Background: an optimization exercise with open tools, aiming at small area and a short achievable clock period. Do not read the settings as production practice. Function was checked by simulation only, so behaviour that the tests miss may differ from the original. Some runs may be left out. An edit can pass the tests and still lose a function that they never use.

### The routed nets, run 1

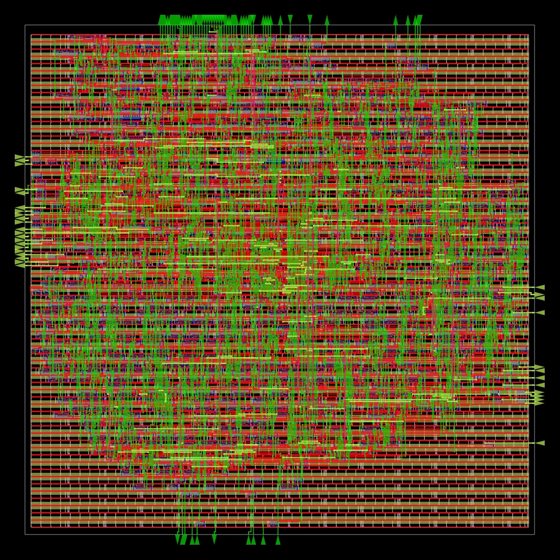
### Signal wires on met3, run 1

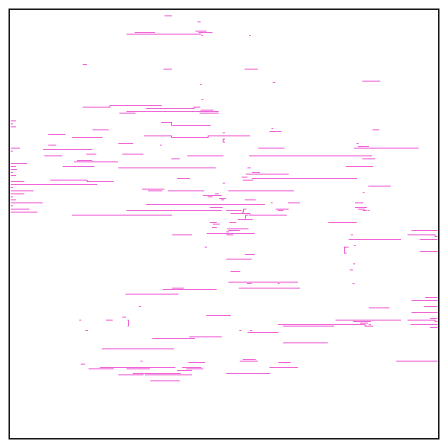
### Met2 routing, run 1

Scale bar: 50 um.
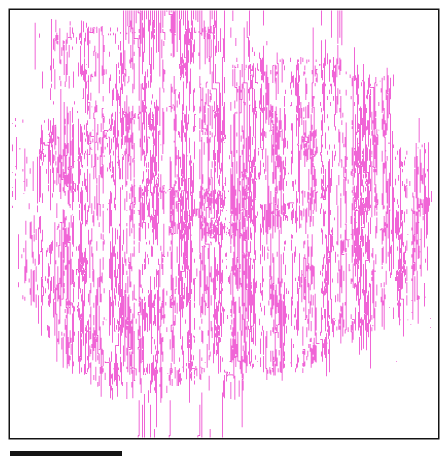
### Port wiring, run 1

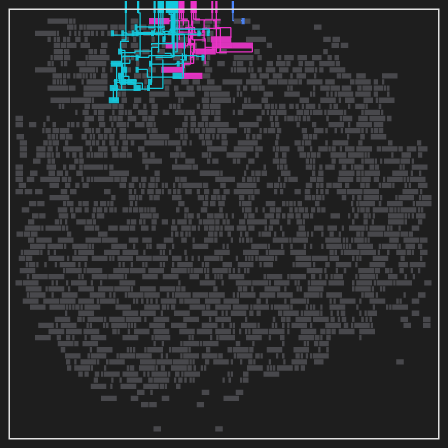
`flow/run.sh`:
```
#!/bin/bash
# synth_recipe.tcl (not shown) runs the flow's synth.tcl, then flattens the netlist and writes it again
# the make line also repeats each setting of config.mk as NAME=value (left out here)
make -C /OpenROAD-flow-scripts/flow DESIGN_CONFIG=/design/flow/config.mk WORK_HOME=/design/flow/orfs CLKGATE_MAP_FILE= SYNTH_SCRIPT=/design/flow/synth_recipe.tcl finish
```
`flow/config.mk`:
```
export PLATFORM = sky130hd
export DESIGN_NAME = processor
export DESIGN_NICKNAME = processor
export VERILOG_FILES = /design/flow/design.v
export SDC_FILE = /design/flow/constraint.sdc
export NUM_CORES = 4
export LEC_CHECK = 0
export CAP_MARGIN = 20
export CORE_MARGIN = 2
export CORE_UTILIZATION = 40
export SLEW_MARGIN = 20
```
`flow/constraint.sdc`:
```
create_clock -name core_clock -period 10.0 [get_ports {clk}]
set_input_delay 2.0000 -clock core_clock [delete_from_list [all_inputs] [get_ports {clk}]]
set_output_delay 2.0000 -clock core_clock [all_outputs]
set_load 0.01 [all_outputs]
```
`flow/design.v`:
```
module alumux
#(
	parameter DATA_WIDTH = 32,
	parameter OP_WIDTH	 = 3
)
(
	input 				[  OP_WIDTH-1:0] 	op,
	input 		signed 	[DATA_WIDTH-1:0] 	op1,
	input 		signed 	[DATA_WIDTH-1:0] 	op2,
	input 		signed 	[DATA_WIDTH-1:0] 	sum,
	input 		signed 	[DATA_WIDTH-1:0] 	mul,
	input      								equ,	
	input									grt,
	input 				[DATA_WIDTH-1:0]	inv,
	output	reg	signed	[DATA_WIDTH-1:0]	out_mux
);
always @ (*) begin
	case (op)
		3'd0	: out_mux <= op2;
		3'd1 	: out_mux <= op1;
		3'd2 	: out_mux <= sum;
		3'd3 	: out_mux <= mul;
		3'd4 	: out_mux <= equ;
		3'd5 	: out_mux <= grt;
		3'd6 	: out_mux <= inv;
		default:  out_mux <= {DATA_WIDTH{1'd0}};
	endcase
end
endmodule
module alu
#(
	parameter DATA_WIDTH = 32,
	parameter OP_WIDTH   = 3
)
(
	input             [  OP_WIDTH-1:0] op,
	input      signed [DATA_WIDTH-1:0] in1, in2,
	output reg signed [DATA_WIDTH-1:0] out_alu
);
wire signed [DATA_WIDTH/2-1:0] pr1 = in1[DATA_WIDTH/2-1:0];
wire signed [DATA_WIDTH/2-1:0] pr2 = in2[DATA_WIDTH/2-1:0];
wire signed [DATA_WIDTH-1:0]   sum = in1+in2;
wire signed [DATA_WIDTH-1:0]   mul = pr1*pr2;
wire						   equ = (in1==in2);
wire						   grt = (in1<in2);
wire		[DATA_WIDTH-1:0]   inv = ~in2;
wire signed [DATA_WIDTH-1:0]  w_out_alu;
alumux #(.DATA_WIDTH(DATA_WIDTH), 
		 .OP_WIDTH(OP_WIDTH)) mux(.op(op),
		   						  .op1(in1),.op2(in2),
		   						  .sum(sum),.mul(mul),
		   						  .equ(equ),.grt(grt),
		   						  .inv(inv),
		   						  .out_mux(w_out_alu));
always @ (*) begin
	out_alu <= w_out_alu;
end
endmodule 
module instr_decoder
#(
	parameter DATA_WIDTH   = 32,
	parameter OPCODE_WIDTH = 4,
	parameter ALU_OP_WIDTH = 3
)
(
	input      		[OPCODE_WIDTH-1:0]	opcode,
	input signed	[  DATA_WIDTH-1:0] 	acc,
	output reg 		[ALU_OP_WIDTH-1:0] 	alu_op,
	output reg      					pc_load,
	output reg       					mem_wr,
	output reg 							data_sp_push,
	output reg  						data_sp_pop
);
wire nzero = acc != {DATA_WIDTH{1'b0}};
always @ (*) begin
	case (opcode)
		4'b0000:  begin                     
						alu_op 			<= 3'd0;
						pc_load  		<= 1'b0;
						mem_wr 			<= 1'b0;
						data_sp_push 	<= 1'b0;
						data_sp_pop 	<= 1'b0;
					end
		4'b0001:  begin                     
						alu_op 			<= 3'd1;
						pc_load  		<= 1'b0;
						mem_wr 			<= 1'b0;
						data_sp_push 	<= 1'b0;
						data_sp_pop 	<= 1'b0;						
					end					
		4'b0010:  begin                     
						alu_op 			<= 3'd0;
						pc_load  		<= 1'b0;
						mem_wr 			<= 1'b1;
						data_sp_push 	<= 1'b0;
						data_sp_pop 	<= 1'b0;						
					end				
		4'b0011:  begin                     
						alu_op 			<= 3'd2;
						pc_load  		<= 1'b0;
						mem_wr 			<= 1'b0;
						data_sp_push 	<= 1'b0;
						data_sp_pop 	<= 1'b0;			
					end										
		4'b0100:  begin                     
						alu_op 			<= 3'd3;
						pc_load  		<= 1'b0;
						mem_wr 			<= 1'b0;
						data_sp_push 	<= 1'b0;
						data_sp_pop 	<= 1'b0;						
					end					
		4'b0101:  begin                     
						alu_op 			<= 3'd0;
						pc_load  		<= nzero;
						mem_wr 			<= 1'b0;
						data_sp_push 	<= 1'b0;
						data_sp_pop 	<= 1'b0;						
					end				
		4'b0110:  begin                     
						alu_op 			<= 3'd0;
						pc_load  		<= !nzero;
						mem_wr 			<= 1'b0;
						data_sp_push 	<= 1'b0;
						data_sp_pop 	<= 1'b0;						
					end		
		4'b0111:  begin                     
						alu_op 			<= 3'd0;
						pc_load  		<= 1'b1;
						mem_wr 			<= 1'b0;
						data_sp_push 	<= 1'b0;
						data_sp_pop 	<= 1'b0;						
					end
		4'b1000:  begin                     
						alu_op 			<= 3'd0;
						pc_load  		<= 1'b0;
						mem_wr 			<= 1'b1;
						data_sp_push 	<= 1'b1;
						data_sp_pop 	<= 1'b0;						
					end					
		4'b1001:  begin                     
						alu_op 			<= 3'd1;
						pc_load  		<= 1'b0;
						mem_wr 			<= 1'b0;
						data_sp_push 	<= 1'b0;
						data_sp_pop 	<= 1'b1;						
					end		
		4'b1010:  begin                     
						alu_op 			<= 3'd2;
						pc_load  		<= 1'b0;
						mem_wr 			<= 1'b0;
						data_sp_push 	<= 1'b0;
						data_sp_pop 	<= 1'b1;						
					end
		4'b1011:  begin                     
						alu_op 			<= 3'd3;
						pc_load  		<= 1'b0;
						mem_wr 			<= 1'b0;
						data_sp_push 	<= 1'b0;
						data_sp_pop 	<= 1'b1;						
					end																							
		default:  begin                     
						alu_op 			<= 3'd0;
						pc_load  		<= 1'b0;
						mem_wr 			<= 1'b0;
						data_sp_push 	<= 1'b0;
						data_sp_pop 	<= 1'b0;				
					end					
	endcase
end
endmodule 
module pc
#(
	parameter INSADDR_WIDTH = 32
)
(
	input       			   clk, rst,
	input 		 			   load,
	input  [INSADDR_WIDTH-1:0] data,
	output [INSADDR_WIDTH-1:0] addr
);
reg [INSADDR_WIDTH-1:0] cnt;
always @ (posedge clk or posedge rst) begin
	if (rst)
		cnt <= 0;
	else
		cnt <= (load) ? data : cnt + {{INSADDR_WIDTH-1{1'b0}},{1'b1}};
end
assign addr = cnt;
endmodule 
module stack_pointer
#(
	parameter ADDR_WIDTH = 8
)
(
	input        			clk, rst,
	input        			push, pop,
	output [ADDR_WIDTH-1:0] addr
);
reg         [ADDR_WIDTH-1:0] cnt;
wire signed [ADDR_WIDTH-1:0] pm  = (push) ? -{{ADDR_WIDTH-1{1'b0}},{1'b1}} : {{ADDR_WIDTH{1'b0}},{1'b1}};
always @ (posedge clk or posedge rst) begin
	if (rst)
		cnt <= {ADDR_WIDTH{1'b1}};
	else if (push | pop)
		cnt <= cnt + pm;
end
assign addr = (push) ? cnt : cnt + pm;
endmodule 
module processor
#(
	parameter DATA_WIDTH 	= 32,						    
	parameter OPCODE_WIDTH 	= 4, 						    
	parameter ALU_OP_WIDTH  = 3,						    
	parameter DATAMEM_WIDTH = 8, 						    
	parameter INSADDR_WIDTH	= 8, 						    
	parameter INS_WIDTH		= OPCODE_WIDTH + DATAMEM_WIDTH  
)
(
	input          clk, rst,
	input          [	INS_WIDTH-1:0] 	instr,
	output         [INSADDR_WIDTH-1:0] 	instr_addr,
	output         mem_wr,
	output         [ DATAMEM_WIDTH-1:0]	mem_addr,
	input  signed  [	DATA_WIDTH-1:0] mem_data_in,
	output signed  [	DATA_WIDTH-1:0] mem_data_out
);
wire signed	[  DATA_WIDTH-1:0]	id_nzero = mem_data_out;
wire    	[ALU_OP_WIDTH-1:0] 	id_alu_op;
wire    						id_pc_load;
wire    						id_mem_wr;
wire  							id_data_sp_push;
wire  							id_data_sp_pop;	
instr_decoder #(.DATA_WIDTH(DATA_WIDTH), 
				.OPCODE_WIDTH(OPCODE_WIDTH), 
				.ALU_OP_WIDTH(ALU_OP_WIDTH)) id(.opcode(instr[INS_WIDTH-1:INS_WIDTH-OPCODE_WIDTH]), 
												.acc(id_nzero), 
												.alu_op(id_alu_op),
												.pc_load(id_pc_load), 
												.mem_wr(id_mem_wr),
												.data_sp_push(id_data_sp_push),
												.data_sp_pop(id_data_sp_pop));
wire signed [DATA_WIDTH-1:0] alu_in1 = mem_data_in;
wire signed [DATA_WIDTH-1:0] alu_in2;
wire signed [DATA_WIDTH-1:0] alu_out;
alu #(.DATA_WIDTH(DATA_WIDTH), 
	  .OP_WIDTH(ALU_OP_WIDTH)) alu(.op(id_alu_op), 
	  								.in1(alu_in1), 
									.in2(alu_in2), 
									.out_alu(alu_out));
reg signed [DATA_WIDTH-1:0] acc;
always @ (posedge clk or posedge rst) begin
	if (rst)
		acc <= 0;
	else
		acc <= alu_out;
end
assign alu_in2 = acc;
wire 					  pc_load = id_pc_load;
wire [INSADDR_WIDTH-1:0]  pc_data = instr[INSADDR_WIDTH-1:0];
pc #(.INSADDR_WIDTH(INSADDR_WIDTH)) pc(.clk(clk), 
								 	   .rst(rst), 
								 	   .load(pc_load), 
								 	   .data(pc_data), 
								 	   .addr(instr_addr));
wire       				 data_sp_push = id_data_sp_push;
wire       				 data_sp_pop  = id_data_sp_pop;
wire [DATAMEM_WIDTH-1:0] data_sp_addr;
stack_pointer #(.ADDR_WIDTH(DATAMEM_WIDTH)) data_sp(.clk(clk), 
													.rst(rst), 
					  								.push(data_sp_push), 
													.pop(data_sp_pop), 
					  								.addr(data_sp_addr));
wire 	pup_pop 		= data_sp_push | data_sp_pop;
assign 	mem_data_out 	= acc;
assign 	mem_addr    	= (pup_pop) ? data_sp_addr : instr[DATAMEM_WIDTH-1:0];
assign 	mem_wr       	= id_mem_wr;
endmodule 
```
==> Implementation_results.wiki, run 1 <==
{| class="wikitable"
! Metric !! Value
|-
| Result of the run || no timing/DRC/antenna violations
|-
| Largest net degree at the start of global routing || 49
|-
| Area leader, netlist || sky130_fd_sc_hd__fa_1
|-
| Synthesized Nets || 2,035
|-
| Post-CTS Setup Inserts || 0
|-
| Post-cts resize count || 0
|-
| Post-Syn Instances || 1,604
|-
| Area growth, synth to finish || 11.6%
|-
| Starting density of the core || 0.406
|-
| Setup-violating endpoint count in the final report || 0
|-
| Synthesized area || 14,000 sq um
|-
| Number of library cell types mapped by synthesis || 58
|-
| Setup clock skew after layout || 0.00409 ns
|-
| Htree depth || 2
|-
| Count of port buffers added during placement || 94
|-
| Sinks on Clock Net || 48
|-
| Tcrit/Tclk final || 0.884
|-
| Vias in the first global route || 12,100
|-
| CTS tree || done
|-
| Number of fillers in the final layout || 3,489
|-
| Number of DRC violations after detailed routing || 0
|-
| Cells taking the most area after synthesis || sky130_fd_sc_hd__fa_1, sky130_fd_sc_hd__ha_1, sky130_fd_sc_hd__inv_1
|-
| Iter 0 DRT Violations || 672
|-
| Average vias per placed instance || 5.32
|-
| Global-route wire length before repair || 65,700 um
|-
| Library cell used as clock root buffer || sky130_fd_sc_hd__clkbuf_16
|-
| Setup slack of the most critical reg-to-reg path || 2.87 ns
|-
| Async SR Flop Fraction || 1.00
|-
| Worst slack at placement || 0.951 ns
|-
| CTS Buf Count || 5
|-
| Worst skew pair latency || 0.30 ns
|-
| Clock period minus worst slack || 8.84 ns
|-
| Slew at the pin closest to its max-slew limit || 1.00 ns
|-
| Reported max-cap violation count || 0
|-
| Crit path DAT || 9.03 ns
|-
| Share of the synthesized area in the top cell type || 0.377
|-
| Die Area || 36,600 sq um
|-
| Hold violation total from the final report || 0
|-
| Final antenna-violating net count || 0
|-
| Max Fanout on Critical Path || 10
|}
Back to the opening pictures, 'The routed nets':
met2 WL post-DR: 19,900 um
DRT met1 WL: 17,500 um
total global-route track usage: 0.231
post-DR wirelength/cell: 18.8 um
detailed-route wire length: 40,000 um

Back to the opening pictures, 'Signal wires on met3':
- wire length on this layer: 1,920 um
- share of all routed wire: 4.8%

Back to the opening pictures, 'Met2 routing':
- longest straight run: 70.4 um
- nets with wire on the layer: 1,787
routing usage on met2: 0.400
vias post-DR: 11,300

Back to the opening pictures, 'Port wiring':
- magenta: instr_addr (bits 8; direction output; end cells 8; buffers 8; wire 312 um)
- blue: rst (bits 1; direction input; end cells 1; buffers 1; wire 5.50 um)
- cyan: instr (bits 12; direction input; end cells 32; buffers 12; wire 648 um)

[run 1: worst max-delay path, cell delays in order]
cell                              delay (ns)
sky130_fd_sc_hd__clkdlybuf4s50_1        0.76
sky130_fd_sc_hd__nand2_1                0.17
sky130_fd_sc_hd__inv_1                  0.16
sky130_fd_sc_hd__fa_1                   0.55
sky130_fd_sc_hd__fa_1                   0.92
sky130_fd_sc_hd__fa_1                   0.53
sky130_fd_sc_hd__fa_1                   0.51
sky130_fd_sc_hd__fa_1                   0.50
sky130_fd_sc_hd__inv_1                  0.05
sky130_fd_sc_hd__fa_1                   0.47
sky130_fd_sc_hd__inv_1                  0.04
sky130_fd_sc_hd__ha_1                   0.35
sky130_fd_sc_hd__and4_1                 0.28
sky130_fd_sc_hd__nand4_1                0.19
sky130_fd_sc_hd__nor2_1                 0.29
sky130_fd_sc_hd__o211ai_1               0.29
sky130_fd_sc_hd__a31oi_1                0.24
sky130_fd_sc_hd__a21oi_1                0.10
sky130_fd_sc_hd__xnor2_1                0.17
sky130_fd_sc_hd__o21ai_2                0.08
sky130_fd_sc_hd__o21a_1                 0.19
sky130_fd_sc_hd__o22a_1                 0.17
[run 1: cell families after synthesis]
logic type,synth area share
and+or+nand+nor,0.146
muxes,0.000803
adders and majority gates,0.485
DFF,0.0863
xor gates and xnor gates,0.0493
buffers and inverters,0.101
AOI/OAI and AO/OA,0.133
[run 1: how the worst min path moves through the flow]
stage / start / endpoint / slack, ns / depth (start not counted)
6_report: data_sp.cnt[2] / data_sp.cnt[2] / 0.49 / 2
5_1_grt: data_sp.cnt[7] / data_sp.cnt[7] / 0.52 / 1
4_1_cts: data_sp.cnt[2] / data_sp.cnt[2] / 0.50 / 2
3_5_place_dp: data_sp.cnt[2] / data_sp.cnt[2] / 0.49 / 2
3_3_place_gp: data_sp.cnt[6] / data_sp.cnt[6] / 0.48 / 2
2_1_floorplan: data_sp.cnt[3] / data_sp.cnt[3] / 0.47 / 2
[run 1: layer usage]
| layer | vias up | global-route usage | wire, um |
|---|---|---|---|
| li1 | 5198 | - | - |
| met1 | 5728 | 0.317 | 17500 |
| met2 | 321 | 0.400 | 19900 |
| met3 | 51 | 0.0191 | 1920 |
| met4 | 0 | 0.0459 | 716 |
| met5 | - | 0 | 0 |
[run 1: flip-flops by register name, summed over array words and instances, names as in the netlist]
| signal | count |
|---|---|
| acc | 32 |
| data_sp.cnt | 8 |
| pc.cnt | 8 |
[run 1: stage by stage]
stage / instances / utilization / hold WS [ns] / cell area [sq um]
floorplan: 1604 / - / 0.467 / 14000
global placement: 2116 / 0.448 / 0.480 / 15500
detailed placement: 2116 / 0.448 / 0.487 / 15500
CTS: 2124 / 0.453 / 0.497 / 15700
global route: 2124 / 0.453 / 0.520 / 15700
finish: 2124 / 0.453 / 0.493 / 15700
[run 1: layout make-up]
| type | instances | area share |
|---|---|---|
| multi-input combinational | 1181 | 0.729 |
| sequential | 48 | 0.0774 |
| inverter | 318 | 0.0762 |
| timing repair buffer | 114 | 0.0697 |
| tap | 455 | 0.0364 |
| clock buffer | 6 | 0.00887 |
| clock inverter | 2 | 0.00248 |
[run 1: placed cells by master, fill, tap and decap left out, types with 40 or more instances in the layout]
cell type                         netlist  routed
sky130_fd_sc_hd__dfrtp_1               40      40
sky130_fd_sc_hd__nand2_1              168     168
sky130_fd_sc_hd__xnor2_1               44      44
sky130_fd_sc_hd__fa_1                 264     264
sky130_fd_sc_hd__o21ai_0               79      79
sky130_fd_sc_hd__inv_1                318     317
sky130_fd_sc_hd__nor2_1                67      67
sky130_fd_sc_hd__clkdlybuf4s50_1        0      94
sky130_fd_sc_hd__and2_1               117     117
sky130_fd_sc_hd__ha_1                 121     121
sky130_fd_sc_hd__a21oi_1               74      74
### Placement by cell class, run 1

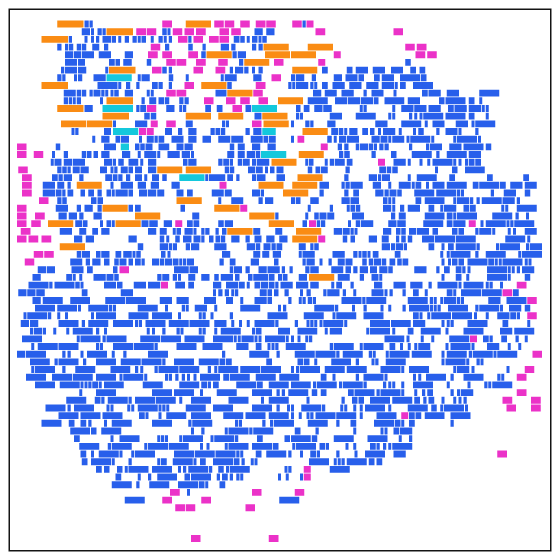

==> run 2: a larger rewrite; changed files in full <==
==> flow/design.v <==
module alu (
    input  [31:0] m,       
    input  [31:0] acc,     
    input         sel_mul,  
    input         sel_m,    
    input         sel_a,    
    output [31:0] result
);
wire [17:0] b = {acc[15:0], 1'b0};
wire [7:0] one, two, ng;
genvar k;
generate for (k = 0; k < 8; k = k + 1) begin : enc
  assign one[k] = b[2*k+1] ^ b[2*k];
  assign two[k] = (b[2*k+2] & ~b[2*k+1] & ~b[2*k]) | (~b[2*k+2] & b[2*k+1] & b[2*k]);
  assign ng[k]  = b[2*k+2];
end endgenerate
wire [17:0] mx = {m[15], m[15:0], 1'b0};
wire pp0_0 = ((one[0] & mx[1]) | (two[0] & mx[0])) ^ ng[0];
wire pp0_1 = ((one[0] & mx[2]) | (two[0] & mx[1])) ^ ng[0];
wire pp0_2 = ((one[0] & mx[3]) | (two[0] & mx[2])) ^ ng[0];
wire pp0_3 = ((one[0] & mx[4]) | (two[0] & mx[3])) ^ ng[0];
wire pp0_4 = ((one[0] & mx[5]) | (two[0] & mx[4])) ^ ng[0];
wire pp0_5 = ((one[0] & mx[6]) | (two[0] & mx[5])) ^ ng[0];
wire pp0_6 = ((one[0] & mx[7]) | (two[0] & mx[6])) ^ ng[0];
wire pp0_7 = ((one[0] & mx[8]) | (two[0] & mx[7])) ^ ng[0];
wire pp0_8 = ((one[0] & mx[9]) | (two[0] & mx[8])) ^ ng[0];
wire pp0_9 = ((one[0] & mx[10]) | (two[0] & mx[9])) ^ ng[0];
wire pp0_10 = ((one[0] & mx[11]) | (two[0] & mx[10])) ^ ng[0];
wire pp0_11 = ((one[0] & mx[12]) | (two[0] & mx[11])) ^ ng[0];
wire pp0_12 = ((one[0] & mx[13]) | (two[0] & mx[12])) ^ ng[0];
wire pp0_13 = ((one[0] & mx[14]) | (two[0] & mx[13])) ^ ng[0];
wire pp0_14 = ((one[0] & mx[15]) | (two[0] & mx[14])) ^ ng[0];
wire pp0_15 = ((one[0] & mx[16]) | (two[0] & mx[15])) ^ ng[0];
wire pp0_16 = ~(((one[0] & mx[17]) | (two[0] & mx[16])) ^ ng[0]);
wire pp1_0 = ((one[1] & mx[1]) | (two[1] & mx[0])) ^ ng[1];
wire pp1_1 = ((one[1] & mx[2]) | (two[1] & mx[1])) ^ ng[1];
wire pp1_2 = ((one[1] & mx[3]) | (two[1] & mx[2])) ^ ng[1];
wire pp1_3 = ((one[1] & mx[4]) | (two[1] & mx[3])) ^ ng[1];
wire pp1_4 = ((one[1] & mx[5]) | (two[1] & mx[4])) ^ ng[1];
wire pp1_5 = ((one[1] & mx[6]) | (two[1] & mx[5])) ^ ng[1];
wire pp1_6 = ((one[1] & mx[7]) | (two[1] & mx[6])) ^ ng[1];
wire pp1_7 = ((one[1] & mx[8]) | (two[1] & mx[7])) ^ ng[1];
wire pp1_8 = ((one[1] & mx[9]) | (two[1] & mx[8])) ^ ng[1];
wire pp1_9 = ((one[1] & mx[10]) | (two[1] & mx[9])) ^ ng[1];
wire pp1_10 = ((one[1] & mx[11]) | (two[1] & mx[10])) ^ ng[1];
wire pp1_11 = ((one[1] & mx[12]) | (two[1] & mx[11])) ^ ng[1];
wire pp1_12 = ((one[1] & mx[13]) | (two[1] & mx[12])) ^ ng[1];
wire pp1_13 = ((one[1] & mx[14]) | (two[1] & mx[13])) ^ ng[1];
wire pp1_14 = ((one[1] & mx[15]) | (two[1] & mx[14])) ^ ng[1];
wire pp1_15 = ((one[1] & mx[16]) | (two[1] & mx[15])) ^ ng[1];
wire pp1_16 = ~(((one[1] & mx[17]) | (two[1] & mx[16])) ^ ng[1]);
wire pp2_0 = ((one[2] & mx[1]) | (two[2] & mx[0])) ^ ng[2];
wire pp2_1 = ((one[2] & mx[2]) | (two[2] & mx[1])) ^ ng[2];
wire pp2_2 = ((one[2] & mx[3]) | (two[2] & mx[2])) ^ ng[2];
wire pp2_3 = ((one[2] & mx[4]) | (two[2] & mx[3])) ^ ng[2];
wire pp2_4 = ((one[2] & mx[5]) | (two[2] & mx[4])) ^ ng[2];
wire pp2_5 = ((one[2] & mx[6]) | (two[2] & mx[5])) ^ ng[2];
wire pp2_6 = ((one[2] & mx[7]) | (two[2] & mx[6])) ^ ng[2];
wire pp2_7 = ((one[2] & mx[8]) | (two[2] & mx[7])) ^ ng[2];
wire pp2_8 = ((one[2] & mx[9]) | (two[2] & mx[8])) ^ ng[2];
wire pp2_9 = ((one[2] & mx[10]) | (two[2] & mx[9])) ^ ng[2];
wire pp2_10 = ((one[2] & mx[11]) | (two[2] & mx[10])) ^ ng[2];
wire pp2_11 = ((one[2] & mx[12]) | (two[2] & mx[11])) ^ ng[2];
wire pp2_12 = ((one[2] & mx[13]) | (two[2] & mx[12])) ^ ng[2];
wire pp2_13 = ((one[2] & mx[14]) | (two[2] & mx[13])) ^ ng[2];
wire pp2_14 = ((one[2] & mx[15]) | (two[2] & mx[14])) ^ ng[2];
wire pp2_15 = ((one[2] & mx[16]) | (two[2] & mx[15])) ^ ng[2];
wire pp2_16 = ~(((one[2] & mx[17]) | (two[2] & mx[16])) ^ ng[2]);
wire pp3_0 = ((one[3] & mx[1]) | (two[3] & mx[0])) ^ ng[3];
wire pp3_1 = ((one[3] & mx[2]) | (two[3] & mx[1])) ^ ng[3];
wire pp3_2 = ((one[3] & mx[3]) | (two[3] & mx[2])) ^ ng[3];
wire pp3_3 = ((one[3] & mx[4]) | (two[3] & mx[3])) ^ ng[3];
wire pp3_4 = ((one[3] & mx[5]) | (two[3] & mx[4])) ^ ng[3];
wire pp3_5 = ((one[3] & mx[6]) | (two[3] & mx[5])) ^ ng[3];
wire pp3_6 = ((one[3] & mx[7]) | (two[3] & mx[6])) ^ ng[3];
wire pp3_7 = ((one[3] & mx[8]) | (two[3] & mx[7])) ^ ng[3];
wire pp3_8 = ((one[3] & mx[9]) | (two[3] & mx[8])) ^ ng[3];
wire pp3_9 = ((one[3] & mx[10]) | (two[3] & mx[9])) ^ ng[3];
wire pp3_10 = ((one[3] & mx[11]) | (two[3] & mx[10])) ^ ng[3];
wire pp3_11 = ((one[3] & mx[12]) | (two[3] & mx[11])) ^ ng[3];
wire pp3_12 = ((one[3] & mx[13]) | (two[3] & mx[12])) ^ ng[3];
wire pp3_13 = ((one[3] & mx[14]) | (two[3] & mx[13])) ^ ng[3];
wire pp3_14 = ((one[3] & mx[15]) | (two[3] & mx[14])) ^ ng[3];
wire pp3_15 = ((one[3] & mx[16]) | (two[3] & mx[15])) ^ ng[3];
wire pp3_16 = ~(((one[3] & mx[17]) | (two[3] & mx[16])) ^ ng[3]);
wire pp4_0 = ((one[4] & mx[1]) | (two[4] & mx[0])) ^ ng[4];
wire pp4_1 = ((one[4] & mx[2]) | (two[4] & mx[1])) ^ ng[4];
wire pp4_2 = ((one[4] & mx[3]) | (two[4] & mx[2])) ^ ng[4];
wire pp4_3 = ((one[4] & mx[4]) | (two[4] & mx[3])) ^ ng[4];
wire pp4_4 = ((one[4] & mx[5]) | (two[4] & mx[4])) ^ ng[4];
wire pp4_5 = ((one[4] & mx[6]) | (two[4] & mx[5])) ^ ng[4];
wire pp4_6 = ((one[4] & mx[7]) | (two[4] & mx[6])) ^ ng[4];
wire pp4_7 = ((one[4] & mx[8]) | (two[4] & mx[7])) ^ ng[4];
wire pp4_8 = ((one[4] & mx[9]) | (two[4] & mx[8])) ^ ng[4];
wire pp4_9 = ((one[4] & mx[10]) | (two[4] & mx[9])) ^ ng[4];
wire pp4_10 = ((one[4] & mx[11]) | (two[4] & mx[10])) ^ ng[4];
wire pp4_11 = ((one[4] & mx[12]) | (two[4] & mx[11])) ^ ng[4];
wire pp4_12 = ((one[4] & mx[13]) | (two[4] & mx[12])) ^ ng[4];
wire pp4_13 = ((one[4] & mx[14]) | (two[4] & mx[13])) ^ ng[4];
wire pp4_14 = ((one[4] & mx[15]) | (two[4] & mx[14])) ^ ng[4];
wire pp4_15 = ((one[4] & mx[16]) | (two[4] & mx[15])) ^ ng[4];
wire pp4_16 = ~(((one[4] & mx[17]) | (two[4] & mx[16])) ^ ng[4]);
wire pp5_0 = ((one[5] & mx[1]) | (two[5] & mx[0])) ^ ng[5];
wire pp5_1 = ((one[5] & mx[2]) | (two[5] & mx[1])) ^ ng[5];
wire pp5_2 = ((one[5] & mx[3]) | (two[5] & mx[2])) ^ ng[5];
wire pp5_3 = ((one[5] & mx[4]) | (two[5] & mx[3])) ^ ng[5];
wire pp5_4 = ((one[5] & mx[5]) | (two[5] & mx[4])) ^ ng[5];
wire pp5_5 = ((one[5] & mx[6]) | (two[5] & mx[5])) ^ ng[5];
wire pp5_6 = ((one[5] & mx[7]) | (two[5] & mx[6])) ^ ng[5];
wire pp5_7 = ((one[5] & mx[8]) | (two[5] & mx[7])) ^ ng[5];
wire pp5_8 = ((one[5] & mx[9]) | (two[5] & mx[8])) ^ ng[5];
wire pp5_9 = ((one[5] & mx[10]) | (two[5] & mx[9])) ^ ng[5];
wire pp5_10 = ((one[5] & mx[11]) | (two[5] & mx[10])) ^ ng[5];
wire pp5_11 = ((one[5] & mx[12]) | (two[5] & mx[11])) ^ ng[5];
wire pp5_12 = ((one[5] & mx[13]) | (two[5] & mx[12])) ^ ng[5];
wire pp5_13 = ((one[5] & mx[14]) | (two[5] & mx[13])) ^ ng[5];
wire pp5_14 = ((one[5] & mx[15]) | (two[5] & mx[14])) ^ ng[5];
wire pp5_15 = ((one[5] & mx[16]) | (two[5] & mx[15])) ^ ng[5];
wire pp5_16 = ~(((one[5] & mx[17]) | (two[5] & mx[16])) ^ ng[5]);
wire pp6_0 = ((one[6] & mx[1]) | (two[6] & mx[0])) ^ ng[6];
wire pp6_1 = ((one[6] & mx[2]) | (two[6] & mx[1])) ^ ng[6];
wire pp6_2 = ((one[6] & mx[3]) | (two[6] & mx[2])) ^ ng[6];
wire pp6_3 = ((one[6] & mx[4]) | (two[6] & mx[3])) ^ ng[6];
wire pp6_4 = ((one[6] & mx[5]) | (two[6] & mx[4])) ^ ng[6];
wire pp6_5 = ((one[6] & mx[6]) | (two[6] & mx[5])) ^ ng[6];
wire pp6_6 = ((one[6] & mx[7]) | (two[6] & mx[6])) ^ ng[6];
wire pp6_7 = ((one[6] & mx[8]) | (two[6] & mx[7])) ^ ng[6];
wire pp6_8 = ((one[6] & mx[9]) | (two[6] & mx[8])) ^ ng[6];
wire pp6_9 = ((one[6] & mx[10]) | (two[6] & mx[9])) ^ ng[6];
wire pp6_10 = ((one[6] & mx[11]) | (two[6] & mx[10])) ^ ng[6];
wire pp6_11 = ((one[6] & mx[12]) | (two[6] & mx[11])) ^ ng[6];
wire pp6_12 = ((one[6] & mx[13]) | (two[6] & mx[12])) ^ ng[6];
wire pp6_13 = ((one[6] & mx[14]) | (two[6] & mx[13])) ^ ng[6];
wire pp6_14 = ((one[6] & mx[15]) | (two[6] & mx[14])) ^ ng[6];
wire pp6_15 = ((one[6] & mx[16]) | (two[6] & mx[15])) ^ ng[6];
wire pp6_16 = ~(((one[6] & mx[17]) | (two[6] & mx[16])) ^ ng[6]);
wire pp7_0 = ((one[7] & mx[1]) | (two[7] & mx[0])) ^ ng[7];
wire pp7_1 = ((one[7] & mx[2]) | (two[7] & mx[1])) ^ ng[7];
wire pp7_2 = ((one[7] & mx[3]) | (two[7] & mx[2])) ^ ng[7];
wire pp7_3 = ((one[7] & mx[4]) | (two[7] & mx[3])) ^ ng[7];
wire pp7_4 = ((one[7] & mx[5]) | (two[7] & mx[4])) ^ ng[7];
wire pp7_5 = ((one[7] & mx[6]) | (two[7] & mx[5])) ^ ng[7];
wire pp7_6 = ((one[7] & mx[7]) | (two[7] & mx[6])) ^ ng[7];
wire pp7_7 = ((one[7] & mx[8]) | (two[7] & mx[7])) ^ ng[7];
wire pp7_8 = ((one[7] & mx[9]) | (two[7] & mx[8])) ^ ng[7];
wire pp7_9 = ((one[7] & mx[10]) | (two[7] & mx[9])) ^ ng[7];
wire pp7_10 = ((one[7] & mx[11]) | (two[7] & mx[10])) ^ ng[7];
wire pp7_11 = ((one[7] & mx[12]) | (two[7] & mx[11])) ^ ng[7];
wire pp7_12 = ((one[7] & mx[13]) | (two[7] & mx[12])) ^ ng[7];
wire pp7_13 = ((one[7] & mx[14]) | (two[7] & mx[13])) ^ ng[7];
wire pp7_14 = ((one[7] & mx[15]) | (two[7] & mx[14])) ^ ng[7];
wire pp7_15 = ((one[7] & mx[16]) | (two[7] & mx[15])) ^ ng[7];
wire pp7_16 = ~(((one[7] & mx[17]) | (two[7] & mx[16])) ^ ng[7]);
wire s5 = ng[2] ^ pp0_4 ^ pp1_2;
wire c6 = (ng[2] & pp0_4) | (ng[2] & pp1_2) | (pp0_4 & pp1_2);
wire s9 = pp0_5 ^ pp1_3 ^ pp2_1;
wire c10 = (pp0_5 & pp1_3) | (pp0_5 & pp2_1) | (pp1_3 & pp2_1);
wire s13 = ng[3] ^ pp0_6 ^ pp1_4;
wire c14 = (ng[3] & pp0_6) | (ng[3] & pp1_4) | (pp0_6 & pp1_4);
wire s15 = pp2_2 ^ pp3_0 ^ c10;
wire c16 = (pp2_2 & pp3_0) | (pp2_2 & c10) | (pp3_0 & c10);
wire s19 = pp0_7 ^ pp1_5 ^ pp2_3;
wire c20 = (pp0_7 & pp1_5) | (pp0_7 & pp2_3) | (pp1_5 & pp2_3);
wire s21 = pp3_1 ^ c14 ^ s19;
wire c22 = (pp3_1 & c14) | (pp3_1 & s19) | (c14 & s19);
wire s25 = ng[4] ^ pp0_8 ^ pp1_6;
wire c26 = (ng[4] & pp0_8) | (ng[4] & pp1_6) | (pp0_8 & pp1_6);
wire s27 = pp2_4 ^ pp3_2 ^ pp4_0;
wire c28 = (pp2_4 & pp3_2) | (pp2_4 & pp4_0) | (pp3_2 & pp4_0);
wire s29 = c20 ^ s25 ^ s27;
wire c30 = (c20 & s25) | (c20 & s27) | (s25 & s27);
wire s33 = pp0_9 ^ pp1_7 ^ pp2_5;
wire c34 = (pp0_9 & pp1_7) | (pp0_9 & pp2_5) | (pp1_7 & pp2_5);
wire s35 = pp3_3 ^ pp4_1 ^ c26;
wire c36 = (pp3_3 & pp4_1) | (pp3_3 & c26) | (pp4_1 & c26);
wire s37 = c28 ^ s33 ^ c30;
wire c38 = (c28 & s33) | (c28 & c30) | (s33 & c30);
wire s41 = ng[5] ^ pp0_10 ^ pp1_8;
wire c42 = (ng[5] & pp0_10) | (ng[5] & pp1_8) | (pp0_10 & pp1_8);
wire s43 = pp2_6 ^ pp3_4 ^ pp4_2;
wire c44 = (pp2_6 & pp3_4) | (pp2_6 & pp4_2) | (pp3_4 & pp4_2);
wire s45 = pp5_0 ^ c34 ^ s41;
wire c46 = (pp5_0 & c34) | (pp5_0 & s41) | (c34 & s41);
wire s47 = s43 ^ c36 ^ s45;
wire c48 = (s43 & c36) | (s43 & s45) | (c36 & s45);
wire s51 = pp0_11 ^ pp1_9 ^ pp2_7;
wire c52 = (pp0_11 & pp1_9) | (pp0_11 & pp2_7) | (pp1_9 & pp2_7);
wire s53 = pp3_5 ^ pp4_3 ^ pp5_1;
wire c54 = (pp3_5 & pp4_3) | (pp3_5 & pp5_1) | (pp4_3 & pp5_1);
wire s55 = c42 ^ c44 ^ s51;
wire c56 = (c42 & c44) | (c42 & s51) | (c44 & s51);
wire s57 = s53 ^ c46 ^ s55;
wire c58 = (s53 & c46) | (s53 & s55) | (c46 & s55);
wire s61 = ng[6] ^ pp0_12 ^ pp1_10;
wire c62 = (ng[6] & pp0_12) | (ng[6] & pp1_10) | (pp0_12 & pp1_10);
wire s63 = pp2_8 ^ pp3_6 ^ pp4_4;
wire c64 = (pp2_8 & pp3_6) | (pp2_8 & pp4_4) | (pp3_6 & pp4_4);
wire s65 = pp5_2 ^ pp6_0 ^ c52;
wire c66 = (pp5_2 & pp6_0) | (pp5_2 & c52) | (pp6_0 & c52);
wire s67 = c54 ^ s61 ^ s63;
wire c68 = (c54 & s61) | (c54 & s63) | (s61 & s63);
wire s69 = c56 ^ s65 ^ s67;
wire c70 = (c56 & s65) | (c56 & s67) | (s65 & s67);
wire s73 = pp0_13 ^ pp1_11 ^ pp2_9;
wire c74 = (pp0_13 & pp1_11) | (pp0_13 & pp2_9) | (pp1_11 & pp2_9);
wire s75 = pp3_7 ^ pp4_5 ^ pp5_3;
wire c76 = (pp3_7 & pp4_5) | (pp3_7 & pp5_3) | (pp4_5 & pp5_3);
wire s77 = pp6_1 ^ c62 ^ c64;
wire c78 = (pp6_1 & c62) | (pp6_1 & c64) | (c62 & c64);
wire s79 = s73 ^ s75 ^ c66;
wire c80 = (s73 & s75) | (s73 & c66) | (s75 & c66);
wire s81 = c68 ^ s77 ^ s79;
wire c82 = (c68 & s77) | (c68 & s79) | (s77 & s79);
wire s85 = ng[7] ^ pp0_14 ^ pp1_12;
wire c86 = (ng[7] & pp0_14) | (ng[7] & pp1_12) | (pp0_14 & pp1_12);
wire s87 = pp2_10 ^ pp3_8 ^ pp4_6;
wire c88 = (pp2_10 & pp3_8) | (pp2_10 & pp4_6) | (pp3_8 & pp4_6);
wire s89 = pp5_4 ^ pp6_2 ^ pp7_0;
wire c90 = (pp5_4 & pp6_2) | (pp5_4 & pp7_0) | (pp6_2 & pp7_0);
wire s91 = c74 ^ c76 ^ s85;
wire c92 = (c74 & c76) | (c74 & s85) | (c76 & s85);
wire s93 = s87 ^ s89 ^ c78;
wire c94 = (s87 & s89) | (s87 & c78) | (s89 & c78);
wire s95 = s91 ^ c80 ^ s93;
wire c96 = (s91 & c80) | (s91 & s93) | (c80 & s93);
wire s99 = pp0_15 ^ pp1_13 ^ pp2_11;
wire c100 = (pp0_15 & pp1_13) | (pp0_15 & pp2_11) | (pp1_13 & pp2_11);
wire s101 = pp3_9 ^ pp4_7 ^ pp5_5;
wire c102 = (pp3_9 & pp4_7) | (pp3_9 & pp5_5) | (pp4_7 & pp5_5);
wire s103 = pp6_3 ^ pp7_1 ^ c86;
wire c104 = (pp6_3 & pp7_1) | (pp6_3 & c86) | (pp7_1 & c86);
wire s105 = c88 ^ c90 ^ s99;
wire c106 = (c88 & c90) | (c88 & s99) | (c90 & s99);
wire s107 = s101 ^ c92 ^ s103;
wire c108 = (s101 & c92) | (s101 & s103) | (c92 & s103);
wire s109 = s105 ^ c94 ^ s107;
wire c110 = (s105 & c94) | (s105 & s107) | (c94 & s107);
wire s113 = 1'b1 ^ pp0_16 ^ pp1_14;
wire c114 = (1'b1 & pp0_16) | (1'b1 & pp1_14) | (pp0_16 & pp1_14);
wire s115 = pp2_12 ^ pp3_10 ^ pp4_8;
wire c116 = (pp2_12 & pp3_10) | (pp2_12 & pp4_8) | (pp3_10 & pp4_8);
wire s117 = pp5_6 ^ pp6_4 ^ pp7_2;
wire c118 = (pp5_6 & pp6_4) | (pp5_6 & pp7_2) | (pp6_4 & pp7_2);
wire s119 = c100 ^ c102 ^ s113;
wire c120 = (c100 & c102) | (c100 & s113) | (c102 & s113);
wire s121 = s115 ^ s117 ^ c104;
wire c122 = (s115 & s117) | (s115 & c104) | (s117 & c104);
wire s123 = c106 ^ s119 ^ c108;
wire c124 = (c106 & s119) | (c106 & c108) | (s119 & c108);
wire s125 = s121 ^ c110 ^ s123;
wire c126 = (s121 & c110) | (s121 & s123) | (c110 & s123);
wire s127 = 1'b1 ^ pp1_15 ^ pp2_13;
wire c128 = (1'b1 & pp1_15) | (1'b1 & pp2_13) | (pp1_15 & pp2_13);
wire s129 = pp3_11 ^ pp4_9 ^ pp5_7;
wire c130 = (pp3_11 & pp4_9) | (pp3_11 & pp5_7) | (pp4_9 & pp5_7);
wire s131 = pp6_5 ^ pp7_3 ^ c114;
wire c132 = (pp6_5 & pp7_3) | (pp6_5 & c114) | (pp7_3 & c114);
wire s133 = c116 ^ c118 ^ s127;
wire c134 = (c116 & c118) | (c116 & s127) | (c118 & s127);
wire s135 = s129 ^ c120 ^ s131;
wire c136 = (s129 & c120) | (s129 & s131) | (c120 & s131);
wire s137 = s133 ^ c122 ^ s135;
wire c138 = (s133 & c122) | (s133 & s135) | (c122 & s135);
wire s141 = pp1_16 ^ pp2_14 ^ pp3_12;
wire c142 = (pp1_16 & pp2_14) | (pp1_16 & pp3_12) | (pp2_14 & pp3_12);
wire s143 = pp4_10 ^ pp5_8 ^ pp6_6;
wire c144 = (pp4_10 & pp5_8) | (pp4_10 & pp6_6) | (pp5_8 & pp6_6);
wire s145 = pp7_4 ^ c128 ^ c130;
wire c146 = (pp7_4 & c128) | (pp7_4 & c130) | (c128 & c130);
wire s147 = s141 ^ s143 ^ c132;
wire c148 = (s141 & s143) | (s141 & c132) | (s143 & c132);
wire s149 = c134 ^ s145 ^ c136;
wire c150 = (c134 & s145) | (c134 & c136) | (s145 & c136);
wire s151 = s147 ^ c138 ^ s149;
wire c152 = (s147 & c138) | (s147 & s149) | (c138 & s149);
wire s153 = 1'b1 ^ pp2_15 ^ pp3_13;
wire c154 = (1'b1 & pp2_15) | (1'b1 & pp3_13) | (pp2_15 & pp3_13);
wire s155 = pp4_11 ^ pp5_9 ^ pp6_7;
wire c156 = (pp4_11 & pp5_9) | (pp4_11 & pp6_7) | (pp5_9 & pp6_7);
wire s157 = pp7_5 ^ c142 ^ c144;
wire c158 = (pp7_5 & c142) | (pp7_5 & c144) | (c142 & c144);
wire s159 = s153 ^ s155 ^ c146;
wire c160 = (s153 & s155) | (s153 & c146) | (s155 & c146);
wire s161 = s157 ^ c148 ^ s159;
wire c162 = (s157 & c148) | (s157 & s159) | (c148 & s159);
wire s165 = pp2_16 ^ pp3_14 ^ pp4_12;
wire c166 = (pp2_16 & pp3_14) | (pp2_16 & pp4_12) | (pp3_14 & pp4_12);
wire s167 = pp5_10 ^ pp6_8 ^ pp7_6;
wire c168 = (pp5_10 & pp6_8) | (pp5_10 & pp7_6) | (pp6_8 & pp7_6);
wire s169 = c154 ^ c156 ^ s165;
wire c170 = (c154 & c156) | (c154 & s165) | (c156 & s165);
wire s171 = s167 ^ c158 ^ s169;
wire c172 = (s167 & c158) | (s167 & s169) | (c158 & s169);
wire s173 = c160 ^ s171 ^ c162;
wire c174 = (c160 & s171) | (c160 & c162) | (s171 & c162);
wire s175 = 1'b1 ^ pp3_15 ^ pp4_13;
wire c176 = (1'b1 & pp3_15) | (1'b1 & pp4_13) | (pp3_15 & pp4_13);
wire s177 = pp5_11 ^ pp6_9 ^ pp7_7;
wire c178 = (pp5_11 & pp6_9) | (pp5_11 & pp7_7) | (pp6_9 & pp7_7);
wire s179 = c166 ^ c168 ^ s175;
wire c180 = (c166 & c168) | (c166 & s175) | (c168 & s175);
wire s181 = s177 ^ c170 ^ s179;
wire c182 = (s177 & c170) | (s177 & s179) | (c170 & s179);
wire s185 = pp3_16 ^ pp4_14 ^ pp5_12;
wire c186 = (pp3_16 & pp4_14) | (pp3_16 & pp5_12) | (pp4_14 & pp5_12);
wire s187 = pp6_10 ^ pp7_8 ^ c176;
wire c188 = (pp6_10 & pp7_8) | (pp6_10 & c176) | (pp7_8 & c176);
wire s189 = c178 ^ s185 ^ c180;
wire c190 = (c178 & s185) | (c178 & c180) | (s185 & c180);
wire s191 = s187 ^ s189 ^ c182;
wire c192 = (s187 & s189) | (s187 & c182) | (s189 & c182);
wire s193 = 1'b1 ^ pp4_15 ^ pp5_13;
wire c194 = (1'b1 & pp4_15) | (1'b1 & pp5_13) | (pp4_15 & pp5_13);
wire s195 = pp6_11 ^ pp7_9 ^ c186;
wire c196 = (pp6_11 & pp7_9) | (pp6_11 & c186) | (pp7_9 & c186);
wire s197 = s193 ^ c188 ^ s195;
wire c198 = (s193 & c188) | (s193 & s195) | (c188 & s195);
wire s201 = pp4_16 ^ pp5_14 ^ pp6_12;
wire c202 = (pp4_16 & pp5_14) | (pp4_16 & pp6_12) | (pp5_14 & pp6_12);
wire s203 = pp7_10 ^ c194 ^ s201;
wire c204 = (pp7_10 & c194) | (pp7_10 & s201) | (c194 & s201);
wire s205 = c196 ^ s203 ^ c198;
wire c206 = (c196 & s203) | (c196 & c198) | (s203 & c198);
wire s207 = 1'b1 ^ pp5_15 ^ pp6_13;
wire c208 = (1'b1 & pp5_15) | (1'b1 & pp6_13) | (pp5_15 & pp6_13);
wire s209 = pp7_11 ^ c202 ^ s207;
wire c210 = (pp7_11 & c202) | (pp7_11 & s207) | (c202 & s207);
wire s213 = pp5_16 ^ pp6_14 ^ pp7_12;
wire c214 = (pp5_16 & pp6_14) | (pp5_16 & pp7_12) | (pp6_14 & pp7_12);
wire s215 = c208 ^ s213 ^ c210;
wire c216 = (c208 & s213) | (c208 & c210) | (s213 & c210);
wire s217 = 1'b1 ^ pp6_15 ^ pp7_13;
wire c218 = (1'b1 & pp6_15) | (1'b1 & pp7_13) | (pp6_15 & pp7_13);
wire s221 = pp6_16 ^ pp7_14 ^ c218;
wire c222 = (pp6_16 & pp7_14) | (pp6_16 & c218) | (pp7_14 & c218);
wire s1 = ng[1] ^ pp0_2;
wire c2 = ng[1] & pp0_2;
wire s3 = pp0_3 ^ pp1_1;
wire c4 = pp0_3 & pp1_1;
wire s7 = pp2_0 ^ c4;
wire c8 = pp2_0 & c4;
wire s11 = c6 ^ s9;
wire c12 = c6 & s9;
wire s17 = s13 ^ c12;
wire c18 = s13 & c12;
wire s23 = c16 ^ s21;
wire c24 = c16 & s21;
wire s31 = c22 ^ s29;
wire c32 = c22 & s29;
wire s39 = s35 ^ c32;
wire c40 = s35 & c32;
wire s49 = c38 ^ s47;
wire c50 = c38 & s47;
wire s59 = c48 ^ s57;
wire c60 = c48 & s57;
wire s71 = c58 ^ s69;
wire c72 = c58 & s69;
wire s83 = c70 ^ c72;
wire c84 = c70 & c72;
wire s97 = c82 ^ s95;
wire c98 = c82 & s95;
wire s111 = c96 ^ s109;
wire c112 = c96 & s109;
wire s139 = c124 ^ s137;
wire c140 = c124 & s137;
wire s163 = c150 ^ s161;
wire c164 = c150 & s161;
wire s183 = c172 ^ s181;
wire c184 = c172 & s181;
wire s199 = c190 ^ s197;
wire c200 = c190 & s197;
wire s211 = c204 ^ s209;
wire c212 = c204 & s209;
wire s219 = c214 ^ s217;
wire c220 = c214 & s217;
wire s223 = 1'b1 ^ pp7_15;
wire c224 = 1'b1 & pp7_15;
wire [31:0] tx = {1'b1, pp7_16, c222, c220, c216, c212, c206, c200, c192, c184, c174, c164, c152, c140, c126, c112, c98, c84, s81, c60, c50, c40, s37, c24, c18, s15, c8, s5, c2, pp1_0, pp0_1, pp0_0};
wire [31:0] ty = {1'b0, c224, s223, s221, s219, s215, s211, s205, s199, s191, s183, s173, s163, s151, s139, s125, s111, s97, s83, s71, s59, s49, s39, s31, s23, s17, s11, s7, s3, s1, 1'b0, ng[0]};
wire [31:0] x = sel_mul ? tx : (m & {32{sel_m}});
wire [31:0] y = sel_mul ? ty : (acc & {32{sel_a}});
assign result = x + y;
endmodule
module instr_decoder
(
	input  [3:0] opcode,
	input        nzero,      
	output       sel_mul,    
	output       sel_m,      
	output       sel_a,      
	output       pc_load,
	output       mem_wr,
	output       push,
	output       pop
);
wire [15:0] d = 16'd1 << opcode;
assign sel_mul = d[4] | d[11];
assign sel_m   = d[1] | d[3] | d[9] | d[10];
assign sel_a   = ~(d[1] | d[9] | d[4] | d[11]);
assign pc_load = d[7] | (d[5] & nzero) | (d[6] & ~nzero);
assign mem_wr  = d[2] | d[8];
assign push    = d[8];
assign pop     = d[9] | d[10] | d[11];
endmodule
module pc
(
	input        clk, rst,
	input        load,
	input  [7:0] data,
	output [7:0] addr
);
reg [7:0] cnt;
always @ (posedge clk or posedge rst) begin
	if (rst)
		cnt <= 8'd0;
	else
		cnt <= load ? data : cnt + 8'd1;
end
assign addr = cnt;
endmodule
module stack_pointer
(
	input        clk, rst,
	input        push, pop,
	output [7:0] addr
);
reg  [7:0] cnt;
wire [7:0] nxt = cnt + (push ? 8'hff : 8'h01);
always @ (posedge clk or posedge rst) begin
	if (rst)
		cnt <= 8'hff;
	else if (push | pop)
		cnt <= nxt;
end
assign addr = push ? cnt : nxt;
endmodule
module processor
#(
	parameter DATA_WIDTH 	= 32,
	parameter OPCODE_WIDTH 	= 4,
	parameter ALU_OP_WIDTH  = 3,
	parameter DATAMEM_WIDTH = 8,
	parameter INSADDR_WIDTH	= 8,
	parameter INS_WIDTH		= OPCODE_WIDTH + DATAMEM_WIDTH
)
(
	input          clk, rst,
	input          [	INS_WIDTH-1:0] 	instr,
	output         [INSADDR_WIDTH-1:0] 	instr_addr,
	output         mem_wr,
	output         [ DATAMEM_WIDTH-1:0]	mem_addr,
	input  signed  [	DATA_WIDTH-1:0] mem_data_in,
	output signed  [	DATA_WIDTH-1:0] mem_data_out
);
wire sel_mul, sel_m, sel_a, pc_load, sp_push, sp_pop;
reg [DATA_WIDTH-1:0] acc;
instr_decoder id (.opcode(instr[11:8]), .nzero(|acc),
                  .sel_mul(sel_mul), .sel_m(sel_m), .sel_a(sel_a),
                  .pc_load(pc_load), .mem_wr(mem_wr),
                  .push(sp_push), .pop(sp_pop));
wire [DATA_WIDTH-1:0] alu_out;
alu alu (.m(mem_data_in), .acc(acc), .sel_mul(sel_mul), .sel_m(sel_m),
         .sel_a(sel_a), .result(alu_out));
always @ (posedge clk or posedge rst) begin
	if (rst)
		acc <= 0;
	else
		acc <= alu_out;
end
pc pc (.clk(clk), .rst(rst), .load(pc_load), .data(instr[7:0]), .addr(instr_addr));
wire [7:0] sp_addr;
stack_pointer data_sp (.clk(clk), .rst(rst), .push(sp_push), .pop(sp_pop), .addr(sp_addr));
assign mem_data_out = acc;
assign mem_addr     = (sp_push | sp_pop) ? sp_addr : instr[7:0];
endmodule
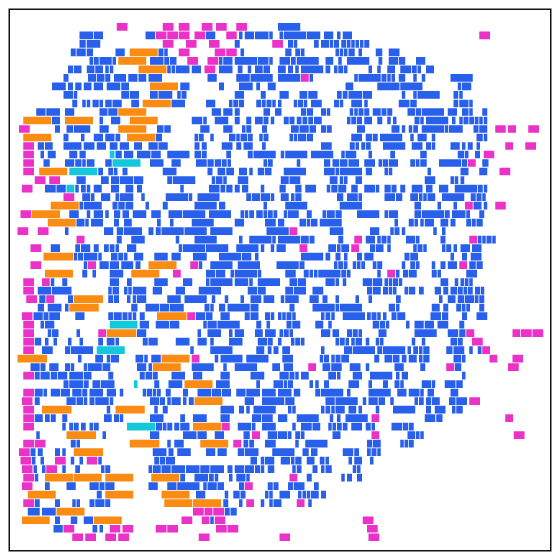
*Placement by cell class, run 2*
- blue: combinational and other logic (cells 1,341; share of their area 79%)
- orange: sequential cells (cells 48; share of their area 10%)
- magenta: remaining buffers and delay cells (cells 133; share of their area 10%)
- cyan: clock drivers and dummy loads (cells 8; share of their area 1.2%)

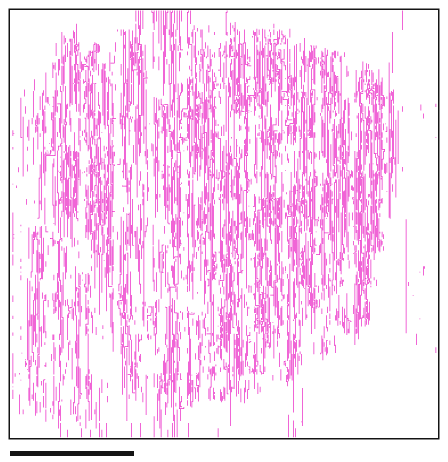
*Met2 routing, run 2*
Scale bar: 50 um.
- longest straight run: 68.8 um
- wire length on this layer: 17,400 um
- share of all routed wire: 44%
- nets with wire on the layer: 1,321
- main direction: vertical

==> run 2 against run 1 <==
Still clean. Area after synthesis shrank 19%. Clock skew is 0.0070 ns higher. Sequential cell count unchanged. Register-to-register slack better by 0.31 ns. Final area down 20%. Global-route usage increased by 3.0 points. Cell count decreased by 10%. Sequential share of layout area grew 1.9 points. Critical path depth shrank 9. Die area decreased by 18%. Critical endpoint is now mem_addr[7]. Largest cell class unchanged.
==> Implementation_results.wiki, run 2 <==
{| class="wikitable"
! Metric !! Value
|-
| CTS Buf Count || 5
|-
| Sinks on Clock Net || 48
|-
| Total global-route track usage || 0.261
|-
| Library cell used as clock root buffer || sky130_fd_sc_hd__clkbuf_16
|-
| Cells taking the most area after synthesis || sky130_fd_sc_hd__fa_1, sky130_fd_sc_hd__dfrtp_1, sky130_fd_sc_hd__ha_1
|-
| Area growth, synth to finish || 10.6%
|-
| Commonest cells after routing, fill and taps aside || sky130_fd_sc_hd__nand2_1, sky130_fd_sc_hd__a21oi_1, sky130_fd_sc_hd__o21ai_0, sky130_fd_sc_hd__nor2_1, sky130_fd_sc_hd__clkdlybuf4s50_1
|-
| Result of the run || no timing/DRC/antenna violations
|-
| Met2 WL post-DR || 17,400 um
|-
| Synthesized area || 11,400 sq um
|-
| Post-cts resize count || 0
|-
| Max FFs per register || 32
|-
| Setup clock skew after layout || 0.0111 ns
|-
| Top layer used by detailed routing || met4
|-
| Worst slack at placement || 1.87 ns
|-
| Crit path DAT || 6.19 ns
|-
| Share of the synthesized area in the top cell type || 0.151
|-
| Htree depth || 2
|-
| Synthesized Nets || 1,759
|-
| Async SR Flop Fraction || 1.00
|-
| Tcrit/Tclk final || 0.819
|-
| CTS tree || done
|-
| Series of cell instances along the critical path || clkdlybuf4s50_1 > nor2_1 > nand2_1 > inv_1 > ha_1 > a21o_1 > a21oi_1 > o21ai_1 > a2111oi_0 > nor4_1 > xnor2_1 > o21ai_1 > clkdlybuf4s50_1
|-
| Number of DRC violations after detailed routing || 0
|-
| Die Area || 29,800 sq um
|-
| Total met3 wirelength after detailed routing || 3280 um
|-
| Number of library cell types mapped by synthesis || 74
|-
| Register with the most flip-flops || acc
|-
| Worst skew pair latency || 0.30 ns
|-
| Hold violation total from the final report || 0
|-
| Largest net degree at the start of global routing || 65
|}
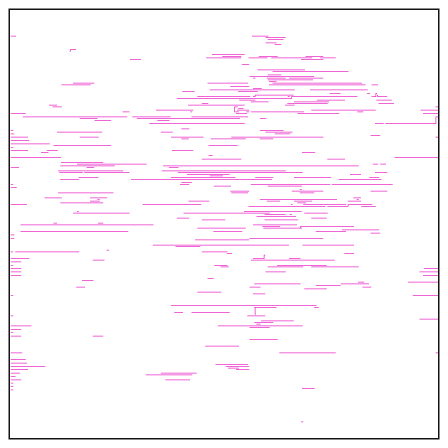
*Signal wires on met3, run 2*
- wire length on this layer: 3,280 um
- share of all routed wire: 8.3%
- longest straight run: 78.7 um
- main direction: horizontal
- nets with wire on the layer: 189
met3 GRT Util: 0.0352
detailed-route wire length: 39,600 um
vias post-DR: 11,600

run 2: worst paths after layout:
path,startpoint,depth (start not counted),to
max reg2reg,acc[5],20,acc[28]
max in group asynchronous,rst,3,acc[13]
min in group asynchronous,rst,3,acc[1]
min reg2reg,data_sp.cnt[6],2,data_sp.cnt[6]
max,instr[8],13,mem_addr[7]
min,data_sp.cnt[6],2,data_sp.cnt[6]
run 2: layer usage:
layer  up-vias  track usage
met4         0       0.0636
met3        50       0.0352
met2       535        0.401
met5         -            0
met1      5573        0.387
li1       5473            -
run 2: kinds of logic (layout without fill, tap and decap cells):
group / count (synthesis) / after routing / share of synthesized area
xor gates and xnor gates: 59 / 59 / 0.0454
buffers and inverters: 268 / 236 / 0.0905
and+or+nand+nor: 426 / 426 / 0.165
DFF: 48 / 48 / 0.106
adders and majority gates: 186 / 186 / 0.253
muxes: 16 / 16 / 0.0143
AOI/OAI and AO/OA: 559 / 559 / 0.325
run 2: through the flow:
step                hold WS, ns  area (sq um)  instances   util
CTS                       0.492         12600       1908  0.450
global placement          0.478         12400       1900  0.445
global route              0.509         12600       1908  0.451
finish                    0.490         12600       1908  0.451
floorplan                 0.464         11400       1562      -
detailed placement        0.485         12400       1900  0.445
run 2: area by class of cell:
class	instances	area (sq um)	area share
Clock buffer	6	129	0.0102
Clock inverter	2	12.5	0.000994
Inverter	95	357	0.0283
Multi-Input combinational cell	1246	9170	0.728
Sequential cell	48	1210	0.0965
Tap cell	378	473	0.0376
Timing Repair Buffer	133	1230	0.0980
run 2: worst max-delay path: cells and delay by family:
kind            cells  cell delay, ns
buf+inv             3            1.39
simple gates        3            1.21
compound gates      5            1.15
fa+ha+maj           1            0.27
xor+xnor            1            0.18
### Port wiring, run 2

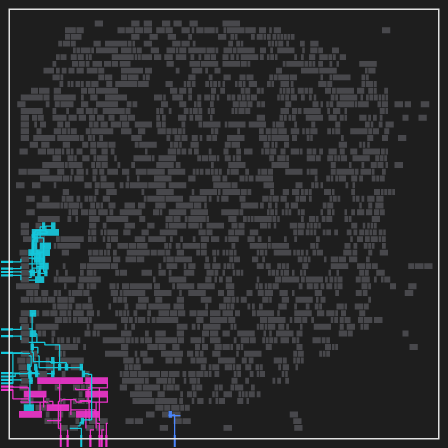

--- run 3 (changed files replaced; the others as in run 2) ---
==> flow/design.v <==
module alu (
    input  [31:0] m,       
    input  [31:0] acc,     
    input         sel_mul,  
    input         sel_m,    
    input         sel_a,    
    output [31:0] result
);
wire [17:0] b = {acc[15:0], 1'b0};
wire [7:0] one, two, ng;
genvar k;
generate for (k = 0; k < 8; k = k + 1) begin : enc
  assign one[k] = b[2*k+1] ^ b[2*k];
  assign two[k] = (b[2*k+2] & ~b[2*k+1] & ~b[2*k]) | (~b[2*k+2] & b[2*k+1] & b[2*k]);
  assign ng[k]  = b[2*k+2];
end endgenerate
wire [17:0] mx = {m[15], m[15:0], 1'b0};
wire pp0_0 = ((one[0] & mx[1]) | (two[0] & mx[0])) ^ ng[0];
wire pp0_1 = ((one[0] & mx[2]) | (two[0] & mx[1])) ^ ng[0];
wire pp0_2 = ((one[0] & mx[3]) | (two[0] & mx[2])) ^ ng[0];
wire pp0_3 = ((one[0] & mx[4]) | (two[0] & mx[3])) ^ ng[0];
wire pp0_4 = ((one[0] & mx[5]) | (two[0] & mx[4])) ^ ng[0];
wire pp0_5 = ((one[0] & mx[6]) | (two[0] & mx[5])) ^ ng[0];
wire pp0_6 = ((one[0] & mx[7]) | (two[0] & mx[6])) ^ ng[0];
wire pp0_7 = ((one[0] & mx[8]) | (two[0] & mx[7])) ^ ng[0];
wire pp0_8 = ((one[0] & mx[9]) | (two[0] & mx[8])) ^ ng[0];
wire pp0_9 = ((one[0] & mx[10]) | (two[0] & mx[9])) ^ ng[0];
wire pp0_10 = ((one[0] & mx[11]) | (two[0] & mx[10])) ^ ng[0];
wire pp0_11 = ((one[0] & mx[12]) | (two[0] & mx[11])) ^ ng[0];
wire pp0_12 = ((one[0] & mx[13]) | (two[0] & mx[12])) ^ ng[0];
wire pp0_13 = ((one[0] & mx[14]) | (two[0] & mx[13])) ^ ng[0];
wire pp0_14 = ((one[0] & mx[15]) | (two[0] & mx[14])) ^ ng[0];
wire pp0_15 = ((one[0] & mx[16]) | (two[0] & mx[15])) ^ ng[0];
wire pp0_16 = ~(((one[0] & mx[17]) | (two[0] & mx[16])) ^ ng[0]);
wire pp1_0 = ((one[1] & mx[1]) | (two[1] & mx[0])) ^ ng[1];
wire pp1_1 = ((one[1] & mx[2]) | (two[1] & mx[1])) ^ ng[1];
wire pp1_2 = ((one[1] & mx[3]) | (two[1] & mx[2])) ^ ng[1];
wire pp1_3 = ((one[1] & mx[4]) | (two[1] & mx[3])) ^ ng[1];
wire pp1_4 = ((one[1] & mx[5]) | (two[1] & mx[4])) ^ ng[1];
wire pp1_5 = ((one[1] & mx[6]) | (two[1] & mx[5])) ^ ng[1];
wire pp1_6 = ((one[1] & mx[7]) | (two[1] & mx[6])) ^ ng[1];
wire pp1_7 = ((one[1] & mx[8]) | (two[1] & mx[7])) ^ ng[1];
wire pp1_8 = ((one[1] & mx[9]) | (two[1] & mx[8])) ^ ng[1];
wire pp1_9 = ((one[1] & mx[10]) | (two[1] & mx[9])) ^ ng[1];
wire pp1_10 = ((one[1] & mx[11]) | (two[1] & mx[10])) ^ ng[1];
wire pp1_11 = ((one[1] & mx[12]) | (two[1] & mx[11])) ^ ng[1];
wire pp1_12 = ((one[1] & mx[13]) | (two[1] & mx[12])) ^ ng[1];
wire pp1_13 = ((one[1] & mx[14]) | (two[1] & mx[13])) ^ ng[1];
wire pp1_14 = ((one[1] & mx[15]) | (two[1] & mx[14])) ^ ng[1];
wire pp1_15 = ((one[1] & mx[16]) | (two[1] & mx[15])) ^ ng[1];
wire pp1_16 = ~(((one[1] & mx[17]) | (two[1] & mx[16])) ^ ng[1]);
wire pp2_0 = ((one[2] & mx[1]) | (two[2] & mx[0])) ^ ng[2];
wire pp2_1 = ((one[2] & mx[2]) | (two[2] & mx[1])) ^ ng[2];
wire pp2_2 = ((one[2] & mx[3]) | (two[2] & mx[2])) ^ ng[2];
wire pp2_3 = ((one[2] & mx[4]) | (two[2] & mx[3])) ^ ng[2];
wire pp2_4 = ((one[2] & mx[5]) | (two[2] & mx[4])) ^ ng[2];
wire pp2_5 = ((one[2] & mx[6]) | (two[2] & mx[5])) ^ ng[2];
wire pp2_6 = ((one[2] & mx[7]) | (two[2] & mx[6])) ^ ng[2];
wire pp2_7 = ((one[2] & mx[8]) | (two[2] & mx[7])) ^ ng[2];
wire pp2_8 = ((one[2] & mx[9]) | (two[2] & mx[8])) ^ ng[2];
wire pp2_9 = ((one[2] & mx[10]) | (two[2] & mx[9])) ^ ng[2];
wire pp2_10 = ((one[2] & mx[11]) | (two[2] & mx[10])) ^ ng[2];
wire pp2_11 = ((one[2] & mx[12]) | (two[2] & mx[11])) ^ ng[2];
wire pp2_12 = ((one[2] & mx[13]) | (two[2] & mx[12])) ^ ng[2];
wire pp2_13 = ((one[2] & mx[14]) | (two[2] & mx[13])) ^ ng[2];
wire pp2_14 = ((one[2] & mx[15]) | (two[2] & mx[14])) ^ ng[2];
wire pp2_15 = ((one[2] & mx[16]) | (two[2] & mx[15])) ^ ng[2];
wire pp2_16 = ~(((one[2] & mx[17]) | (two[2] & mx[16])) ^ ng[2]);
wire pp3_0 = ((one[3] & mx[1]) | (two[3] & mx[0])) ^ ng[3];
wire pp3_1 = ((one[3] & mx[2]) | (two[3] & mx[1])) ^ ng[3];
wire pp3_2 = ((one[3] & mx[3]) | (two[3] & mx[2])) ^ ng[3];
wire pp3_3 = ((one[3] & mx[4]) | (two[3] & mx[3])) ^ ng[3];
wire pp3_4 = ((one[3] & mx[5]) | (two[3] & mx[4])) ^ ng[3];
wire pp3_5 = ((one[3] & mx[6]) | (two[3] & mx[5])) ^ ng[3];
wire pp3_6 = ((one[3] & mx[7]) | (two[3] & mx[6])) ^ ng[3];
wire pp3_7 = ((one[3] & mx[8]) | (two[3] & mx[7])) ^ ng[3];
wire pp3_8 = ((one[3] & mx[9]) | (two[3] & mx[8])) ^ ng[3];
wire pp3_9 = ((one[3] & mx[10]) | (two[3] & mx[9])) ^ ng[3];
wire pp3_10 = ((one[3] & mx[11]) | (two[3] & mx[10])) ^ ng[3];
wire pp3_11 = ((one[3] & mx[12]) | (two[3] & mx[11])) ^ ng[3];
wire pp3_12 = ((one[3] & mx[13]) | (two[3] & mx[12])) ^ ng[3];
wire pp3_13 = ((one[3] & mx[14]) | (two[3] & mx[13])) ^ ng[3];
wire pp3_14 = ((one[3] & mx[15]) | (two[3] & mx[14])) ^ ng[3];
wire pp3_15 = ((one[3] & mx[16]) | (two[3] & mx[15])) ^ ng[3];
wire pp3_16 = ~(((one[3] & mx[17]) | (two[3] & mx[16])) ^ ng[3]);
wire pp4_0 = ((one[4] & mx[1]) | (two[4] & mx[0])) ^ ng[4];
wire pp4_1 = ((one[4] & mx[2]) | (two[4] & mx[1])) ^ ng[4];
wire pp4_2 = ((one[4] & mx[3]) | (two[4] & mx[2])) ^ ng[4];
wire pp4_3 = ((one[4] & mx[4]) | (two[4] & mx[3])) ^ ng[4];
wire pp4_4 = ((one[4] & mx[5]) | (two[4] & mx[4])) ^ ng[4];
wire pp4_5 = ((one[4] & mx[6]) | (two[4] & mx[5])) ^ ng[4];
wire pp4_6 = ((one[4] & mx[7]) | (two[4] & mx[6])) ^ ng[4];
wire pp4_7 = ((one[4] & mx[8]) | (two[4] & mx[7])) ^ ng[4];
wire pp4_8 = ((one[4] & mx[9]) | (two[4] & mx[8])) ^ ng[4];
wire pp4_9 = ((one[4] & mx[10]) | (two[4] & mx[9])) ^ ng[4];
wire pp4_10 = ((one[4] & mx[11]) | (two[4] & mx[10])) ^ ng[4];
wire pp4_11 = ((one[4] & mx[12]) | (two[4] & mx[11])) ^ ng[4];
wire pp4_12 = ((one[4] & mx[13]) | (two[4] & mx[12])) ^ ng[4];
wire pp4_13 = ((one[4] & mx[14]) | (two[4] & mx[13])) ^ ng[4];
wire pp4_14 = ((one[4] & mx[15]) | (two[4] & mx[14])) ^ ng[4];
wire pp4_15 = ((one[4] & mx[16]) | (two[4] & mx[15])) ^ ng[4];
wire pp4_16 = ~(((one[4] & mx[17]) | (two[4] & mx[16])) ^ ng[4]);
wire pp5_0 = ((one[5] & mx[1]) | (two[5] & mx[0])) ^ ng[5];
wire pp5_1 = ((one[5] & mx[2]) | (two[5] & mx[1])) ^ ng[5];
wire pp5_2 = ((one[5] & mx[3]) | (two[5] & mx[2])) ^ ng[5];
wire pp5_3 = ((one[5] & mx[4]) | (two[5] & mx[3])) ^ ng[5];
wire pp5_4 = ((one[5] & mx[5]) | (two[5] & mx[4])) ^ ng[5];
wire pp5_5 = ((one[5] & mx[6]) | (two[5] & mx[5])) ^ ng[5];
wire pp5_6 = ((one[5] & mx[7]) | (two[5] & mx[6])) ^ ng[5];
wire pp5_7 = ((one[5] & mx[8]) | (two[5] & mx[7])) ^ ng[5];
wire pp5_8 = ((one[5] & mx[9]) | (two[5] & mx[8])) ^ ng[5];
wire pp5_9 = ((one[5] & mx[10]) | (two[5] & mx[9])) ^ ng[5];
wire pp5_10 = ((one[5] & mx[11]) | (two[5] & mx[10])) ^ ng[5];
wire pp5_11 = ((one[5] & mx[12]) | (two[5] & mx[11])) ^ ng[5];
wire pp5_12 = ((one[5] & mx[13]) | (two[5] & mx[12])) ^ ng[5];
wire pp5_13 = ((one[5] & mx[14]) | (two[5] & mx[13])) ^ ng[5];
wire pp5_14 = ((one[5] & mx[15]) | (two[5] & mx[14])) ^ ng[5];
wire pp5_15 = ((one[5] & mx[16]) | (two[5] & mx[15])) ^ ng[5];
wire pp5_16 = ~(((one[5] & mx[17]) | (two[5] & mx[16])) ^ ng[5]);
wire pp6_0 = ((one[6] & mx[1]) | (two[6] & mx[0])) ^ ng[6];
wire pp6_1 = ((one[6] & mx[2]) | (two[6] & mx[1])) ^ ng[6];
wire pp6_2 = ((one[6] & mx[3]) | (two[6] & mx[2])) ^ ng[6];
wire pp6_3 = ((one[6] & mx[4]) | (two[6] & mx[3])) ^ ng[6];
wire pp6_4 = ((one[6] & mx[5]) | (two[6] & mx[4])) ^ ng[6];
wire pp6_5 = ((one[6] & mx[6]) | (two[6] & mx[5])) ^ ng[6];
wire pp6_6 = ((one[6] & mx[7]) | (two[6] & mx[6])) ^ ng[6];
wire pp6_7 = ((one[6] & mx[8]) | (two[6] & mx[7])) ^ ng[6];
wire pp6_8 = ((one[6] & mx[9]) | (two[6] & mx[8])) ^ ng[6];
wire pp6_9 = ((one[6] & mx[10]) | (two[6] & mx[9])) ^ ng[6];
wire pp6_10 = ((one[6] & mx[11]) | (two[6] & mx[10])) ^ ng[6];
wire pp6_11 = ((one[6] & mx[12]) | (two[6] & mx[11])) ^ ng[6];
wire pp6_12 = ((one[6] & mx[13]) | (two[6] & mx[12])) ^ ng[6];
wire pp6_13 = ((one[6] & mx[14]) | (two[6] & mx[13])) ^ ng[6];
wire pp6_14 = ((one[6] & mx[15]) | (two[6] & mx[14])) ^ ng[6];
wire pp6_15 = ((one[6] & mx[16]) | (two[6] & mx[15])) ^ ng[6];
wire pp6_16 = ~(((one[6] & mx[17]) | (two[6] & mx[16])) ^ ng[6]);
wire pp7_0 = ((one[7] & mx[1]) | (two[7] & mx[0])) ^ ng[7];
wire pp7_1 = ((one[7] & mx[2]) | (two[7] & mx[1])) ^ ng[7];
wire pp7_2 = ((one[7] & mx[3]) | (two[7] & mx[2])) ^ ng[7];
wire pp7_3 = ((one[7] & mx[4]) | (two[7] & mx[3])) ^ ng[7];
wire pp7_4 = ((one[7] & mx[5]) | (two[7] & mx[4])) ^ ng[7];
wire pp7_5 = ((one[7] & mx[6]) | (two[7] & mx[5])) ^ ng[7];
wire pp7_6 = ((one[7] & mx[7]) | (two[7] & mx[6])) ^ ng[7];
wire pp7_7 = ((one[7] & mx[8]) | (two[7] & mx[7])) ^ ng[7];
wire pp7_8 = ((one[7] & mx[9]) | (two[7] & mx[8])) ^ ng[7];
wire pp7_9 = ((one[7] & mx[10]) | (two[7] & mx[9])) ^ ng[7];
wire pp7_10 = ((one[7] & mx[11]) | (two[7] & mx[10])) ^ ng[7];
wire pp7_11 = ((one[7] & mx[12]) | (two[7] & mx[11])) ^ ng[7];
wire pp7_12 = ((one[7] & mx[13]) | (two[7] & mx[12])) ^ ng[7];
wire pp7_13 = ((one[7] & mx[14]) | (two[7] & mx[13])) ^ ng[7];
wire pp7_14 = ((one[7] & mx[15]) | (two[7] & mx[14])) ^ ng[7];
wire pp7_15 = ((one[7] & mx[16]) | (two[7] & mx[15])) ^ ng[7];
wire pp7_16 = ~(((one[7] & mx[17]) | (two[7] & mx[16])) ^ ng[7]);
wire ts5 = ng[2] ^ pp0_4;
wire s5 = ts5 ^ pp1_2;
wire c6 = (ng[2] & pp0_4) | (ts5 & pp1_2);
wire ts9 = pp0_5 ^ pp1_3;
wire s9 = ts9 ^ pp2_1;
wire c10 = (pp0_5 & pp1_3) | (ts9 & pp2_1);
wire ts13 = ng[3] ^ pp0_6;
wire s13 = ts13 ^ pp1_4;
wire c14 = (ng[3] & pp0_6) | (ts13 & pp1_4);
wire ts15 = pp2_2 ^ pp3_0;
wire s15 = ts15 ^ c10;
wire c16 = (pp2_2 & pp3_0) | (ts15 & c10);
wire ts19 = pp0_7 ^ pp1_5;
wire s19 = ts19 ^ pp2_3;
wire c20 = (pp0_7 & pp1_5) | (ts19 & pp2_3);
wire ts21 = pp3_1 ^ c14;
wire s21 = ts21 ^ s19;
wire c22 = (pp3_1 & c14) | (ts21 & s19);
wire ts25 = ng[4] ^ pp0_8;
wire s25 = ts25 ^ pp1_6;
wire c26 = (ng[4] & pp0_8) | (ts25 & pp1_6);
wire ts27 = pp2_4 ^ pp3_2;
wire s27 = ts27 ^ pp4_0;
wire c28 = (pp2_4 & pp3_2) | (ts27 & pp4_0);
wire ts29 = c20 ^ s25;
wire s29 = ts29 ^ s27;
wire c30 = (c20 & s25) | (ts29 & s27);
wire ts33 = pp0_9 ^ pp1_7;
wire s33 = ts33 ^ pp2_5;
wire c34 = (pp0_9 & pp1_7) | (ts33 & pp2_5);
wire ts35 = pp3_3 ^ pp4_1;
wire s35 = ts35 ^ c26;
wire c36 = (pp3_3 & pp4_1) | (ts35 & c26);
wire ts37 = c28 ^ s33;
wire s37 = ts37 ^ c30;
wire c38 = (c28 & s33) | (ts37 & c30);
wire ts41 = ng[5] ^ pp0_10;
wire s41 = ts41 ^ pp1_8;
wire c42 = (ng[5] & pp0_10) | (ts41 & pp1_8);
wire ts43 = pp2_6 ^ pp3_4;
wire s43 = ts43 ^ pp4_2;
wire c44 = (pp2_6 & pp3_4) | (ts43 & pp4_2);
wire ts45 = pp5_0 ^ c34;
wire s45 = ts45 ^ s41;
wire c46 = (pp5_0 & c34) | (ts45 & s41);
wire ts47 = s43 ^ c36;
wire s47 = ts47 ^ s45;
wire c48 = (s43 & c36) | (ts47 & s45);
wire ts51 = pp0_11 ^ pp1_9;
wire s51 = ts51 ^ pp2_7;
wire c52 = (pp0_11 & pp1_9) | (ts51 & pp2_7);
wire ts53 = pp3_5 ^ pp4_3;
wire s53 = ts53 ^ pp5_1;
wire c54 = (pp3_5 & pp4_3) | (ts53 & pp5_1);
wire ts55 = c42 ^ c44;
wire s55 = ts55 ^ s51;
wire c56 = (c42 & c44) | (ts55 & s51);
wire ts57 = s53 ^ c46;
wire s57 = ts57 ^ s55;
wire c58 = (s53 & c46) | (ts57 & s55);
wire ts61 = ng[6] ^ pp0_12;
wire s61 = ts61 ^ pp1_10;
wire c62 = (ng[6] & pp0_12) | (ts61 & pp1_10);
wire ts63 = pp2_8 ^ pp3_6;
wire s63 = ts63 ^ pp4_4;
wire c64 = (pp2_8 & pp3_6) | (ts63 & pp4_4);
wire ts65 = pp5_2 ^ pp6_0;
wire s65 = ts65 ^ c52;
wire c66 = (pp5_2 & pp6_0) | (ts65 & c52);
wire ts67 = c54 ^ s61;
wire s67 = ts67 ^ s63;
wire c68 = (c54 & s61) | (ts67 & s63);
wire ts69 = c56 ^ s65;
wire s69 = ts69 ^ s67;
wire c70 = (c56 & s65) | (ts69 & s67);
wire ts73 = pp0_13 ^ pp1_11;
wire s73 = ts73 ^ pp2_9;
wire c74 = (pp0_13 & pp1_11) | (ts73 & pp2_9);
wire ts75 = pp3_7 ^ pp4_5;
wire s75 = ts75 ^ pp5_3;
wire c76 = (pp3_7 & pp4_5) | (ts75 & pp5_3);
wire ts77 = pp6_1 ^ c62;
wire s77 = ts77 ^ c64;
wire c78 = (pp6_1 & c62) | (ts77 & c64);
wire ts79 = s73 ^ s75;
wire s79 = ts79 ^ c66;
wire c80 = (s73 & s75) | (ts79 & c66);
wire ts81 = c68 ^ s77;
wire s81 = ts81 ^ s79;
wire c82 = (c68 & s77) | (ts81 & s79);
wire ts85 = ng[7] ^ pp0_14;
wire s85 = ts85 ^ pp1_12;
wire c86 = (ng[7] & pp0_14) | (ts85 & pp1_12);
wire ts87 = pp2_10 ^ pp3_8;
wire s87 = ts87 ^ pp4_6;
wire c88 = (pp2_10 & pp3_8) | (ts87 & pp4_6);
wire ts89 = pp5_4 ^ pp6_2;
wire s89 = ts89 ^ pp7_0;
wire c90 = (pp5_4 & pp6_2) | (ts89 & pp7_0);
wire ts91 = c74 ^ c76;
wire s91 = ts91 ^ s85;
wire c92 = (c74 & c76) | (ts91 & s85);
wire ts93 = s87 ^ s89;
wire s93 = ts93 ^ c78;
wire c94 = (s87 & s89) | (ts93 & c78);
wire ts95 = s91 ^ c80;
wire s95 = ts95 ^ s93;
wire c96 = (s91 & c80) | (ts95 & s93);
wire ts99 = pp0_15 ^ pp1_13;
wire s99 = ts99 ^ pp2_11;
wire c100 = (pp0_15 & pp1_13) | (ts99 & pp2_11);
wire ts101 = pp3_9 ^ pp4_7;
wire s101 = ts101 ^ pp5_5;
wire c102 = (pp3_9 & pp4_7) | (ts101 & pp5_5);
wire ts103 = pp6_3 ^ pp7_1;
wire s103 = ts103 ^ c86;
wire c104 = (pp6_3 & pp7_1) | (ts103 & c86);
wire ts105 = c88 ^ c90;
wire s105 = ts105 ^ s99;
wire c106 = (c88 & c90) | (ts105 & s99);
wire ts107 = s101 ^ c92;
wire s107 = ts107 ^ s103;
wire c108 = (s101 & c92) | (ts107 & s103);
wire ts109 = s105 ^ c94;
wire s109 = ts109 ^ s107;
wire c110 = (s105 & c94) | (ts109 & s107);
wire ts113 = 1'b1 ^ pp0_16;
wire s113 = ts113 ^ pp1_14;
wire c114 = (1'b1 & pp0_16) | (ts113 & pp1_14);
wire ts115 = pp2_12 ^ pp3_10;
wire s115 = ts115 ^ pp4_8;
wire c116 = (pp2_12 & pp3_10) | (ts115 & pp4_8);
wire ts117 = pp5_6 ^ pp6_4;
wire s117 = ts117 ^ pp7_2;
wire c118 = (pp5_6 & pp6_4) | (ts117 & pp7_2);
wire ts119 = c100 ^ c102;
wire s119 = ts119 ^ s113;
wire c120 = (c100 & c102) | (ts119 & s113);
wire ts121 = s115 ^ s117;
wire s121 = ts121 ^ c104;
wire c122 = (s115 & s117) | (ts121 & c104);
wire ts123 = c106 ^ s119;
wire s123 = ts123 ^ c108;
wire c124 = (c106 & s119) | (ts123 & c108);
wire ts125 = s121 ^ c110;
wire s125 = ts125 ^ s123;
wire c126 = (s121 & c110) | (ts125 & s123);
wire ts127 = 1'b1 ^ pp1_15;
wire s127 = ts127 ^ pp2_13;
wire c128 = (1'b1 & pp1_15) | (ts127 & pp2_13);
wire ts129 = pp3_11 ^ pp4_9;
wire s129 = ts129 ^ pp5_7;
wire c130 = (pp3_11 & pp4_9) | (ts129 & pp5_7);
wire ts131 = pp6_5 ^ pp7_3;
wire s131 = ts131 ^ c114;
wire c132 = (pp6_5 & pp7_3) | (ts131 & c114);
wire ts133 = c116 ^ c118;
wire s133 = ts133 ^ s127;
wire c134 = (c116 & c118) | (ts133 & s127);
wire ts135 = s129 ^ c120;
wire s135 = ts135 ^ s131;
wire c136 = (s129 & c120) | (ts135 & s131);
wire ts137 = s133 ^ c122;
wire s137 = ts137 ^ s135;
wire c138 = (s133 & c122) | (ts137 & s135);
wire ts141 = pp1_16 ^ pp2_14;
wire s141 = ts141 ^ pp3_12;
wire c142 = (pp1_16 & pp2_14) | (ts141 & pp3_12);
wire ts143 = pp4_10 ^ pp5_8;
wire s143 = ts143 ^ pp6_6;
wire c144 = (pp4_10 & pp5_8) | (ts143 & pp6_6);
wire ts145 = pp7_4 ^ c128;
wire s145 = ts145 ^ c130;
wire c146 = (pp7_4 & c128) | (ts145 & c130);
wire ts147 = s141 ^ s143;
wire s147 = ts147 ^ c132;
wire c148 = (s141 & s143) | (ts147 & c132);
wire ts149 = c134 ^ s145;
wire s149 = ts149 ^ c136;
wire c150 = (c134 & s145) | (ts149 & c136);
wire ts151 = s147 ^ c138;
wire s151 = ts151 ^ s149;
wire c152 = (s147 & c138) | (ts151 & s149);
wire ts153 = 1'b1 ^ pp2_15;
wire s153 = ts153 ^ pp3_13;
wire c154 = (1'b1 & pp2_15) | (ts153 & pp3_13);
wire ts155 = pp4_11 ^ pp5_9;
wire s155 = ts155 ^ pp6_7;
wire c156 = (pp4_11 & pp5_9) | (ts155 & pp6_7);
wire ts157 = pp7_5 ^ c142;
wire s157 = ts157 ^ c144;
wire c158 = (pp7_5 & c142) | (ts157 & c144);
wire ts159 = s153 ^ s155;
wire s159 = ts159 ^ c146;
wire c160 = (s153 & s155) | (ts159 & c146);
wire ts161 = s157 ^ c148;
wire s161 = ts161 ^ s159;
wire c162 = (s157 & c148) | (ts161 & s159);
wire ts165 = pp2_16 ^ pp3_14;
wire s165 = ts165 ^ pp4_12;
wire c166 = (pp2_16 & pp3_14) | (ts165 & pp4_12);
wire ts167 = pp5_10 ^ pp6_8;
wire s167 = ts167 ^ pp7_6;
wire c168 = (pp5_10 & pp6_8) | (ts167 & pp7_6);
wire ts169 = c154 ^ c156;
wire s169 = ts169 ^ s165;
wire c170 = (c154 & c156) | (ts169 & s165);
wire ts171 = s167 ^ c158;
wire s171 = ts171 ^ s169;
wire c172 = (s167 & c158) | (ts171 & s169);
wire ts173 = c160 ^ s171;
wire s173 = ts173 ^ c162;
wire c174 = (c160 & s171) | (ts173 & c162);
wire ts175 = 1'b1 ^ pp3_15;
wire s175 = ts175 ^ pp4_13;
wire c176 = (1'b1 & pp3_15) | (ts175 & pp4_13);
wire ts177 = pp5_11 ^ pp6_9;
wire s177 = ts177 ^ pp7_7;
wire c178 = (pp5_11 & pp6_9) | (ts177 & pp7_7);
wire ts179 = c166 ^ c168;
wire s179 = ts179 ^ s175;
wire c180 = (c166 & c168) | (ts179 & s175);
wire ts181 = s177 ^ c170;
wire s181 = ts181 ^ s179;
wire c182 = (s177 & c170) | (ts181 & s179);
wire ts185 = pp3_16 ^ pp4_14;
wire s185 = ts185 ^ pp5_12;
wire c186 = (pp3_16 & pp4_14) | (ts185 & pp5_12);
wire ts187 = pp6_10 ^ pp7_8;
wire s187 = ts187 ^ c176;
wire c188 = (pp6_10 & pp7_8) | (ts187 & c176);
wire ts189 = c178 ^ s185;
wire s189 = ts189 ^ c180;
wire c190 = (c178 & s185) | (ts189 & c180);
wire ts191 = s187 ^ s189;
wire s191 = ts191 ^ c182;
wire c192 = (s187 & s189) | (ts191 & c182);
wire ts193 = 1'b1 ^ pp4_15;
wire s193 = ts193 ^ pp5_13;
wire c194 = (1'b1 & pp4_15) | (ts193 & pp5_13);
wire ts195 = pp6_11 ^ pp7_9;
wire s195 = ts195 ^ c186;
wire c196 = (pp6_11 & pp7_9) | (ts195 & c186);
wire ts197 = s193 ^ c188;
wire s197 = ts197 ^ s195;
wire c198 = (s193 & c188) | (ts197 & s195);
wire ts201 = pp4_16 ^ pp5_14;
wire s201 = ts201 ^ pp6_12;
wire c202 = (pp4_16 & pp5_14) | (ts201 & pp6_12);
wire ts203 = pp7_10 ^ c194;
wire s203 = ts203 ^ s201;
wire c204 = (pp7_10 & c194) | (ts203 & s201);
wire ts205 = c196 ^ s203;
wire s205 = ts205 ^ c198;
wire c206 = (c196 & s203) | (ts205 & c198);
wire ts207 = 1'b1 ^ pp5_15;
wire s207 = ts207 ^ pp6_13;
wire c208 = (1'b1 & pp5_15) | (ts207 & pp6_13);
wire ts209 = pp7_11 ^ c202;
wire s209 = ts209 ^ s207;
wire c210 = (pp7_11 & c202) | (ts209 & s207);
wire ts213 = pp5_16 ^ pp6_14;
wire s213 = ts213 ^ pp7_12;
wire c214 = (pp5_16 & pp6_14) | (ts213 & pp7_12);
wire ts215 = c208 ^ s213;
wire s215 = ts215 ^ c210;
wire c216 = (c208 & s213) | (ts215 & c210);
wire ts217 = 1'b1 ^ pp6_15;
wire s217 = ts217 ^ pp7_13;
wire c218 = (1'b1 & pp6_15) | (ts217 & pp7_13);
wire ts221 = pp6_16 ^ pp7_14;
wire s221 = ts221 ^ c218;
wire c222 = (pp6_16 & pp7_14) | (ts221 & c218);
wire s1 = ng[1] ^ pp0_2;
wire c2 = ng[1] & pp0_2;
wire s3 = pp0_3 ^ pp1_1;
wire c4 = pp0_3 & pp1_1;
wire s7 = pp2_0 ^ c4;
wire c8 = pp2_0 & c4;
wire s11 = c6 ^ s9;
wire c12 = c6 & s9;
wire s17 = s13 ^ c12;
wire c18 = s13 & c12;
wire s23 = c16 ^ s21;
wire c24 = c16 & s21;
wire s31 = c22 ^ s29;
wire c32 = c22 & s29;
wire s39 = s35 ^ c32;
wire c40 = s35 & c32;
wire s49 = c38 ^ s47;
wire c50 = c38 & s47;
wire s59 = c48 ^ s57;
wire c60 = c48 & s57;
wire s71 = c58 ^ s69;
wire c72 = c58 & s69;
wire s83 = c70 ^ c72;
wire c84 = c70 & c72;
wire s97 = c82 ^ s95;
wire c98 = c82 & s95;
wire s111 = c96 ^ s109;
wire c112 = c96 & s109;
wire s139 = c124 ^ s137;
wire c140 = c124 & s137;
wire s163 = c150 ^ s161;
wire c164 = c150 & s161;
wire s183 = c172 ^ s181;
wire c184 = c172 & s181;
wire s199 = c190 ^ s197;
wire c200 = c190 & s197;
wire s211 = c204 ^ s209;
wire c212 = c204 & s209;
wire s219 = c214 ^ s217;
wire c220 = c214 & s217;
wire s223 = 1'b1 ^ pp7_15;
wire c224 = 1'b1 & pp7_15;
wire [31:0] tx = {1'b1, pp7_16, c222, c220, c216, c212, c206, c200, c192, c184, c174, c164, c152, c140, c126, c112, c98, c84, s81, c60, c50, c40, s37, c24, c18, s15, c8, s5, c2, pp1_0, pp0_1, pp0_0};
wire [31:0] ty = {1'b0, c224, s223, s221, s219, s215, s211, s205, s199, s191, s183, s173, s163, s151, s139, s125, s111, s97, s83, s71, s59, s49, s39, s31, s23, s17, s11, s7, s3, s1, 1'b0, ng[0]};
wire [31:0] x = sel_mul ? tx : (m & {32{sel_m}});
wire [31:0] y = sel_mul ? ty : (acc & {32{sel_a}});
wire [31:0] g = x & y;
wire [31:0] p = x ^ y;
wire [32:0] cy;
assign cy[0] = 1'b0;
assign cy[1] = g[0] | (p[0] & cy[0]);
assign cy[2] = g[1] | (p[1] & cy[1]);
assign cy[3] = g[2] | (p[2] & cy[2]);
assign cy[4] = g[3] | (p[3] & cy[3]);
assign cy[5] = g[4] | (p[4] & cy[4]);
assign cy[6] = g[5] | (p[5] & cy[5]);
wire G1_0 = g[7] | (p[7] & g[6]);
wire P1_0 = p[7] & p[6];
wire G3_2 = g[9] | (p[9] & g[8]);
wire P3_2 = p[9] & p[8];
wire G5_4 = g[11] | (p[11] & g[10]);
wire P5_4 = p[11] & p[10];
wire G7_6 = g[13] | (p[13] & g[12]);
wire P7_6 = p[13] & p[12];
wire G9_8 = g[15] | (p[15] & g[14]);
wire P9_8 = p[15] & p[14];
wire G11_10 = g[17] | (p[17] & g[16]);
wire P11_10 = p[17] & p[16];
wire G13_12 = g[19] | (p[19] & g[18]);
wire P13_12 = p[19] & p[18];
wire G15_14 = g[21] | (p[21] & g[20]);
wire P15_14 = p[21] & p[20];
wire G17_16 = g[23] | (p[23] & g[22]);
wire P17_16 = p[23] & p[22];
wire G19_18 = g[25] | (p[25] & g[24]);
wire P19_18 = p[25] & p[24];
wire G21_20 = g[27] | (p[27] & g[26]);
wire P21_20 = p[27] & p[26];
wire G23_22 = g[29] | (p[29] & g[28]);
wire P23_22 = p[29] & p[28];
wire G3_0 = G3_2 | (P3_2 & G1_0);
wire P3_0 = P3_2 & P1_0;
wire G7_4 = G7_6 | (P7_6 & G5_4);
wire P7_4 = P7_6 & P5_4;
wire G11_8 = G11_10 | (P11_10 & G9_8);
wire P11_8 = P11_10 & P9_8;
wire G15_12 = G15_14 | (P15_14 & G13_12);
wire P15_12 = P15_14 & P13_12;
wire G19_16 = G19_18 | (P19_18 & G17_16);
wire P19_16 = P19_18 & P17_16;
wire G23_20 = G23_22 | (P23_22 & G21_20);
wire P23_20 = P23_22 & P21_20;
wire G7_0 = G7_4 | (P7_4 & G3_0);
wire P7_0 = P7_4 & P3_0;
wire G15_8 = G15_12 | (P15_12 & G11_8);
wire P15_8 = P15_12 & P11_8;
wire G23_16 = G23_20 | (P23_20 & G19_16);
wire P23_16 = P23_20 & P19_16;
wire G15_0 = G15_8 | (P15_8 & G7_0);
wire P15_0 = P15_8 & P7_0;
wire G23_0 = G23_16 | (P23_16 & G15_0);
wire P23_0 = P23_16 & P15_0;
wire G11_0 = G11_8 | (P11_8 & G7_0);
wire P11_0 = P11_8 & P7_0;
wire G19_0 = G19_16 | (P19_16 & G15_0);
wire P19_0 = P19_16 & P15_0;
wire G5_0 = G5_4 | (P5_4 & G3_0);
wire P5_0 = P5_4 & P3_0;
wire G9_0 = G9_8 | (P9_8 & G7_0);
wire P9_0 = P9_8 & P7_0;
wire G13_0 = G13_12 | (P13_12 & G11_0);
wire P13_0 = P13_12 & P11_0;
wire G17_0 = G17_16 | (P17_16 & G15_0);
wire P17_0 = P17_16 & P15_0;
wire G21_0 = G21_20 | (P21_20 & G19_0);
wire P21_0 = P21_20 & P19_0;
wire G2_0 = g[8] | (p[8] & G1_0);
wire P2_0 = p[8] & P1_0;
wire G4_0 = g[10] | (p[10] & G3_0);
wire P4_0 = p[10] & P3_0;
wire G6_0 = g[12] | (p[12] & G5_0);
wire P6_0 = p[12] & P5_0;
wire G8_0 = g[14] | (p[14] & G7_0);
wire P8_0 = p[14] & P7_0;
wire G10_0 = g[16] | (p[16] & G9_0);
wire P10_0 = p[16] & P9_0;
wire G12_0 = g[18] | (p[18] & G11_0);
wire P12_0 = p[18] & P11_0;
wire G14_0 = g[20] | (p[20] & G13_0);
wire P14_0 = p[20] & P13_0;
wire G16_0 = g[22] | (p[22] & G15_0);
wire P16_0 = p[22] & P15_0;
wire G18_0 = g[24] | (p[24] & G17_0);
wire P18_0 = p[24] & P17_0;
wire G20_0 = g[26] | (p[26] & G19_0);
wire P20_0 = p[26] & P19_0;
wire G22_0 = g[28] | (p[28] & G21_0);
wire P22_0 = p[28] & P21_0;
wire G24_0 = g[30] | (p[30] & G23_0);
wire P24_0 = p[30] & P23_0;
assign cy[7] = g[6] | (p[6] & cy[6]);
assign cy[8] = G1_0 | (P1_0 & cy[6]);
assign cy[9] = G2_0 | (P2_0 & cy[6]);
assign cy[10] = G3_0 | (P3_0 & cy[6]);
assign cy[11] = G4_0 | (P4_0 & cy[6]);
assign cy[12] = G5_0 | (P5_0 & cy[6]);
assign cy[13] = G6_0 | (P6_0 & cy[6]);
assign cy[14] = G7_0 | (P7_0 & cy[6]);
assign cy[15] = G8_0 | (P8_0 & cy[6]);
assign cy[16] = G9_0 | (P9_0 & cy[6]);
assign cy[17] = G10_0 | (P10_0 & cy[6]);
assign cy[18] = G11_0 | (P11_0 & cy[6]);
assign cy[19] = G12_0 | (P12_0 & cy[6]);
assign cy[20] = G13_0 | (P13_0 & cy[6]);
assign cy[21] = G14_0 | (P14_0 & cy[6]);
assign cy[22] = G15_0 | (P15_0 & cy[6]);
assign cy[23] = G16_0 | (P16_0 & cy[6]);
assign cy[24] = G17_0 | (P17_0 & cy[6]);
assign cy[25] = G18_0 | (P18_0 & cy[6]);
assign cy[26] = G19_0 | (P19_0 & cy[6]);
assign cy[27] = G20_0 | (P20_0 & cy[6]);
assign cy[28] = G21_0 | (P21_0 & cy[6]);
assign cy[29] = G22_0 | (P22_0 & cy[6]);
assign cy[30] = G23_0 | (P23_0 & cy[6]);
assign cy[31] = G24_0 | (P24_0 & cy[6]);
assign result = p ^ cy[31:0];
endmodule
module instr_decoder
(
	input  [3:0] opcode,
	input        nzero,      
	output       sel_mul,    
	output       sel_m,      
	output       sel_a,      
	output       pc_load,
	output       mem_wr,
	output       push,
	output       pop
);
wire [15:0] d = 16'd1 << opcode;
assign sel_mul = d[4] | d[11];
assign sel_m   = d[1] | d[3] | d[9] | d[10];
assign sel_a   = ~(d[1] | d[9] | d[4] | d[11]);
assign pc_load = d[7] | (d[5] & nzero) | (d[6] & ~nzero);
assign mem_wr  = d[2] | d[8];
assign push    = d[8];
assign pop     = d[9] | d[10] | d[11];
endmodule
module pc
(
	input        clk, rst,
	input        load,
	input  [7:0] data,
	output [7:0] addr
);
reg [7:0] cnt;
always @ (posedge clk or posedge rst) begin
	if (rst)
		cnt <= 8'd0;
	else
		cnt <= load ? data : cnt + 8'd1;
end
assign addr = cnt;
endmodule
module stack_pointer
(
	input        clk, rst,
	input        push, pop,
	output [7:0] addr
);
reg  [7:0] top;                  
wire [7:0] top_dec = top - 8'd1;  
wire [7:0] top_inc = top + 8'd1;  
always @ (posedge clk or posedge rst) begin
	if (rst)
		top <= 8'd0;             
	else if (push)
		top <= top_dec;
	else if (pop)
		top <= top_inc;
end
assign addr = push ? top_dec : top;
endmodule
module processor
#(
	parameter DATA_WIDTH 	= 32,
	parameter OPCODE_WIDTH 	= 4,
	parameter ALU_OP_WIDTH  = 3,
	parameter DATAMEM_WIDTH = 8,
	parameter INSADDR_WIDTH	= 8,
	parameter INS_WIDTH		= OPCODE_WIDTH + DATAMEM_WIDTH
)
(
	input          clk, rst,
	input          [	INS_WIDTH-1:0] 	instr,
	output         [INSADDR_WIDTH-1:0] 	instr_addr,
	output         mem_wr,
	output         [ DATAMEM_WIDTH-1:0]	mem_addr,
	input  signed  [	DATA_WIDTH-1:0] mem_data_in,
	output signed  [	DATA_WIDTH-1:0] mem_data_out
);
wire sel_mul, sel_m, sel_a, pc_load, sp_push, sp_pop;
reg [DATA_WIDTH-1:0] acc;
instr_decoder id (.opcode(instr[11:8]), .nzero(|acc),
                  .sel_mul(sel_mul), .sel_m(sel_m), .sel_a(sel_a),
                  .pc_load(pc_load), .mem_wr(mem_wr),
                  .push(sp_push), .pop(sp_pop));
wire [DATA_WIDTH-1:0] alu_out;
alu alu (.m(mem_data_in), .acc(acc), .sel_mul(sel_mul), .sel_m(sel_m),
         .sel_a(sel_a), .result(alu_out));
always @ (posedge clk or posedge rst) begin
	if (rst)
		acc <= 0;
	else
		acc <= alu_out;
end
pc pc (.clk(clk), .rst(rst), .load(pc_load), .data(instr[7:0]), .addr(instr_addr));
wire [7:0] sp_addr;
stack_pointer data_sp (.clk(clk), .rst(rst), .push(sp_push), .pop(sp_pop), .addr(sp_addr));
assign mem_data_out = acc;
assign mem_addr     = (sp_push | sp_pop) ? sp_addr : instr[7:0];
endmodule
==> flow/config.mk <==
export PLATFORM = sky130hd
export DESIGN_NAME = processor
export DESIGN_NICKNAME = processor
export VERILOG_FILES = /design/flow/design.v
export SDC_FILE = /design/flow/constraint.sdc
export NUM_CORES = 4
export LEC_CHECK = 0
export ABC_AREA = 1
export CAP_MARGIN = 20
export CORE_MARGIN = 2
export CORE_UTILIZATION = 40
export SETUP_SLACK_MARGIN = 3
export SLEW_MARGIN = 20
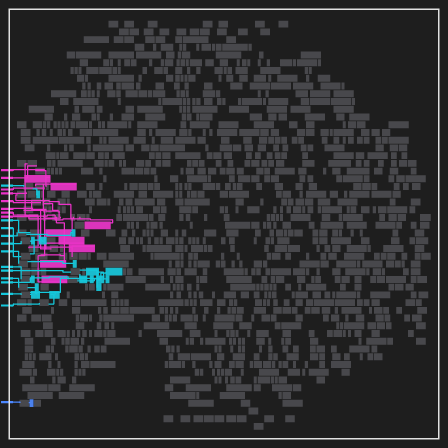
*Port wiring, run 3*
- magenta: instr_addr (bits 8; direction output; end cells 8; buffers 8; wire 388 um)
- blue: rst (bits 1; direction input; end cells 1; buffers 1; wire 3.60 um)
- cyan: instr (bits 12; direction input; end cells 21; buffers 12; wire 247 um)

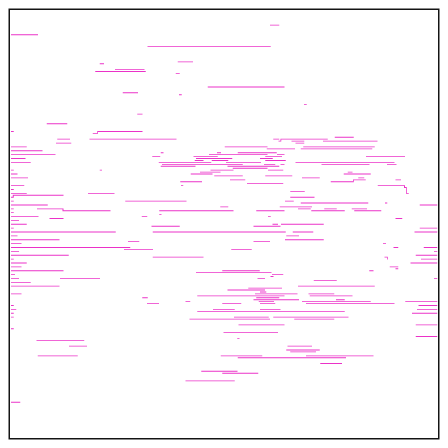
*Signal wires on met3, run 3*
- share of all routed wire: 7.6%
- main direction: horizontal
- wire length on this layer: 2,100 um
vias post-DR: 7,960
met3 GRT Util: 0.0345
detailed-route wire length: 27,700 um

==> run 3 against run 2 <==
Die area decreased by 24%. Maximum frequency increased by 22%. Hold slack improved by 0.13 ns. Clock skew decreased by 0.0027 ns. Non-clock buffer count decreased by 13.
==> Implementation_results.wiki, run 3 <==
{| class="wikitable"
! Metric !! Value
|-
| Final antenna-violating net count || 0
|-
| CTS Buf Count || 5
|-
| Most frequent standard cell in the layout excluding fill and tap cells || sky130_fd_sc_hd__nand2_1
|-
| Library cell used as clock root buffer || sky130_fd_sc_hd__clkbuf_16
|-
| Vias in the first global route || 7,931
|-
| Htree depth || 2
|-
| Average vias per placed instance || 5.62
|-
| Number of fillers in the final layout || 2,081
|-
| Total global-route track usage || 0.252
|-
| Most repeated library cell on the critical path || sky130_fd_sc_hd__nand2_1
|-
| Global-route wire length before repair || 44,200 um
|-
| Crit path DAT || 6.92 ns
|-
| Max FFs per register || 32
|-
| Post-Place Cell Area || 9700 sq um
|-
| Hold violation total from the final report || 0
|-
| Share of the synthesized area in the top cell type || 0.210
|-
| Largest registers ranked by flip-flop count || acc: 32 flops, data_sp.top: 8 flops, pc.cnt: 8 flops
|-
| Number of DRC violations after detailed routing || 0
|-
| Async SR Flop Fraction || 1.00
|-
| Setup clock skew after layout || 0.00841 ns
|-
| Final non-filler cell area || 10,100 sq um
|-
| Bufs and invs on worst path || 5
|-
| Post-Syn Instances || 1,074
|-
| CTS tree || done
|-
| Final core utilization || 0.482
|-
| Iter 0 DRT Violations || 878
|-
| Synthesized Nets || 1,268
|-
| Worst skew pair latency || 0.30 ns
|-
| Largest net degree at the start of global routing || 49
|-
| Setup-violating endpoint count in the final report || 0
|-
| Crit-path leading delay family || adder cells
|-
| Kind of critical path || in -> reg
|-
| Starting density of the core || 0.408
|-
| Post-DR wirelength/cell || 19.6 um
|-
| Crit path largest cell delay || 0.54 ns
|-
| Number of library cell types mapped by synthesis || 44
|-
| Cells taking the most area after synthesis || sky130_fd_sc_hd__fa_1, sky130_fd_sc_hd__xor2_1, sky130_fd_sc_hd__dfrtp_1
|-
| Synthesized area || 8580 sq um
|-
| Area growth, synth to finish || 18.0%
|-
| Register with the most flip-flops || acc
|-
| Clock period minus worst slack || 6.72 ns
|-
| Number of top-level pins || 95
|-
| Count of port buffers added during placement || 94
|-
| Result of the run || no timing/DRC/antenna violations
|-
| Cell at the slowest stage of the critical path || sky130_fd_sc_hd__fa_1
|-
| Die Area || 22,600 sq um
|-
| Area leader, netlist || sky130_fd_sc_hd__fa_1
|-
| Slew at the pin closest to its max-slew limit || 1.08 ns
|-
| Commonest cells after routing, fill and taps aside || sky130_fd_sc_hd__nand2_1, sky130_fd_sc_hd__xor2_1, sky130_fd_sc_hd__inv_1, sky130_fd_sc_hd__o22ai_1, sky130_fd_sc_hd__clkdlybuf4s50_1
|-
| Data required time at the worst endpoint || 10.19 ns
|-
| Tcrit/Tclk final || 0.672
|-
| Antenna violations before repair || 0
|}
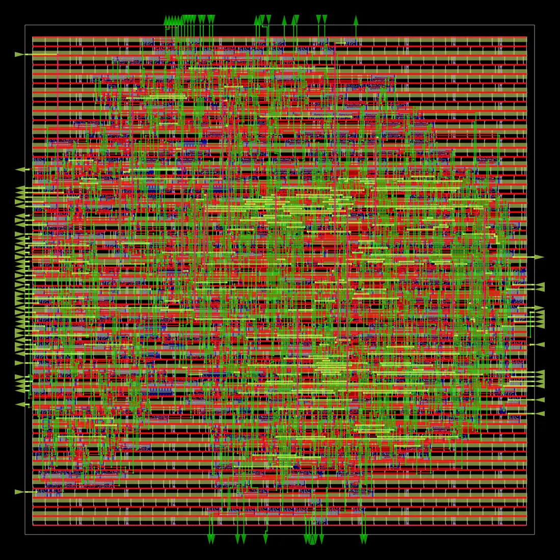
*The routed nets, run 3*
top layer used by detailed routing: met4
DRT met1 WL: 12,400 um
total met3 wirelength after detailed routing: 2100 um

[run 3: kinds of logic (layout without fill, tap and decap cells)]
family / count (synthesis) / in the layout / share of synthesized area
xor+xnor: 159 / 159 / 0.162
fa+ha+maj: 148 / 148 / 0.294
flops: 48 / 48 / 0.140
simple gates: 250 / 250 / 0.120
buf+inv: 223 / 291 / 0.102
compound gates: 246 / 246 / 0.181
[run 3: cell type report]
| cell class | instances | area (sq um) | share of cell area |
|---|---|---|---|
| Tap cell | 275 | 344 | 0.0340 |
| Timing Repair inverter | 1 | 5.00 | 0.000494 |
| Clock buffer | 5 | 125 | 0.0124 |
| Timing Repair Buffer | 120 | 1170 | 0.116 |
| Inverter | 162 | 664 | 0.0656 |
| Sequential cell | 48 | 1200 | 0.119 |
| Multi-Input combinational cell | 803 | 6550 | 0.647 |
| Clock inverter | 3 | 68.8 | 0.00679 |
[run 3: repair_timing]
item / 4_1_cts / 5_1_grt
pin swaps: 0 / 3
endpoints found under the setup margin: 18 / 16
cloned: 0 / 2
buffers inserted: 2 / 12
resized for setup: 16 / 33
[run 3: per-stage QoR]
step                      instances  hold WS [ns]  worst slack [ns]
after CTS                      1403         0.617              3.00
after global placement         1393         0.612              2.32
after detailed placement       1393         0.591              2.29
after floorplan                1074         0.576              3.60
after global routing           1417         0.649              3.00
final                          1417         0.616              3.28
[run 3: final timing paths]
path	startpoint	endpoint	slack [ns]	depth (start not counted)
setup / recovery	mem_data_in[14]	acc[31]	3.28	26
hold / removal	pc.cnt[7]	pc.cnt[7]	0.62	3
setup reg to reg	acc[3]	acc[31]	3.86	29
hold reg to reg	pc.cnt[7]	pc.cnt[7]	0.62	3
max in group asynchronous	rst	acc[22]	7.34	3
min in group asynchronous	rst	data_sp.top[1]	2.19	3
[run 3: worst register-to-register path: cells and delay by family (launching register included)]
kind | cells | cell delay (ns)
AOI/OAI and AO/OA | 2 | 0.26
xor gates and xnor gates | 1 | 0.20
adders and majority gates | 6 | 2.37
buffers and inverters | 4 | 0.66
DFF | 1 | 0.38
and+or+nand+nor | 16 | 2.17
[run 3: routing by layer]
layer | vias up | global-route usage | wire length (um)
li1 | 3690 | - | -
met1 | 3863 | 0.365 | 12400
met2 | 364 | 0.395 | 12700
met3 | 43 | 0.0345 | 2100
met4 | 0 | 0.0689 | 571
met5 | - | 0 | 0
### Met2 routing, run 3

Scale bar: 50 um.
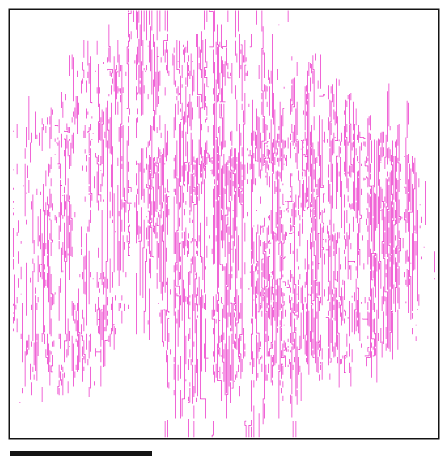

==> inputs of run 4 (changes only) <==
--- a/flow/config.mk
+++ b/flow/config.mk
@@ -10,4 +10,4 @@
 export CORE_MARGIN = 2
 export CORE_UTILIZATION = 40
-export SETUP_SLACK_MARGIN = 3
+export SETUP_SLACK_MARGIN = 5
 export SLEW_MARGIN = 20
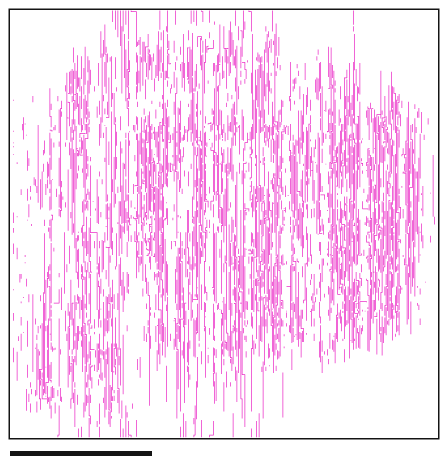
*Met2 routing, run 4*
Scale bar: 50 um.
- share of all routed wire: 46%
- longest straight run: 52.2 um
- wire length on this layer: 14,200 um
- nets with wire on the layer: 1,239
- main direction: vertical

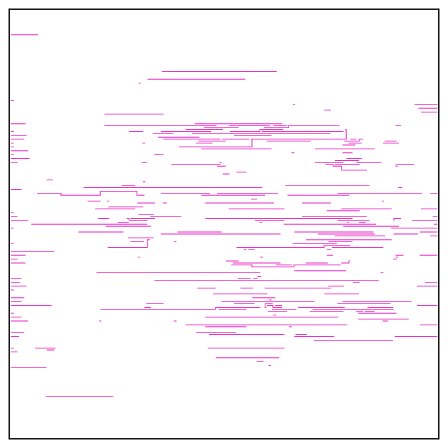
*Signal wires on met3, run 4*
- main direction: horizontal
- nets with wire on the layer: 167
- longest straight run: 78.7 um
vias post-DR: 8,578
met3 GRT Util: 0.0606
detailed-route wire length: 30,800 um

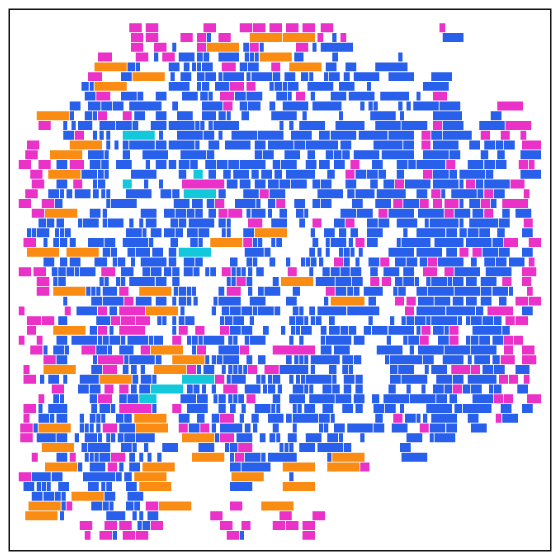
*Placement by cell class, run 4*
- magenta: remaining buffers and delay cells (cells 232; share of their area 18%)
- blue: combinational and other logic (cells 968; share of their area 70%)
- cyan: clock drivers and dummy loads (cells 8; share of their area 1.3%)
- orange: sequential cells (cells 48; share of their area 10%)
area of the core: 21,000 sq um
Rows: 53
final non-filler cell area: 12,100 sq um
sequential share of cell area: 0.0995
final core utilization: 0.575

==> run 4 against run 3 <==
Clock skew is 0.0031 ns higher. Global-route usage up 1.7 points. Cell count is 8.0% higher.
==> Implementation_results.wiki, run 4 <==
{| class="wikitable"
! Metric !! Value
|-
| Result of the run || no timing/DRC/antenna violations
|-
| Commonest cells after routing, fill and taps aside || sky130_fd_sc_hd__xor2_1, sky130_fd_sc_hd__nand2_1, sky130_fd_sc_hd__inv_1, sky130_fd_sc_hd__buf_4, sky130_fd_sc_hd__o22ai_1
|-
| Post-Place Cell Area || 9870 sq um
|-
| Clock period minus worst slack || 6.13 ns
|-
| CTS Buf Count || 5
|-
| Vias in the first global route || 8,659
|-
| Largest net degree at the start of global routing || 49
|-
| Iter 0 DRT Violations || 693
|-
| Number of library cell types mapped by synthesis || 44
|-
| Area leader, netlist || sky130_fd_sc_hd__fa_1
|-
| Post-Syn Instances || 1,074
|-
| Library cell used as clock root buffer || sky130_fd_sc_hd__clkbuf_16
|-
| Longest Clk Path Bufs || 2
|-
| Global-route wire length before repair || 47,000 um
|-
| Async SR Flop Fraction || 1.00
|-
| Antenna violations before repair || 1
|-
| Largest registers ranked by flip-flop count || acc: 32 flops, data_sp.top: 8 flops, pc.cnt: 8 flops
|-
| Tcrit/Tclk final || 0.613
|-
| Max FFs per register || 32
|-
| Slew at the pin closest to its max-slew limit || 0.965 ns
|-
| Hold violation total from the final report || 0
|-
| Max Fanout on Critical Path || 5
|-
| Reported max-cap violation count || 0
|-
| Final antenna-violating net count || 0
|-
| Post-DR wirelength/cell || 20.1 um
|-
| Cells taking the most area after synthesis || sky130_fd_sc_hd__fa_1, sky130_fd_sc_hd__xor2_1, sky130_fd_sc_hd__dfrtp_1
|-
| Crit path DAT || 6.33 ns
|-
| Average vias per placed instance || 5.60
|-
| Final-layout worst hold slack || 0.601 ns
|-
| Number of DRC violations after detailed routing || 0
|-
| Data required time at the worst endpoint || 10.19 ns
|-
| Die Area || 22,600 sq um
|-
| Most frequent standard cell in the layout excluding fill and tap cells || sky130_fd_sc_hd__xor2_1
|-
| Htree depth || 2
|-
| Setup-violating endpoint count in the final report || 0
|-
| Count of port buffers added during placement || 94
|-
| CTS tree || done
|-
| Total global-route track usage || 0.270
|-
| Starting density of the core || 0.408
|-
| Kind of critical path || in -> reg
|-
| Setup clock skew after layout || 0.0115 ns
|-
| Synthesized Nets || 1,268
|-
| Synthesized area || 8580 sq um
|-
| Share of the synthesized area in the top cell type || 0.210
|-
| Register with the most flip-flops || acc
|-
| Setup slack of the most critical reg-to-reg path || 3.92 ns
|-
| Sinks on Clock Net || 48
|-
| Number of top-level pins || 95
|-
| Worst skew pair latency || 0.31 ns
|-
| Area growth, synth to finish || 40.8%
|}
[run 4: cell counts after synthesis]
No cell type changed its count.
[run 4: final timing paths]
kind                              to  cells past startpoint           start
setup / recovery             acc[29]                     24  mem_data_in[3]
min in group asynchronous     acc[7]                      3             rst
hold reg to reg            pc.cnt[7]                      3       pc.cnt[7]
max in group asynchronous    acc[22]                      3             rst
setup reg to reg             acc[29]                     26          acc[3]
hold / removal             pc.cnt[7]                      3       pc.cnt[7]
[run 4: layout make-up]
| class | count | area [sq um] |
|---|---|---|
| tap | 275 | 344 |
| sequential | 48 | 1200 |
| clock buffer | 6 | 139 |
| clock inverter | 2 | 15.0 |
| timing repair inverter | 3 | 18.8 |
| multi-input combinational | 803 | 7460 |
| fill | 1890 | 8940 |
| timing repair buffer | 232 | 2150 |
| inverter | 162 | 754 |
[run 4: timing repair]
action,CTS,global route
pin swaps,94,70
buffers inserted,104,21
hold buffers,0,0
gates resized for setup,265,107
setup endpoints to repair,39,35
gates cloned,5,1
[run 4: kinds of logic (layout without fill, tap and decap cells)]
| logic type | after synthesis | in the layout | synth area share |
|---|---|---|---|
| adder cells (fa/ha/maj) | 148 | 148 | 0.294 |
| AND/OR/NAND/NOR | 250 | 250 | 0.120 |
| AO/OA/AOI/OAI | 246 | 246 | 0.181 |
| flip-flops | 48 | 48 | 0.140 |
| buffers and inverters | 223 | 405 | 0.102 |
| XOR/XNOR | 159 | 159 | 0.162 |
[run 4: worst max-delay path: stages]
cell                              delay, ns
sky130_fd_sc_hd__clkdlybuf4s15_2       0.20
sky130_fd_sc_hd__clkinv_4              0.07
sky130_fd_sc_hd__buf_4                 0.14
sky130_fd_sc_hd__buf_4                 0.16
sky130_fd_sc_hd__o22ai_2               0.18
sky130_fd_sc_hd__xor2_1                0.23
sky130_fd_sc_hd__fa_1                  0.46
sky130_fd_sc_hd__fa_1                  0.49
sky130_fd_sc_hd__fa_2                  0.55
sky130_fd_sc_hd__inv_2                 0.04
sky130_fd_sc_hd__ha_4                  0.22
sky130_fd_sc_hd__a22o_1                0.26
sky130_fd_sc_hd__ha_4                  0.31
sky130_fd_sc_hd__nand4_1               0.17
sky130_fd_sc_hd__nor3_4                0.19
sky130_fd_sc_hd__nand2_2               0.09
sky130_fd_sc_hd__nand2_4               0.09
sky130_fd_sc_hd__nand2_2               0.07
sky130_fd_sc_hd__nand2_4               0.09
sky130_fd_sc_hd__nand2_2               0.06
sky130_fd_sc_hd__nand2_2               0.08
sky130_fd_sc_hd__nand2_2               0.07
sky130_fd_sc_hd__nand3_2               0.06
sky130_fd_sc_hd__nand2_1               0.05
[run 4: routing by layer]
layer | vias up | GRT usage | share of wire
li1 | 3905 | - | -
met1 | 4215 | 0.366 | 0.42
met2 | 381 | 0.428 | 0.46
met3 | 75 | 0.0606 | 0.089
met4 | 2 | 0.0844 | 0.031
met5 | - | 0 | 0.00055
[run 4: stage by stage]
stage | setup slack [ns] | util | instances
detailed placement | 2.69 | 0.469 | 1392
finish | 3.87 | 0.575 | 1531
CTS | 3.91 | 0.545 | 1509
global placement | 2.71 | 0.469 | 1392
global route | 3.66 | 0.575 | 1531
floorplan | 3.95 | - | 1074
### Port wiring, run 4

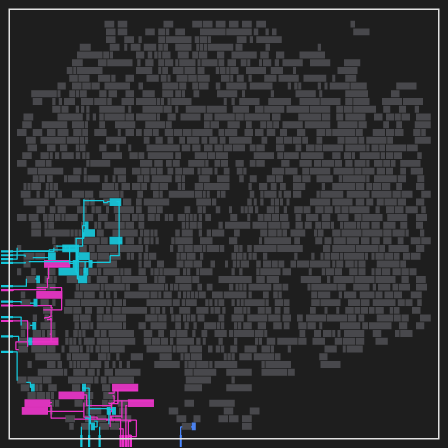

==> inputs of run 5 (changes only) <==
--- a/flow/config.mk
+++ b/flow/config.mk
@@ -10,4 +10,3 @@
 export CORE_MARGIN = 2
 export CORE_UTILIZATION = 40
-export SETUP_SLACK_MARGIN = 5
 export SLEW_MARGIN = 20
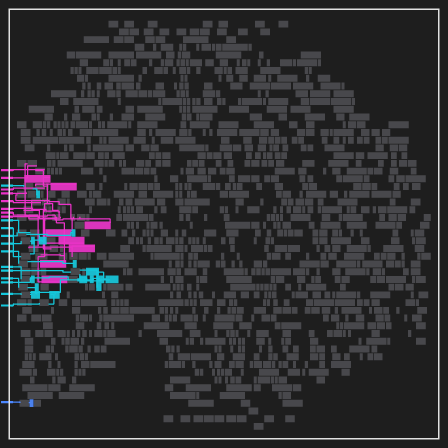
*Port wiring, run 5*
- cyan: instr (bits 12; direction input; end cells 21; buffers 12; wire 246 um)
- blue: rst (bits 1; direction input; end cells 1; buffers 1; wire 3.60 um)
- magenta: instr_addr (bits 8; direction output; end cells 8; buffers 8; wire 385 um)

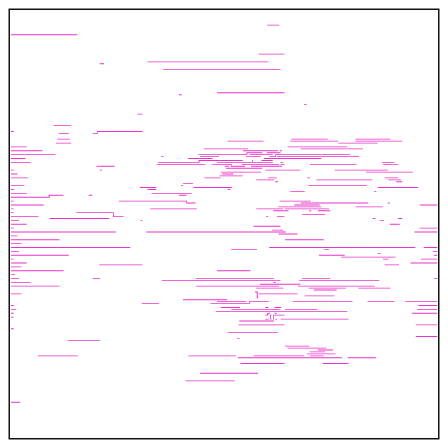
*Signal wires on met3, run 5*
- share of all routed wire: 8.5%
- longest straight run: 51.1 um
detailed-route wire length: 27,400 um
vias post-DR: 7,923

==> run 5 against run 4 <==
Global-route usage down 1.8 points. Via count shrank 7.6%. Non-clock buffer count is 127 lower. First-iteration DRC count is 18% higher. Clock skew is 0.0047 ns lower. Clock-buffer cell count fell by 1. Wire length is 11% lower. Die area is the same. Critical path type unchanged. Maximum frequency shrank 18%. Synthesized cell count unchanged.
==> Implementation_results.wiki, run 5 <==
{| class="wikitable"
! Metric !! Value
|-
| Sinks on Clock Net || 48
|-
| Crit path DAT || 7.66 ns
|-
| Result of the run || no timing/DRC/antenna violations
|-
| Synthesized area || 8580 sq um
|-
| Hold violation total from the final report || 0
|-
| Die Area || 22,600 sq um
|-
| Area of the core || 21,000 sq um
|-
| Slew at the pin closest to its max-slew limit || 1.06 ns
|-
| Share of the synthesized area in the top cell type || 0.210
|-
| Cells taking the most area after synthesis || sky130_fd_sc_hd__fa_1, sky130_fd_sc_hd__xor2_1, sky130_fd_sc_hd__dfrtp_1
|-
| Non-filler cells in the finished layout || 1,401
|-
| Synth Area in Adders || 0.294
|-
| Tcrit/Tclk final || 0.747
|-
| Largest net degree at the start of global routing || 49
|-
| Data required time at the worst endpoint || 10.20 ns
|-
| Post-synthesis xor/xnor area fraction || 0.162
|-
| Worst skew pair latency || 0.30 ns
|-
| Starting density of the core || 0.408
|-
| Crit path largest cell delay || 0.49 ns
|-
| Number of library cell types mapped by synthesis || 44
|-
| Setup-violating endpoint count in the final report || 0
|-
| Largest registers ranked by flip-flop count || acc: 32 flops, data_sp.top: 8 flops, pc.cnt: 8 flops
|-
| Post-cts resize count || 0
|-
| Iter 0 DRT Violations || 821
|-
| Rows || 53
|-
| Post-Syn Instances || 1,074
|}
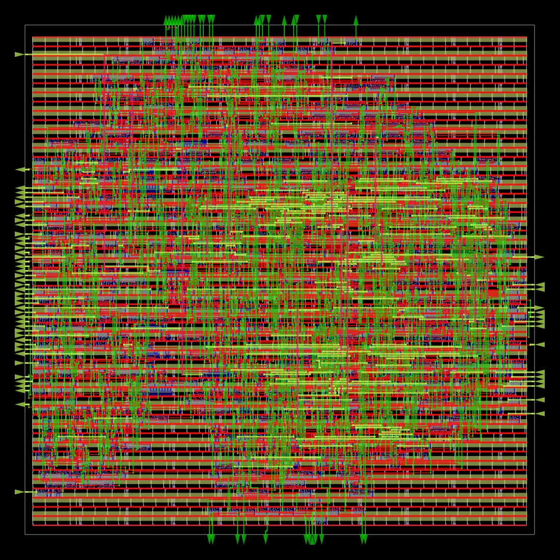
*The routed nets, run 5*
DRT met1 WL: 12,000 um
total global-route track usage: 0.251
met2 WL post-DR: 12,500 um

==> run 5: final timing paths <==
kind / to / slack (ns) / depth (start not counted) / start
max: acc[31] / 2.53 / 33 / instr[10]
min: pc.cnt[7] / 0.62 / 3 / pc.cnt[7]
max reg2reg: acc[31] / 3.73 / 24 / acc[13]
min reg2reg: pc.cnt[7] / 0.62 / 3 / pc.cnt[7]
max in group asynchronous: acc[18] / 7.35 / 3 / rst
min in group asynchronous: data_sp.top[1] / 2.18 / 3 / rst
==> run 5: metal layers <==
| layer | track usage | vias to the layer above | part of all wire |
|---|---|---|---|
| li1 | - | 3665 | - |
| met1 | 0.364 | 3822 | 0.44 |
| met2 | 0.396 | 387 | 0.46 |
| met3 | 0.0333 | 49 | 0.085 |
| met4 | 0.0665 | 0 | 0.021 |
| met5 | 0 | - | 0 |
==> run 5: critical path: cells and delay by family <==
kind | cells | cell delay, ns
buf+inv | 8 | 1.75
simple gates | 16 | 1.52
compound gates | 3 | 0.67
fa+ha+maj | 6 | 1.66
==> run 5: area by class of cell <==
type / instances / area [sq um] / area share
multi-input cells: 803 / 6520 / 0.659
flip-flops and latches: 48 / 1200 / 0.121
repair buffers: 105 / 1020 / 0.103
inverters: 162 / 616 / 0.0622
well taps: 275 / 344 / 0.0348
clock buffers: 5 / 125 / 0.0126
clock inverters: 3 / 68.8 / 0.00695
==> run 5: kinds of logic after synthesis <==
| family | after synthesis |
|---|---|
| and+or+nand+nor | 250 |
| xor gates and xnor gates | 159 |
| AOI/OAI and AO/OA | 246 |
| DFF | 48 |
| buffers and inverters | 223 |
| adders and majority gates | 148 |
==> run 5: through the flow <==
step	setup slack, ns	area [sq um]
after detailed placement	2.29	9700
after CTS	2.60	9900
final	2.53	9900
after global routing	2.12	9900
after floorplan	3.60	8580
after global placement	2.32	9700
### Met2 routing, run 5

Scale bar: 50 um.
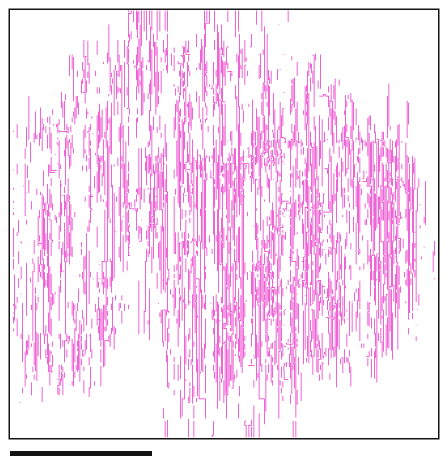

## Run 6: large edit since run 5, in outline
flow/design.v: 688 -> 688 lines; modules unchanged: 4
  alu: edited, 593 -> 593 lines
==> flow/flow/run.sh (new file) <==
#!/bin/bash
# Layout flow: the standard flow (standard.sh: ORFS synthesis to final
# layout, unchanged), with the port buffers made of plain buffers
# (sky130_fd_sc_hd__buf_N) instead of the delay buffer the resizer picks by
# default. Every input and output port still gets its own buffer.
export BUFFER_PORTS_ARGS="-buffer_cell sky130_fd_sc_hd__buf_1"
bash standard.sh > standard.log 2>&1
==> flow/standard.sh (new file) <==
#!/bin/bash
# synth_recipe.tcl (not shown) runs the flow's synth.tcl, then flattens the netlist and writes it again
# the make line also repeats each setting of config.mk as NAME=value (left out here)
make -C /OpenROAD-flow-scripts/flow DESIGN_CONFIG=/design/flow/config.mk WORK_HOME=/design/flow/orfs CLKGATE_MAP_FILE= SYNTH_SCRIPT=/design/flow/synth_recipe.tcl "${@:-finish}"
--- a/flow/config.mk
+++ b/flow/config.mk
@@ -10,3 +10,5 @@
 export CORE_MARGIN = 2
 export CORE_UTILIZATION = 40
+export CTS_BUF_LIST = sky130_fd_sc_hd__clkbuf_4 sky130_fd_sc_hd__clkbuf_8
+export SETUP_SLACK_MARGIN = 3
 export SLEW_MARGIN = 20
removed: flow/run.sh
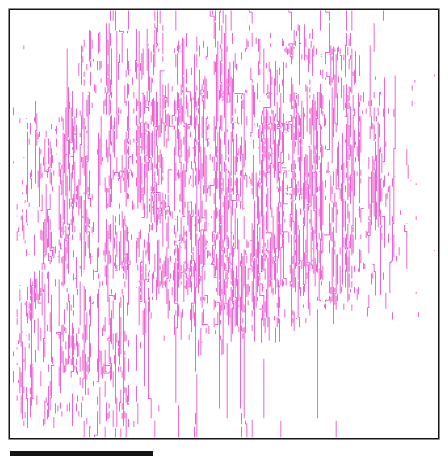
*Met2 routing, run 6*
Scale bar: 50 um.
- share of all routed wire: 45%
- main direction: vertical
- wire length on this layer: 11,600 um
detailed-route wire length: 26,000 um
vias post-DR: 7,723

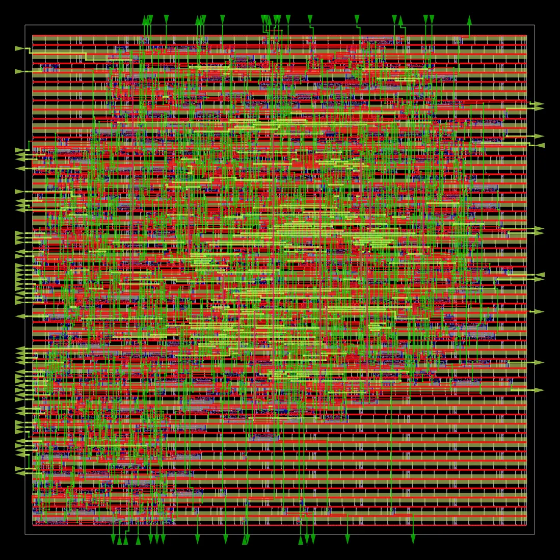
*The routed nets, run 6*
post-DR wirelength/cell: 19.0 um
total met3 wirelength after detailed routing: 2300 um
met2 WL post-DR: 11,600 um
DRT met1 WL: 11,600 um
total global-route track usage: 0.240

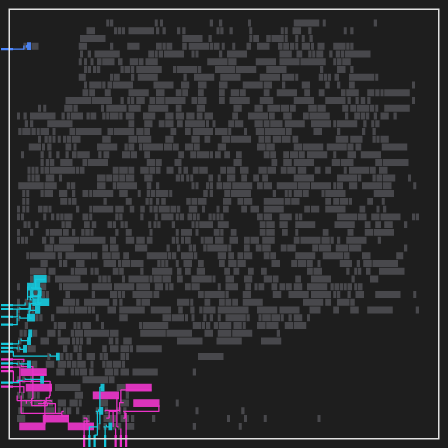
*Port wiring, run 6*
- blue: rst (bits 1; direction input; end cells 1; buffers 1; wire 6.70 um)
- cyan: instr (bits 12; direction input; end cells 21; buffers 12; wire 163 um)
- magenta: instr_addr (bits 8; direction output; end cells 8; buffers 8; wire 233 um)

==> run 6 against run 5 <==
Critical path type unchanged. Clock-buffer cell count is the same. Non-clock buffer count down 4. Area after synthesis is 0.60% lower. Highest routed layer unchanged. Still clean. Register-to-register slack worse by 0.07 ns. Sequential share of layout area rose by 1.0 points.
==> Implementation_results.wiki, run 6 <==
{| class="wikitable"
! Metric !! Value
|-
| Setup slack of the most critical reg-to-reg path || 3.66 ns
|-
| Global-route wire length before repair || 41,700 um
|-
| Cells taking the most area after synthesis || sky130_fd_sc_hd__fa_1, sky130_fd_sc_hd__xor2_1, sky130_fd_sc_hd__dfrtp_1
|-
| Max FFs per register || 32
|-
| Vias in the first global route || 7,608
|-
| Max Fanout on Critical Path || 15
|-
| Reported max-cap violation count || 0
|-
| FF-to-FF End || acc[29]
|-
| Post-Syn Instances || 1,047
|-
| Starting density of the core || 0.407
|-
| Async SR Flop Fraction || 1.00
|-
| Largest registers ranked by flip-flop count || acc: 32 flops, data_sp.top: 8 flops, pc.cnt: 8 flops
|-
| Antenna violations before repair || 0
|-
| Synthesized area || 8530 sq um
|-
| Crit path DAT || 6.89 ns
|-
| Number of placed instances, taps included || 1,359
|-
| CTS tree || done
|-
| Reg-to-reg critical path startpoint || acc[3]
|-
| Hold violation total from the final report || 0
|-
| Number of library cell types mapped by synthesis || 42
|-
| Slew at the pin closest to its max-slew limit || 0.975 ns
|-
| Post-Place Cell Area || 8990 sq um
|-
| Final core utilization || 0.435
|-
| Non-filler cells in the finished layout || 1,369
|-
| Count of port buffers added during placement || 94
|-
| Tcrit/Tclk final || 0.663
|-
| CTS Buf Count || 5
|-
| Result of the run || no timing/DRC/antenna violations
|-
| Area of the core || 21,000 sq um
|-
| Die Area || 22,500 sq um
|-
| Clock period minus worst slack || 6.63 ns
|-
| Number of DRC violations after detailed routing || 0
|-
| Iter 0 DRT Violations || 719
|}
## run 6: cell families after synthesis
group,Yosys count,synth area share
buffers and inverters,216,0.104
xor gates and xnor gates,160,0.164
AOI/OAI and AO/OA,247,0.181
DFF,48,0.141
adders and majority gates,145,0.294
and+or+nand+nor,231,0.116
## run 6: layout make-up
cell class | count | area, sq um | area share
diodes | 1 | 2.50 | 0.000274
clock buffers | 5 | 68.8 | 0.00755
clock inverters | 3 | 46.3 | 0.00508
inverters | 153 | 597 | 0.0654
multi-input cells | 783 | 6450 | 0.708
flip-flops and latches | 48 | 1200 | 0.132
well taps | 275 | 344 | 0.0377
repair buffers | 101 | 405 | 0.0445
## run 6: critical path, cell delays in order
cell and delay (ns):
sky130_fd_sc_hd__buf_1 0.47, sky130_fd_sc_hd__clkinv_1 0.51, sky130_fd_sc_hd__o21ai_0 0.36, sky130_fd_sc_hd__inv_1 0.09, sky130_fd_sc_hd__ha_1 0.34, sky130_fd_sc_hd__fa_1 0.46
sky130_fd_sc_hd__fa_1 0.49, sky130_fd_sc_hd__fa_1 0.49, sky130_fd_sc_hd__o22ai_1 0.09, sky130_fd_sc_hd__ha_1 0.41, sky130_fd_sc_hd__nand4_1 0.13, sky130_fd_sc_hd__nor3_1 0.16
sky130_fd_sc_hd__nand2_1 0.08, sky130_fd_sc_hd__nand2_1 0.20, sky130_fd_sc_hd__nand2_1 0.08, sky130_fd_sc_hd__nand2_1 0.15, sky130_fd_sc_hd__nand2_1 0.08, sky130_fd_sc_hd__nand2_1 0.09
sky130_fd_sc_hd__nand2_1 0.07, sky130_fd_sc_hd__nand3_1 0.07, sky130_fd_sc_hd__nand2_1 0.05
## run 6: how the worst min path moves through the flow
stage                     cells past startpoint              to           start  slack [ns]
final                                         3       pc.cnt[7]       pc.cnt[7]        0.60
after global routing                          3  data_sp.top[7]  data_sp.top[7]        0.66
after CTS                                     3       pc.cnt[7]       pc.cnt[7]        0.61
after detailed placement                      3       pc.cnt[7]       pc.cnt[7]        0.59
after global placement                        3       pc.cnt[7]       pc.cnt[7]        0.58
after floorplan                               3  data_sp.top[7]  data_sp.top[7]        0.56
## run 6: timing repair
action	4_1_cts	5_1_grt
resized for setup	0	1
setup endpoints to repair	0	7
buffers inserted	0	1
## run 6: metal layers
metal  part of all wire  global-route usage  up-vias
met5                  0                   0        -
met4              0.015              0.0599        0
met3              0.088              0.0466       30
li1                   -                   -     3580
met2               0.45               0.371      378
met1               0.45               0.343     3735

## port drivers added, routing unchanged
The results above use ideal ports. As a check the final layouts listed here were re-extracted and re-timed, cells and wires unchanged. Step 1, drivers: a clkbuf_16 drives clk and a buf_2 each remaining input, both assumed. Step 2 also shifts input and output timing later by t, the mid clock arrival at the registers, as if the neighbouring blocks saw the same clock. a / b / c = ideal / step 1 / step 2; a / b = the first two.
run | t, ns | setup slack, ns | slew at the worst register clock pin (ns) | cell pins on the clock port's net
run 1 | 0.337 | 1.163 / 1.143 / 0.806 | 0.07 / 0.07 | 1
run 2 | 0.336 | 1.805 / 1.784 / 1.784 | 0.07 / 0.07 | 1
run 3 | 0.332 | 3.277 / 3.294 / 2.962 | 0.08 / 0.08 | 1
run 4 | 0.341 | 3.867 / 3.872 / 3.531 | 0.08 / 0.08 | 1
run 5 | 0.335 | 2.534 / 2.542 / 2.208 | 0.08 / 0.08 | 1
run 6 | 0.392 | 3.373 / 3.339 / 2.947 | 0.12 / 0.12 | 1
After both steps setup and hold are still met in every run listed. For run 6, which loses most, drivers alone change the setup slack by -0.034 ns; drivers and shift together by -0.426 ns.
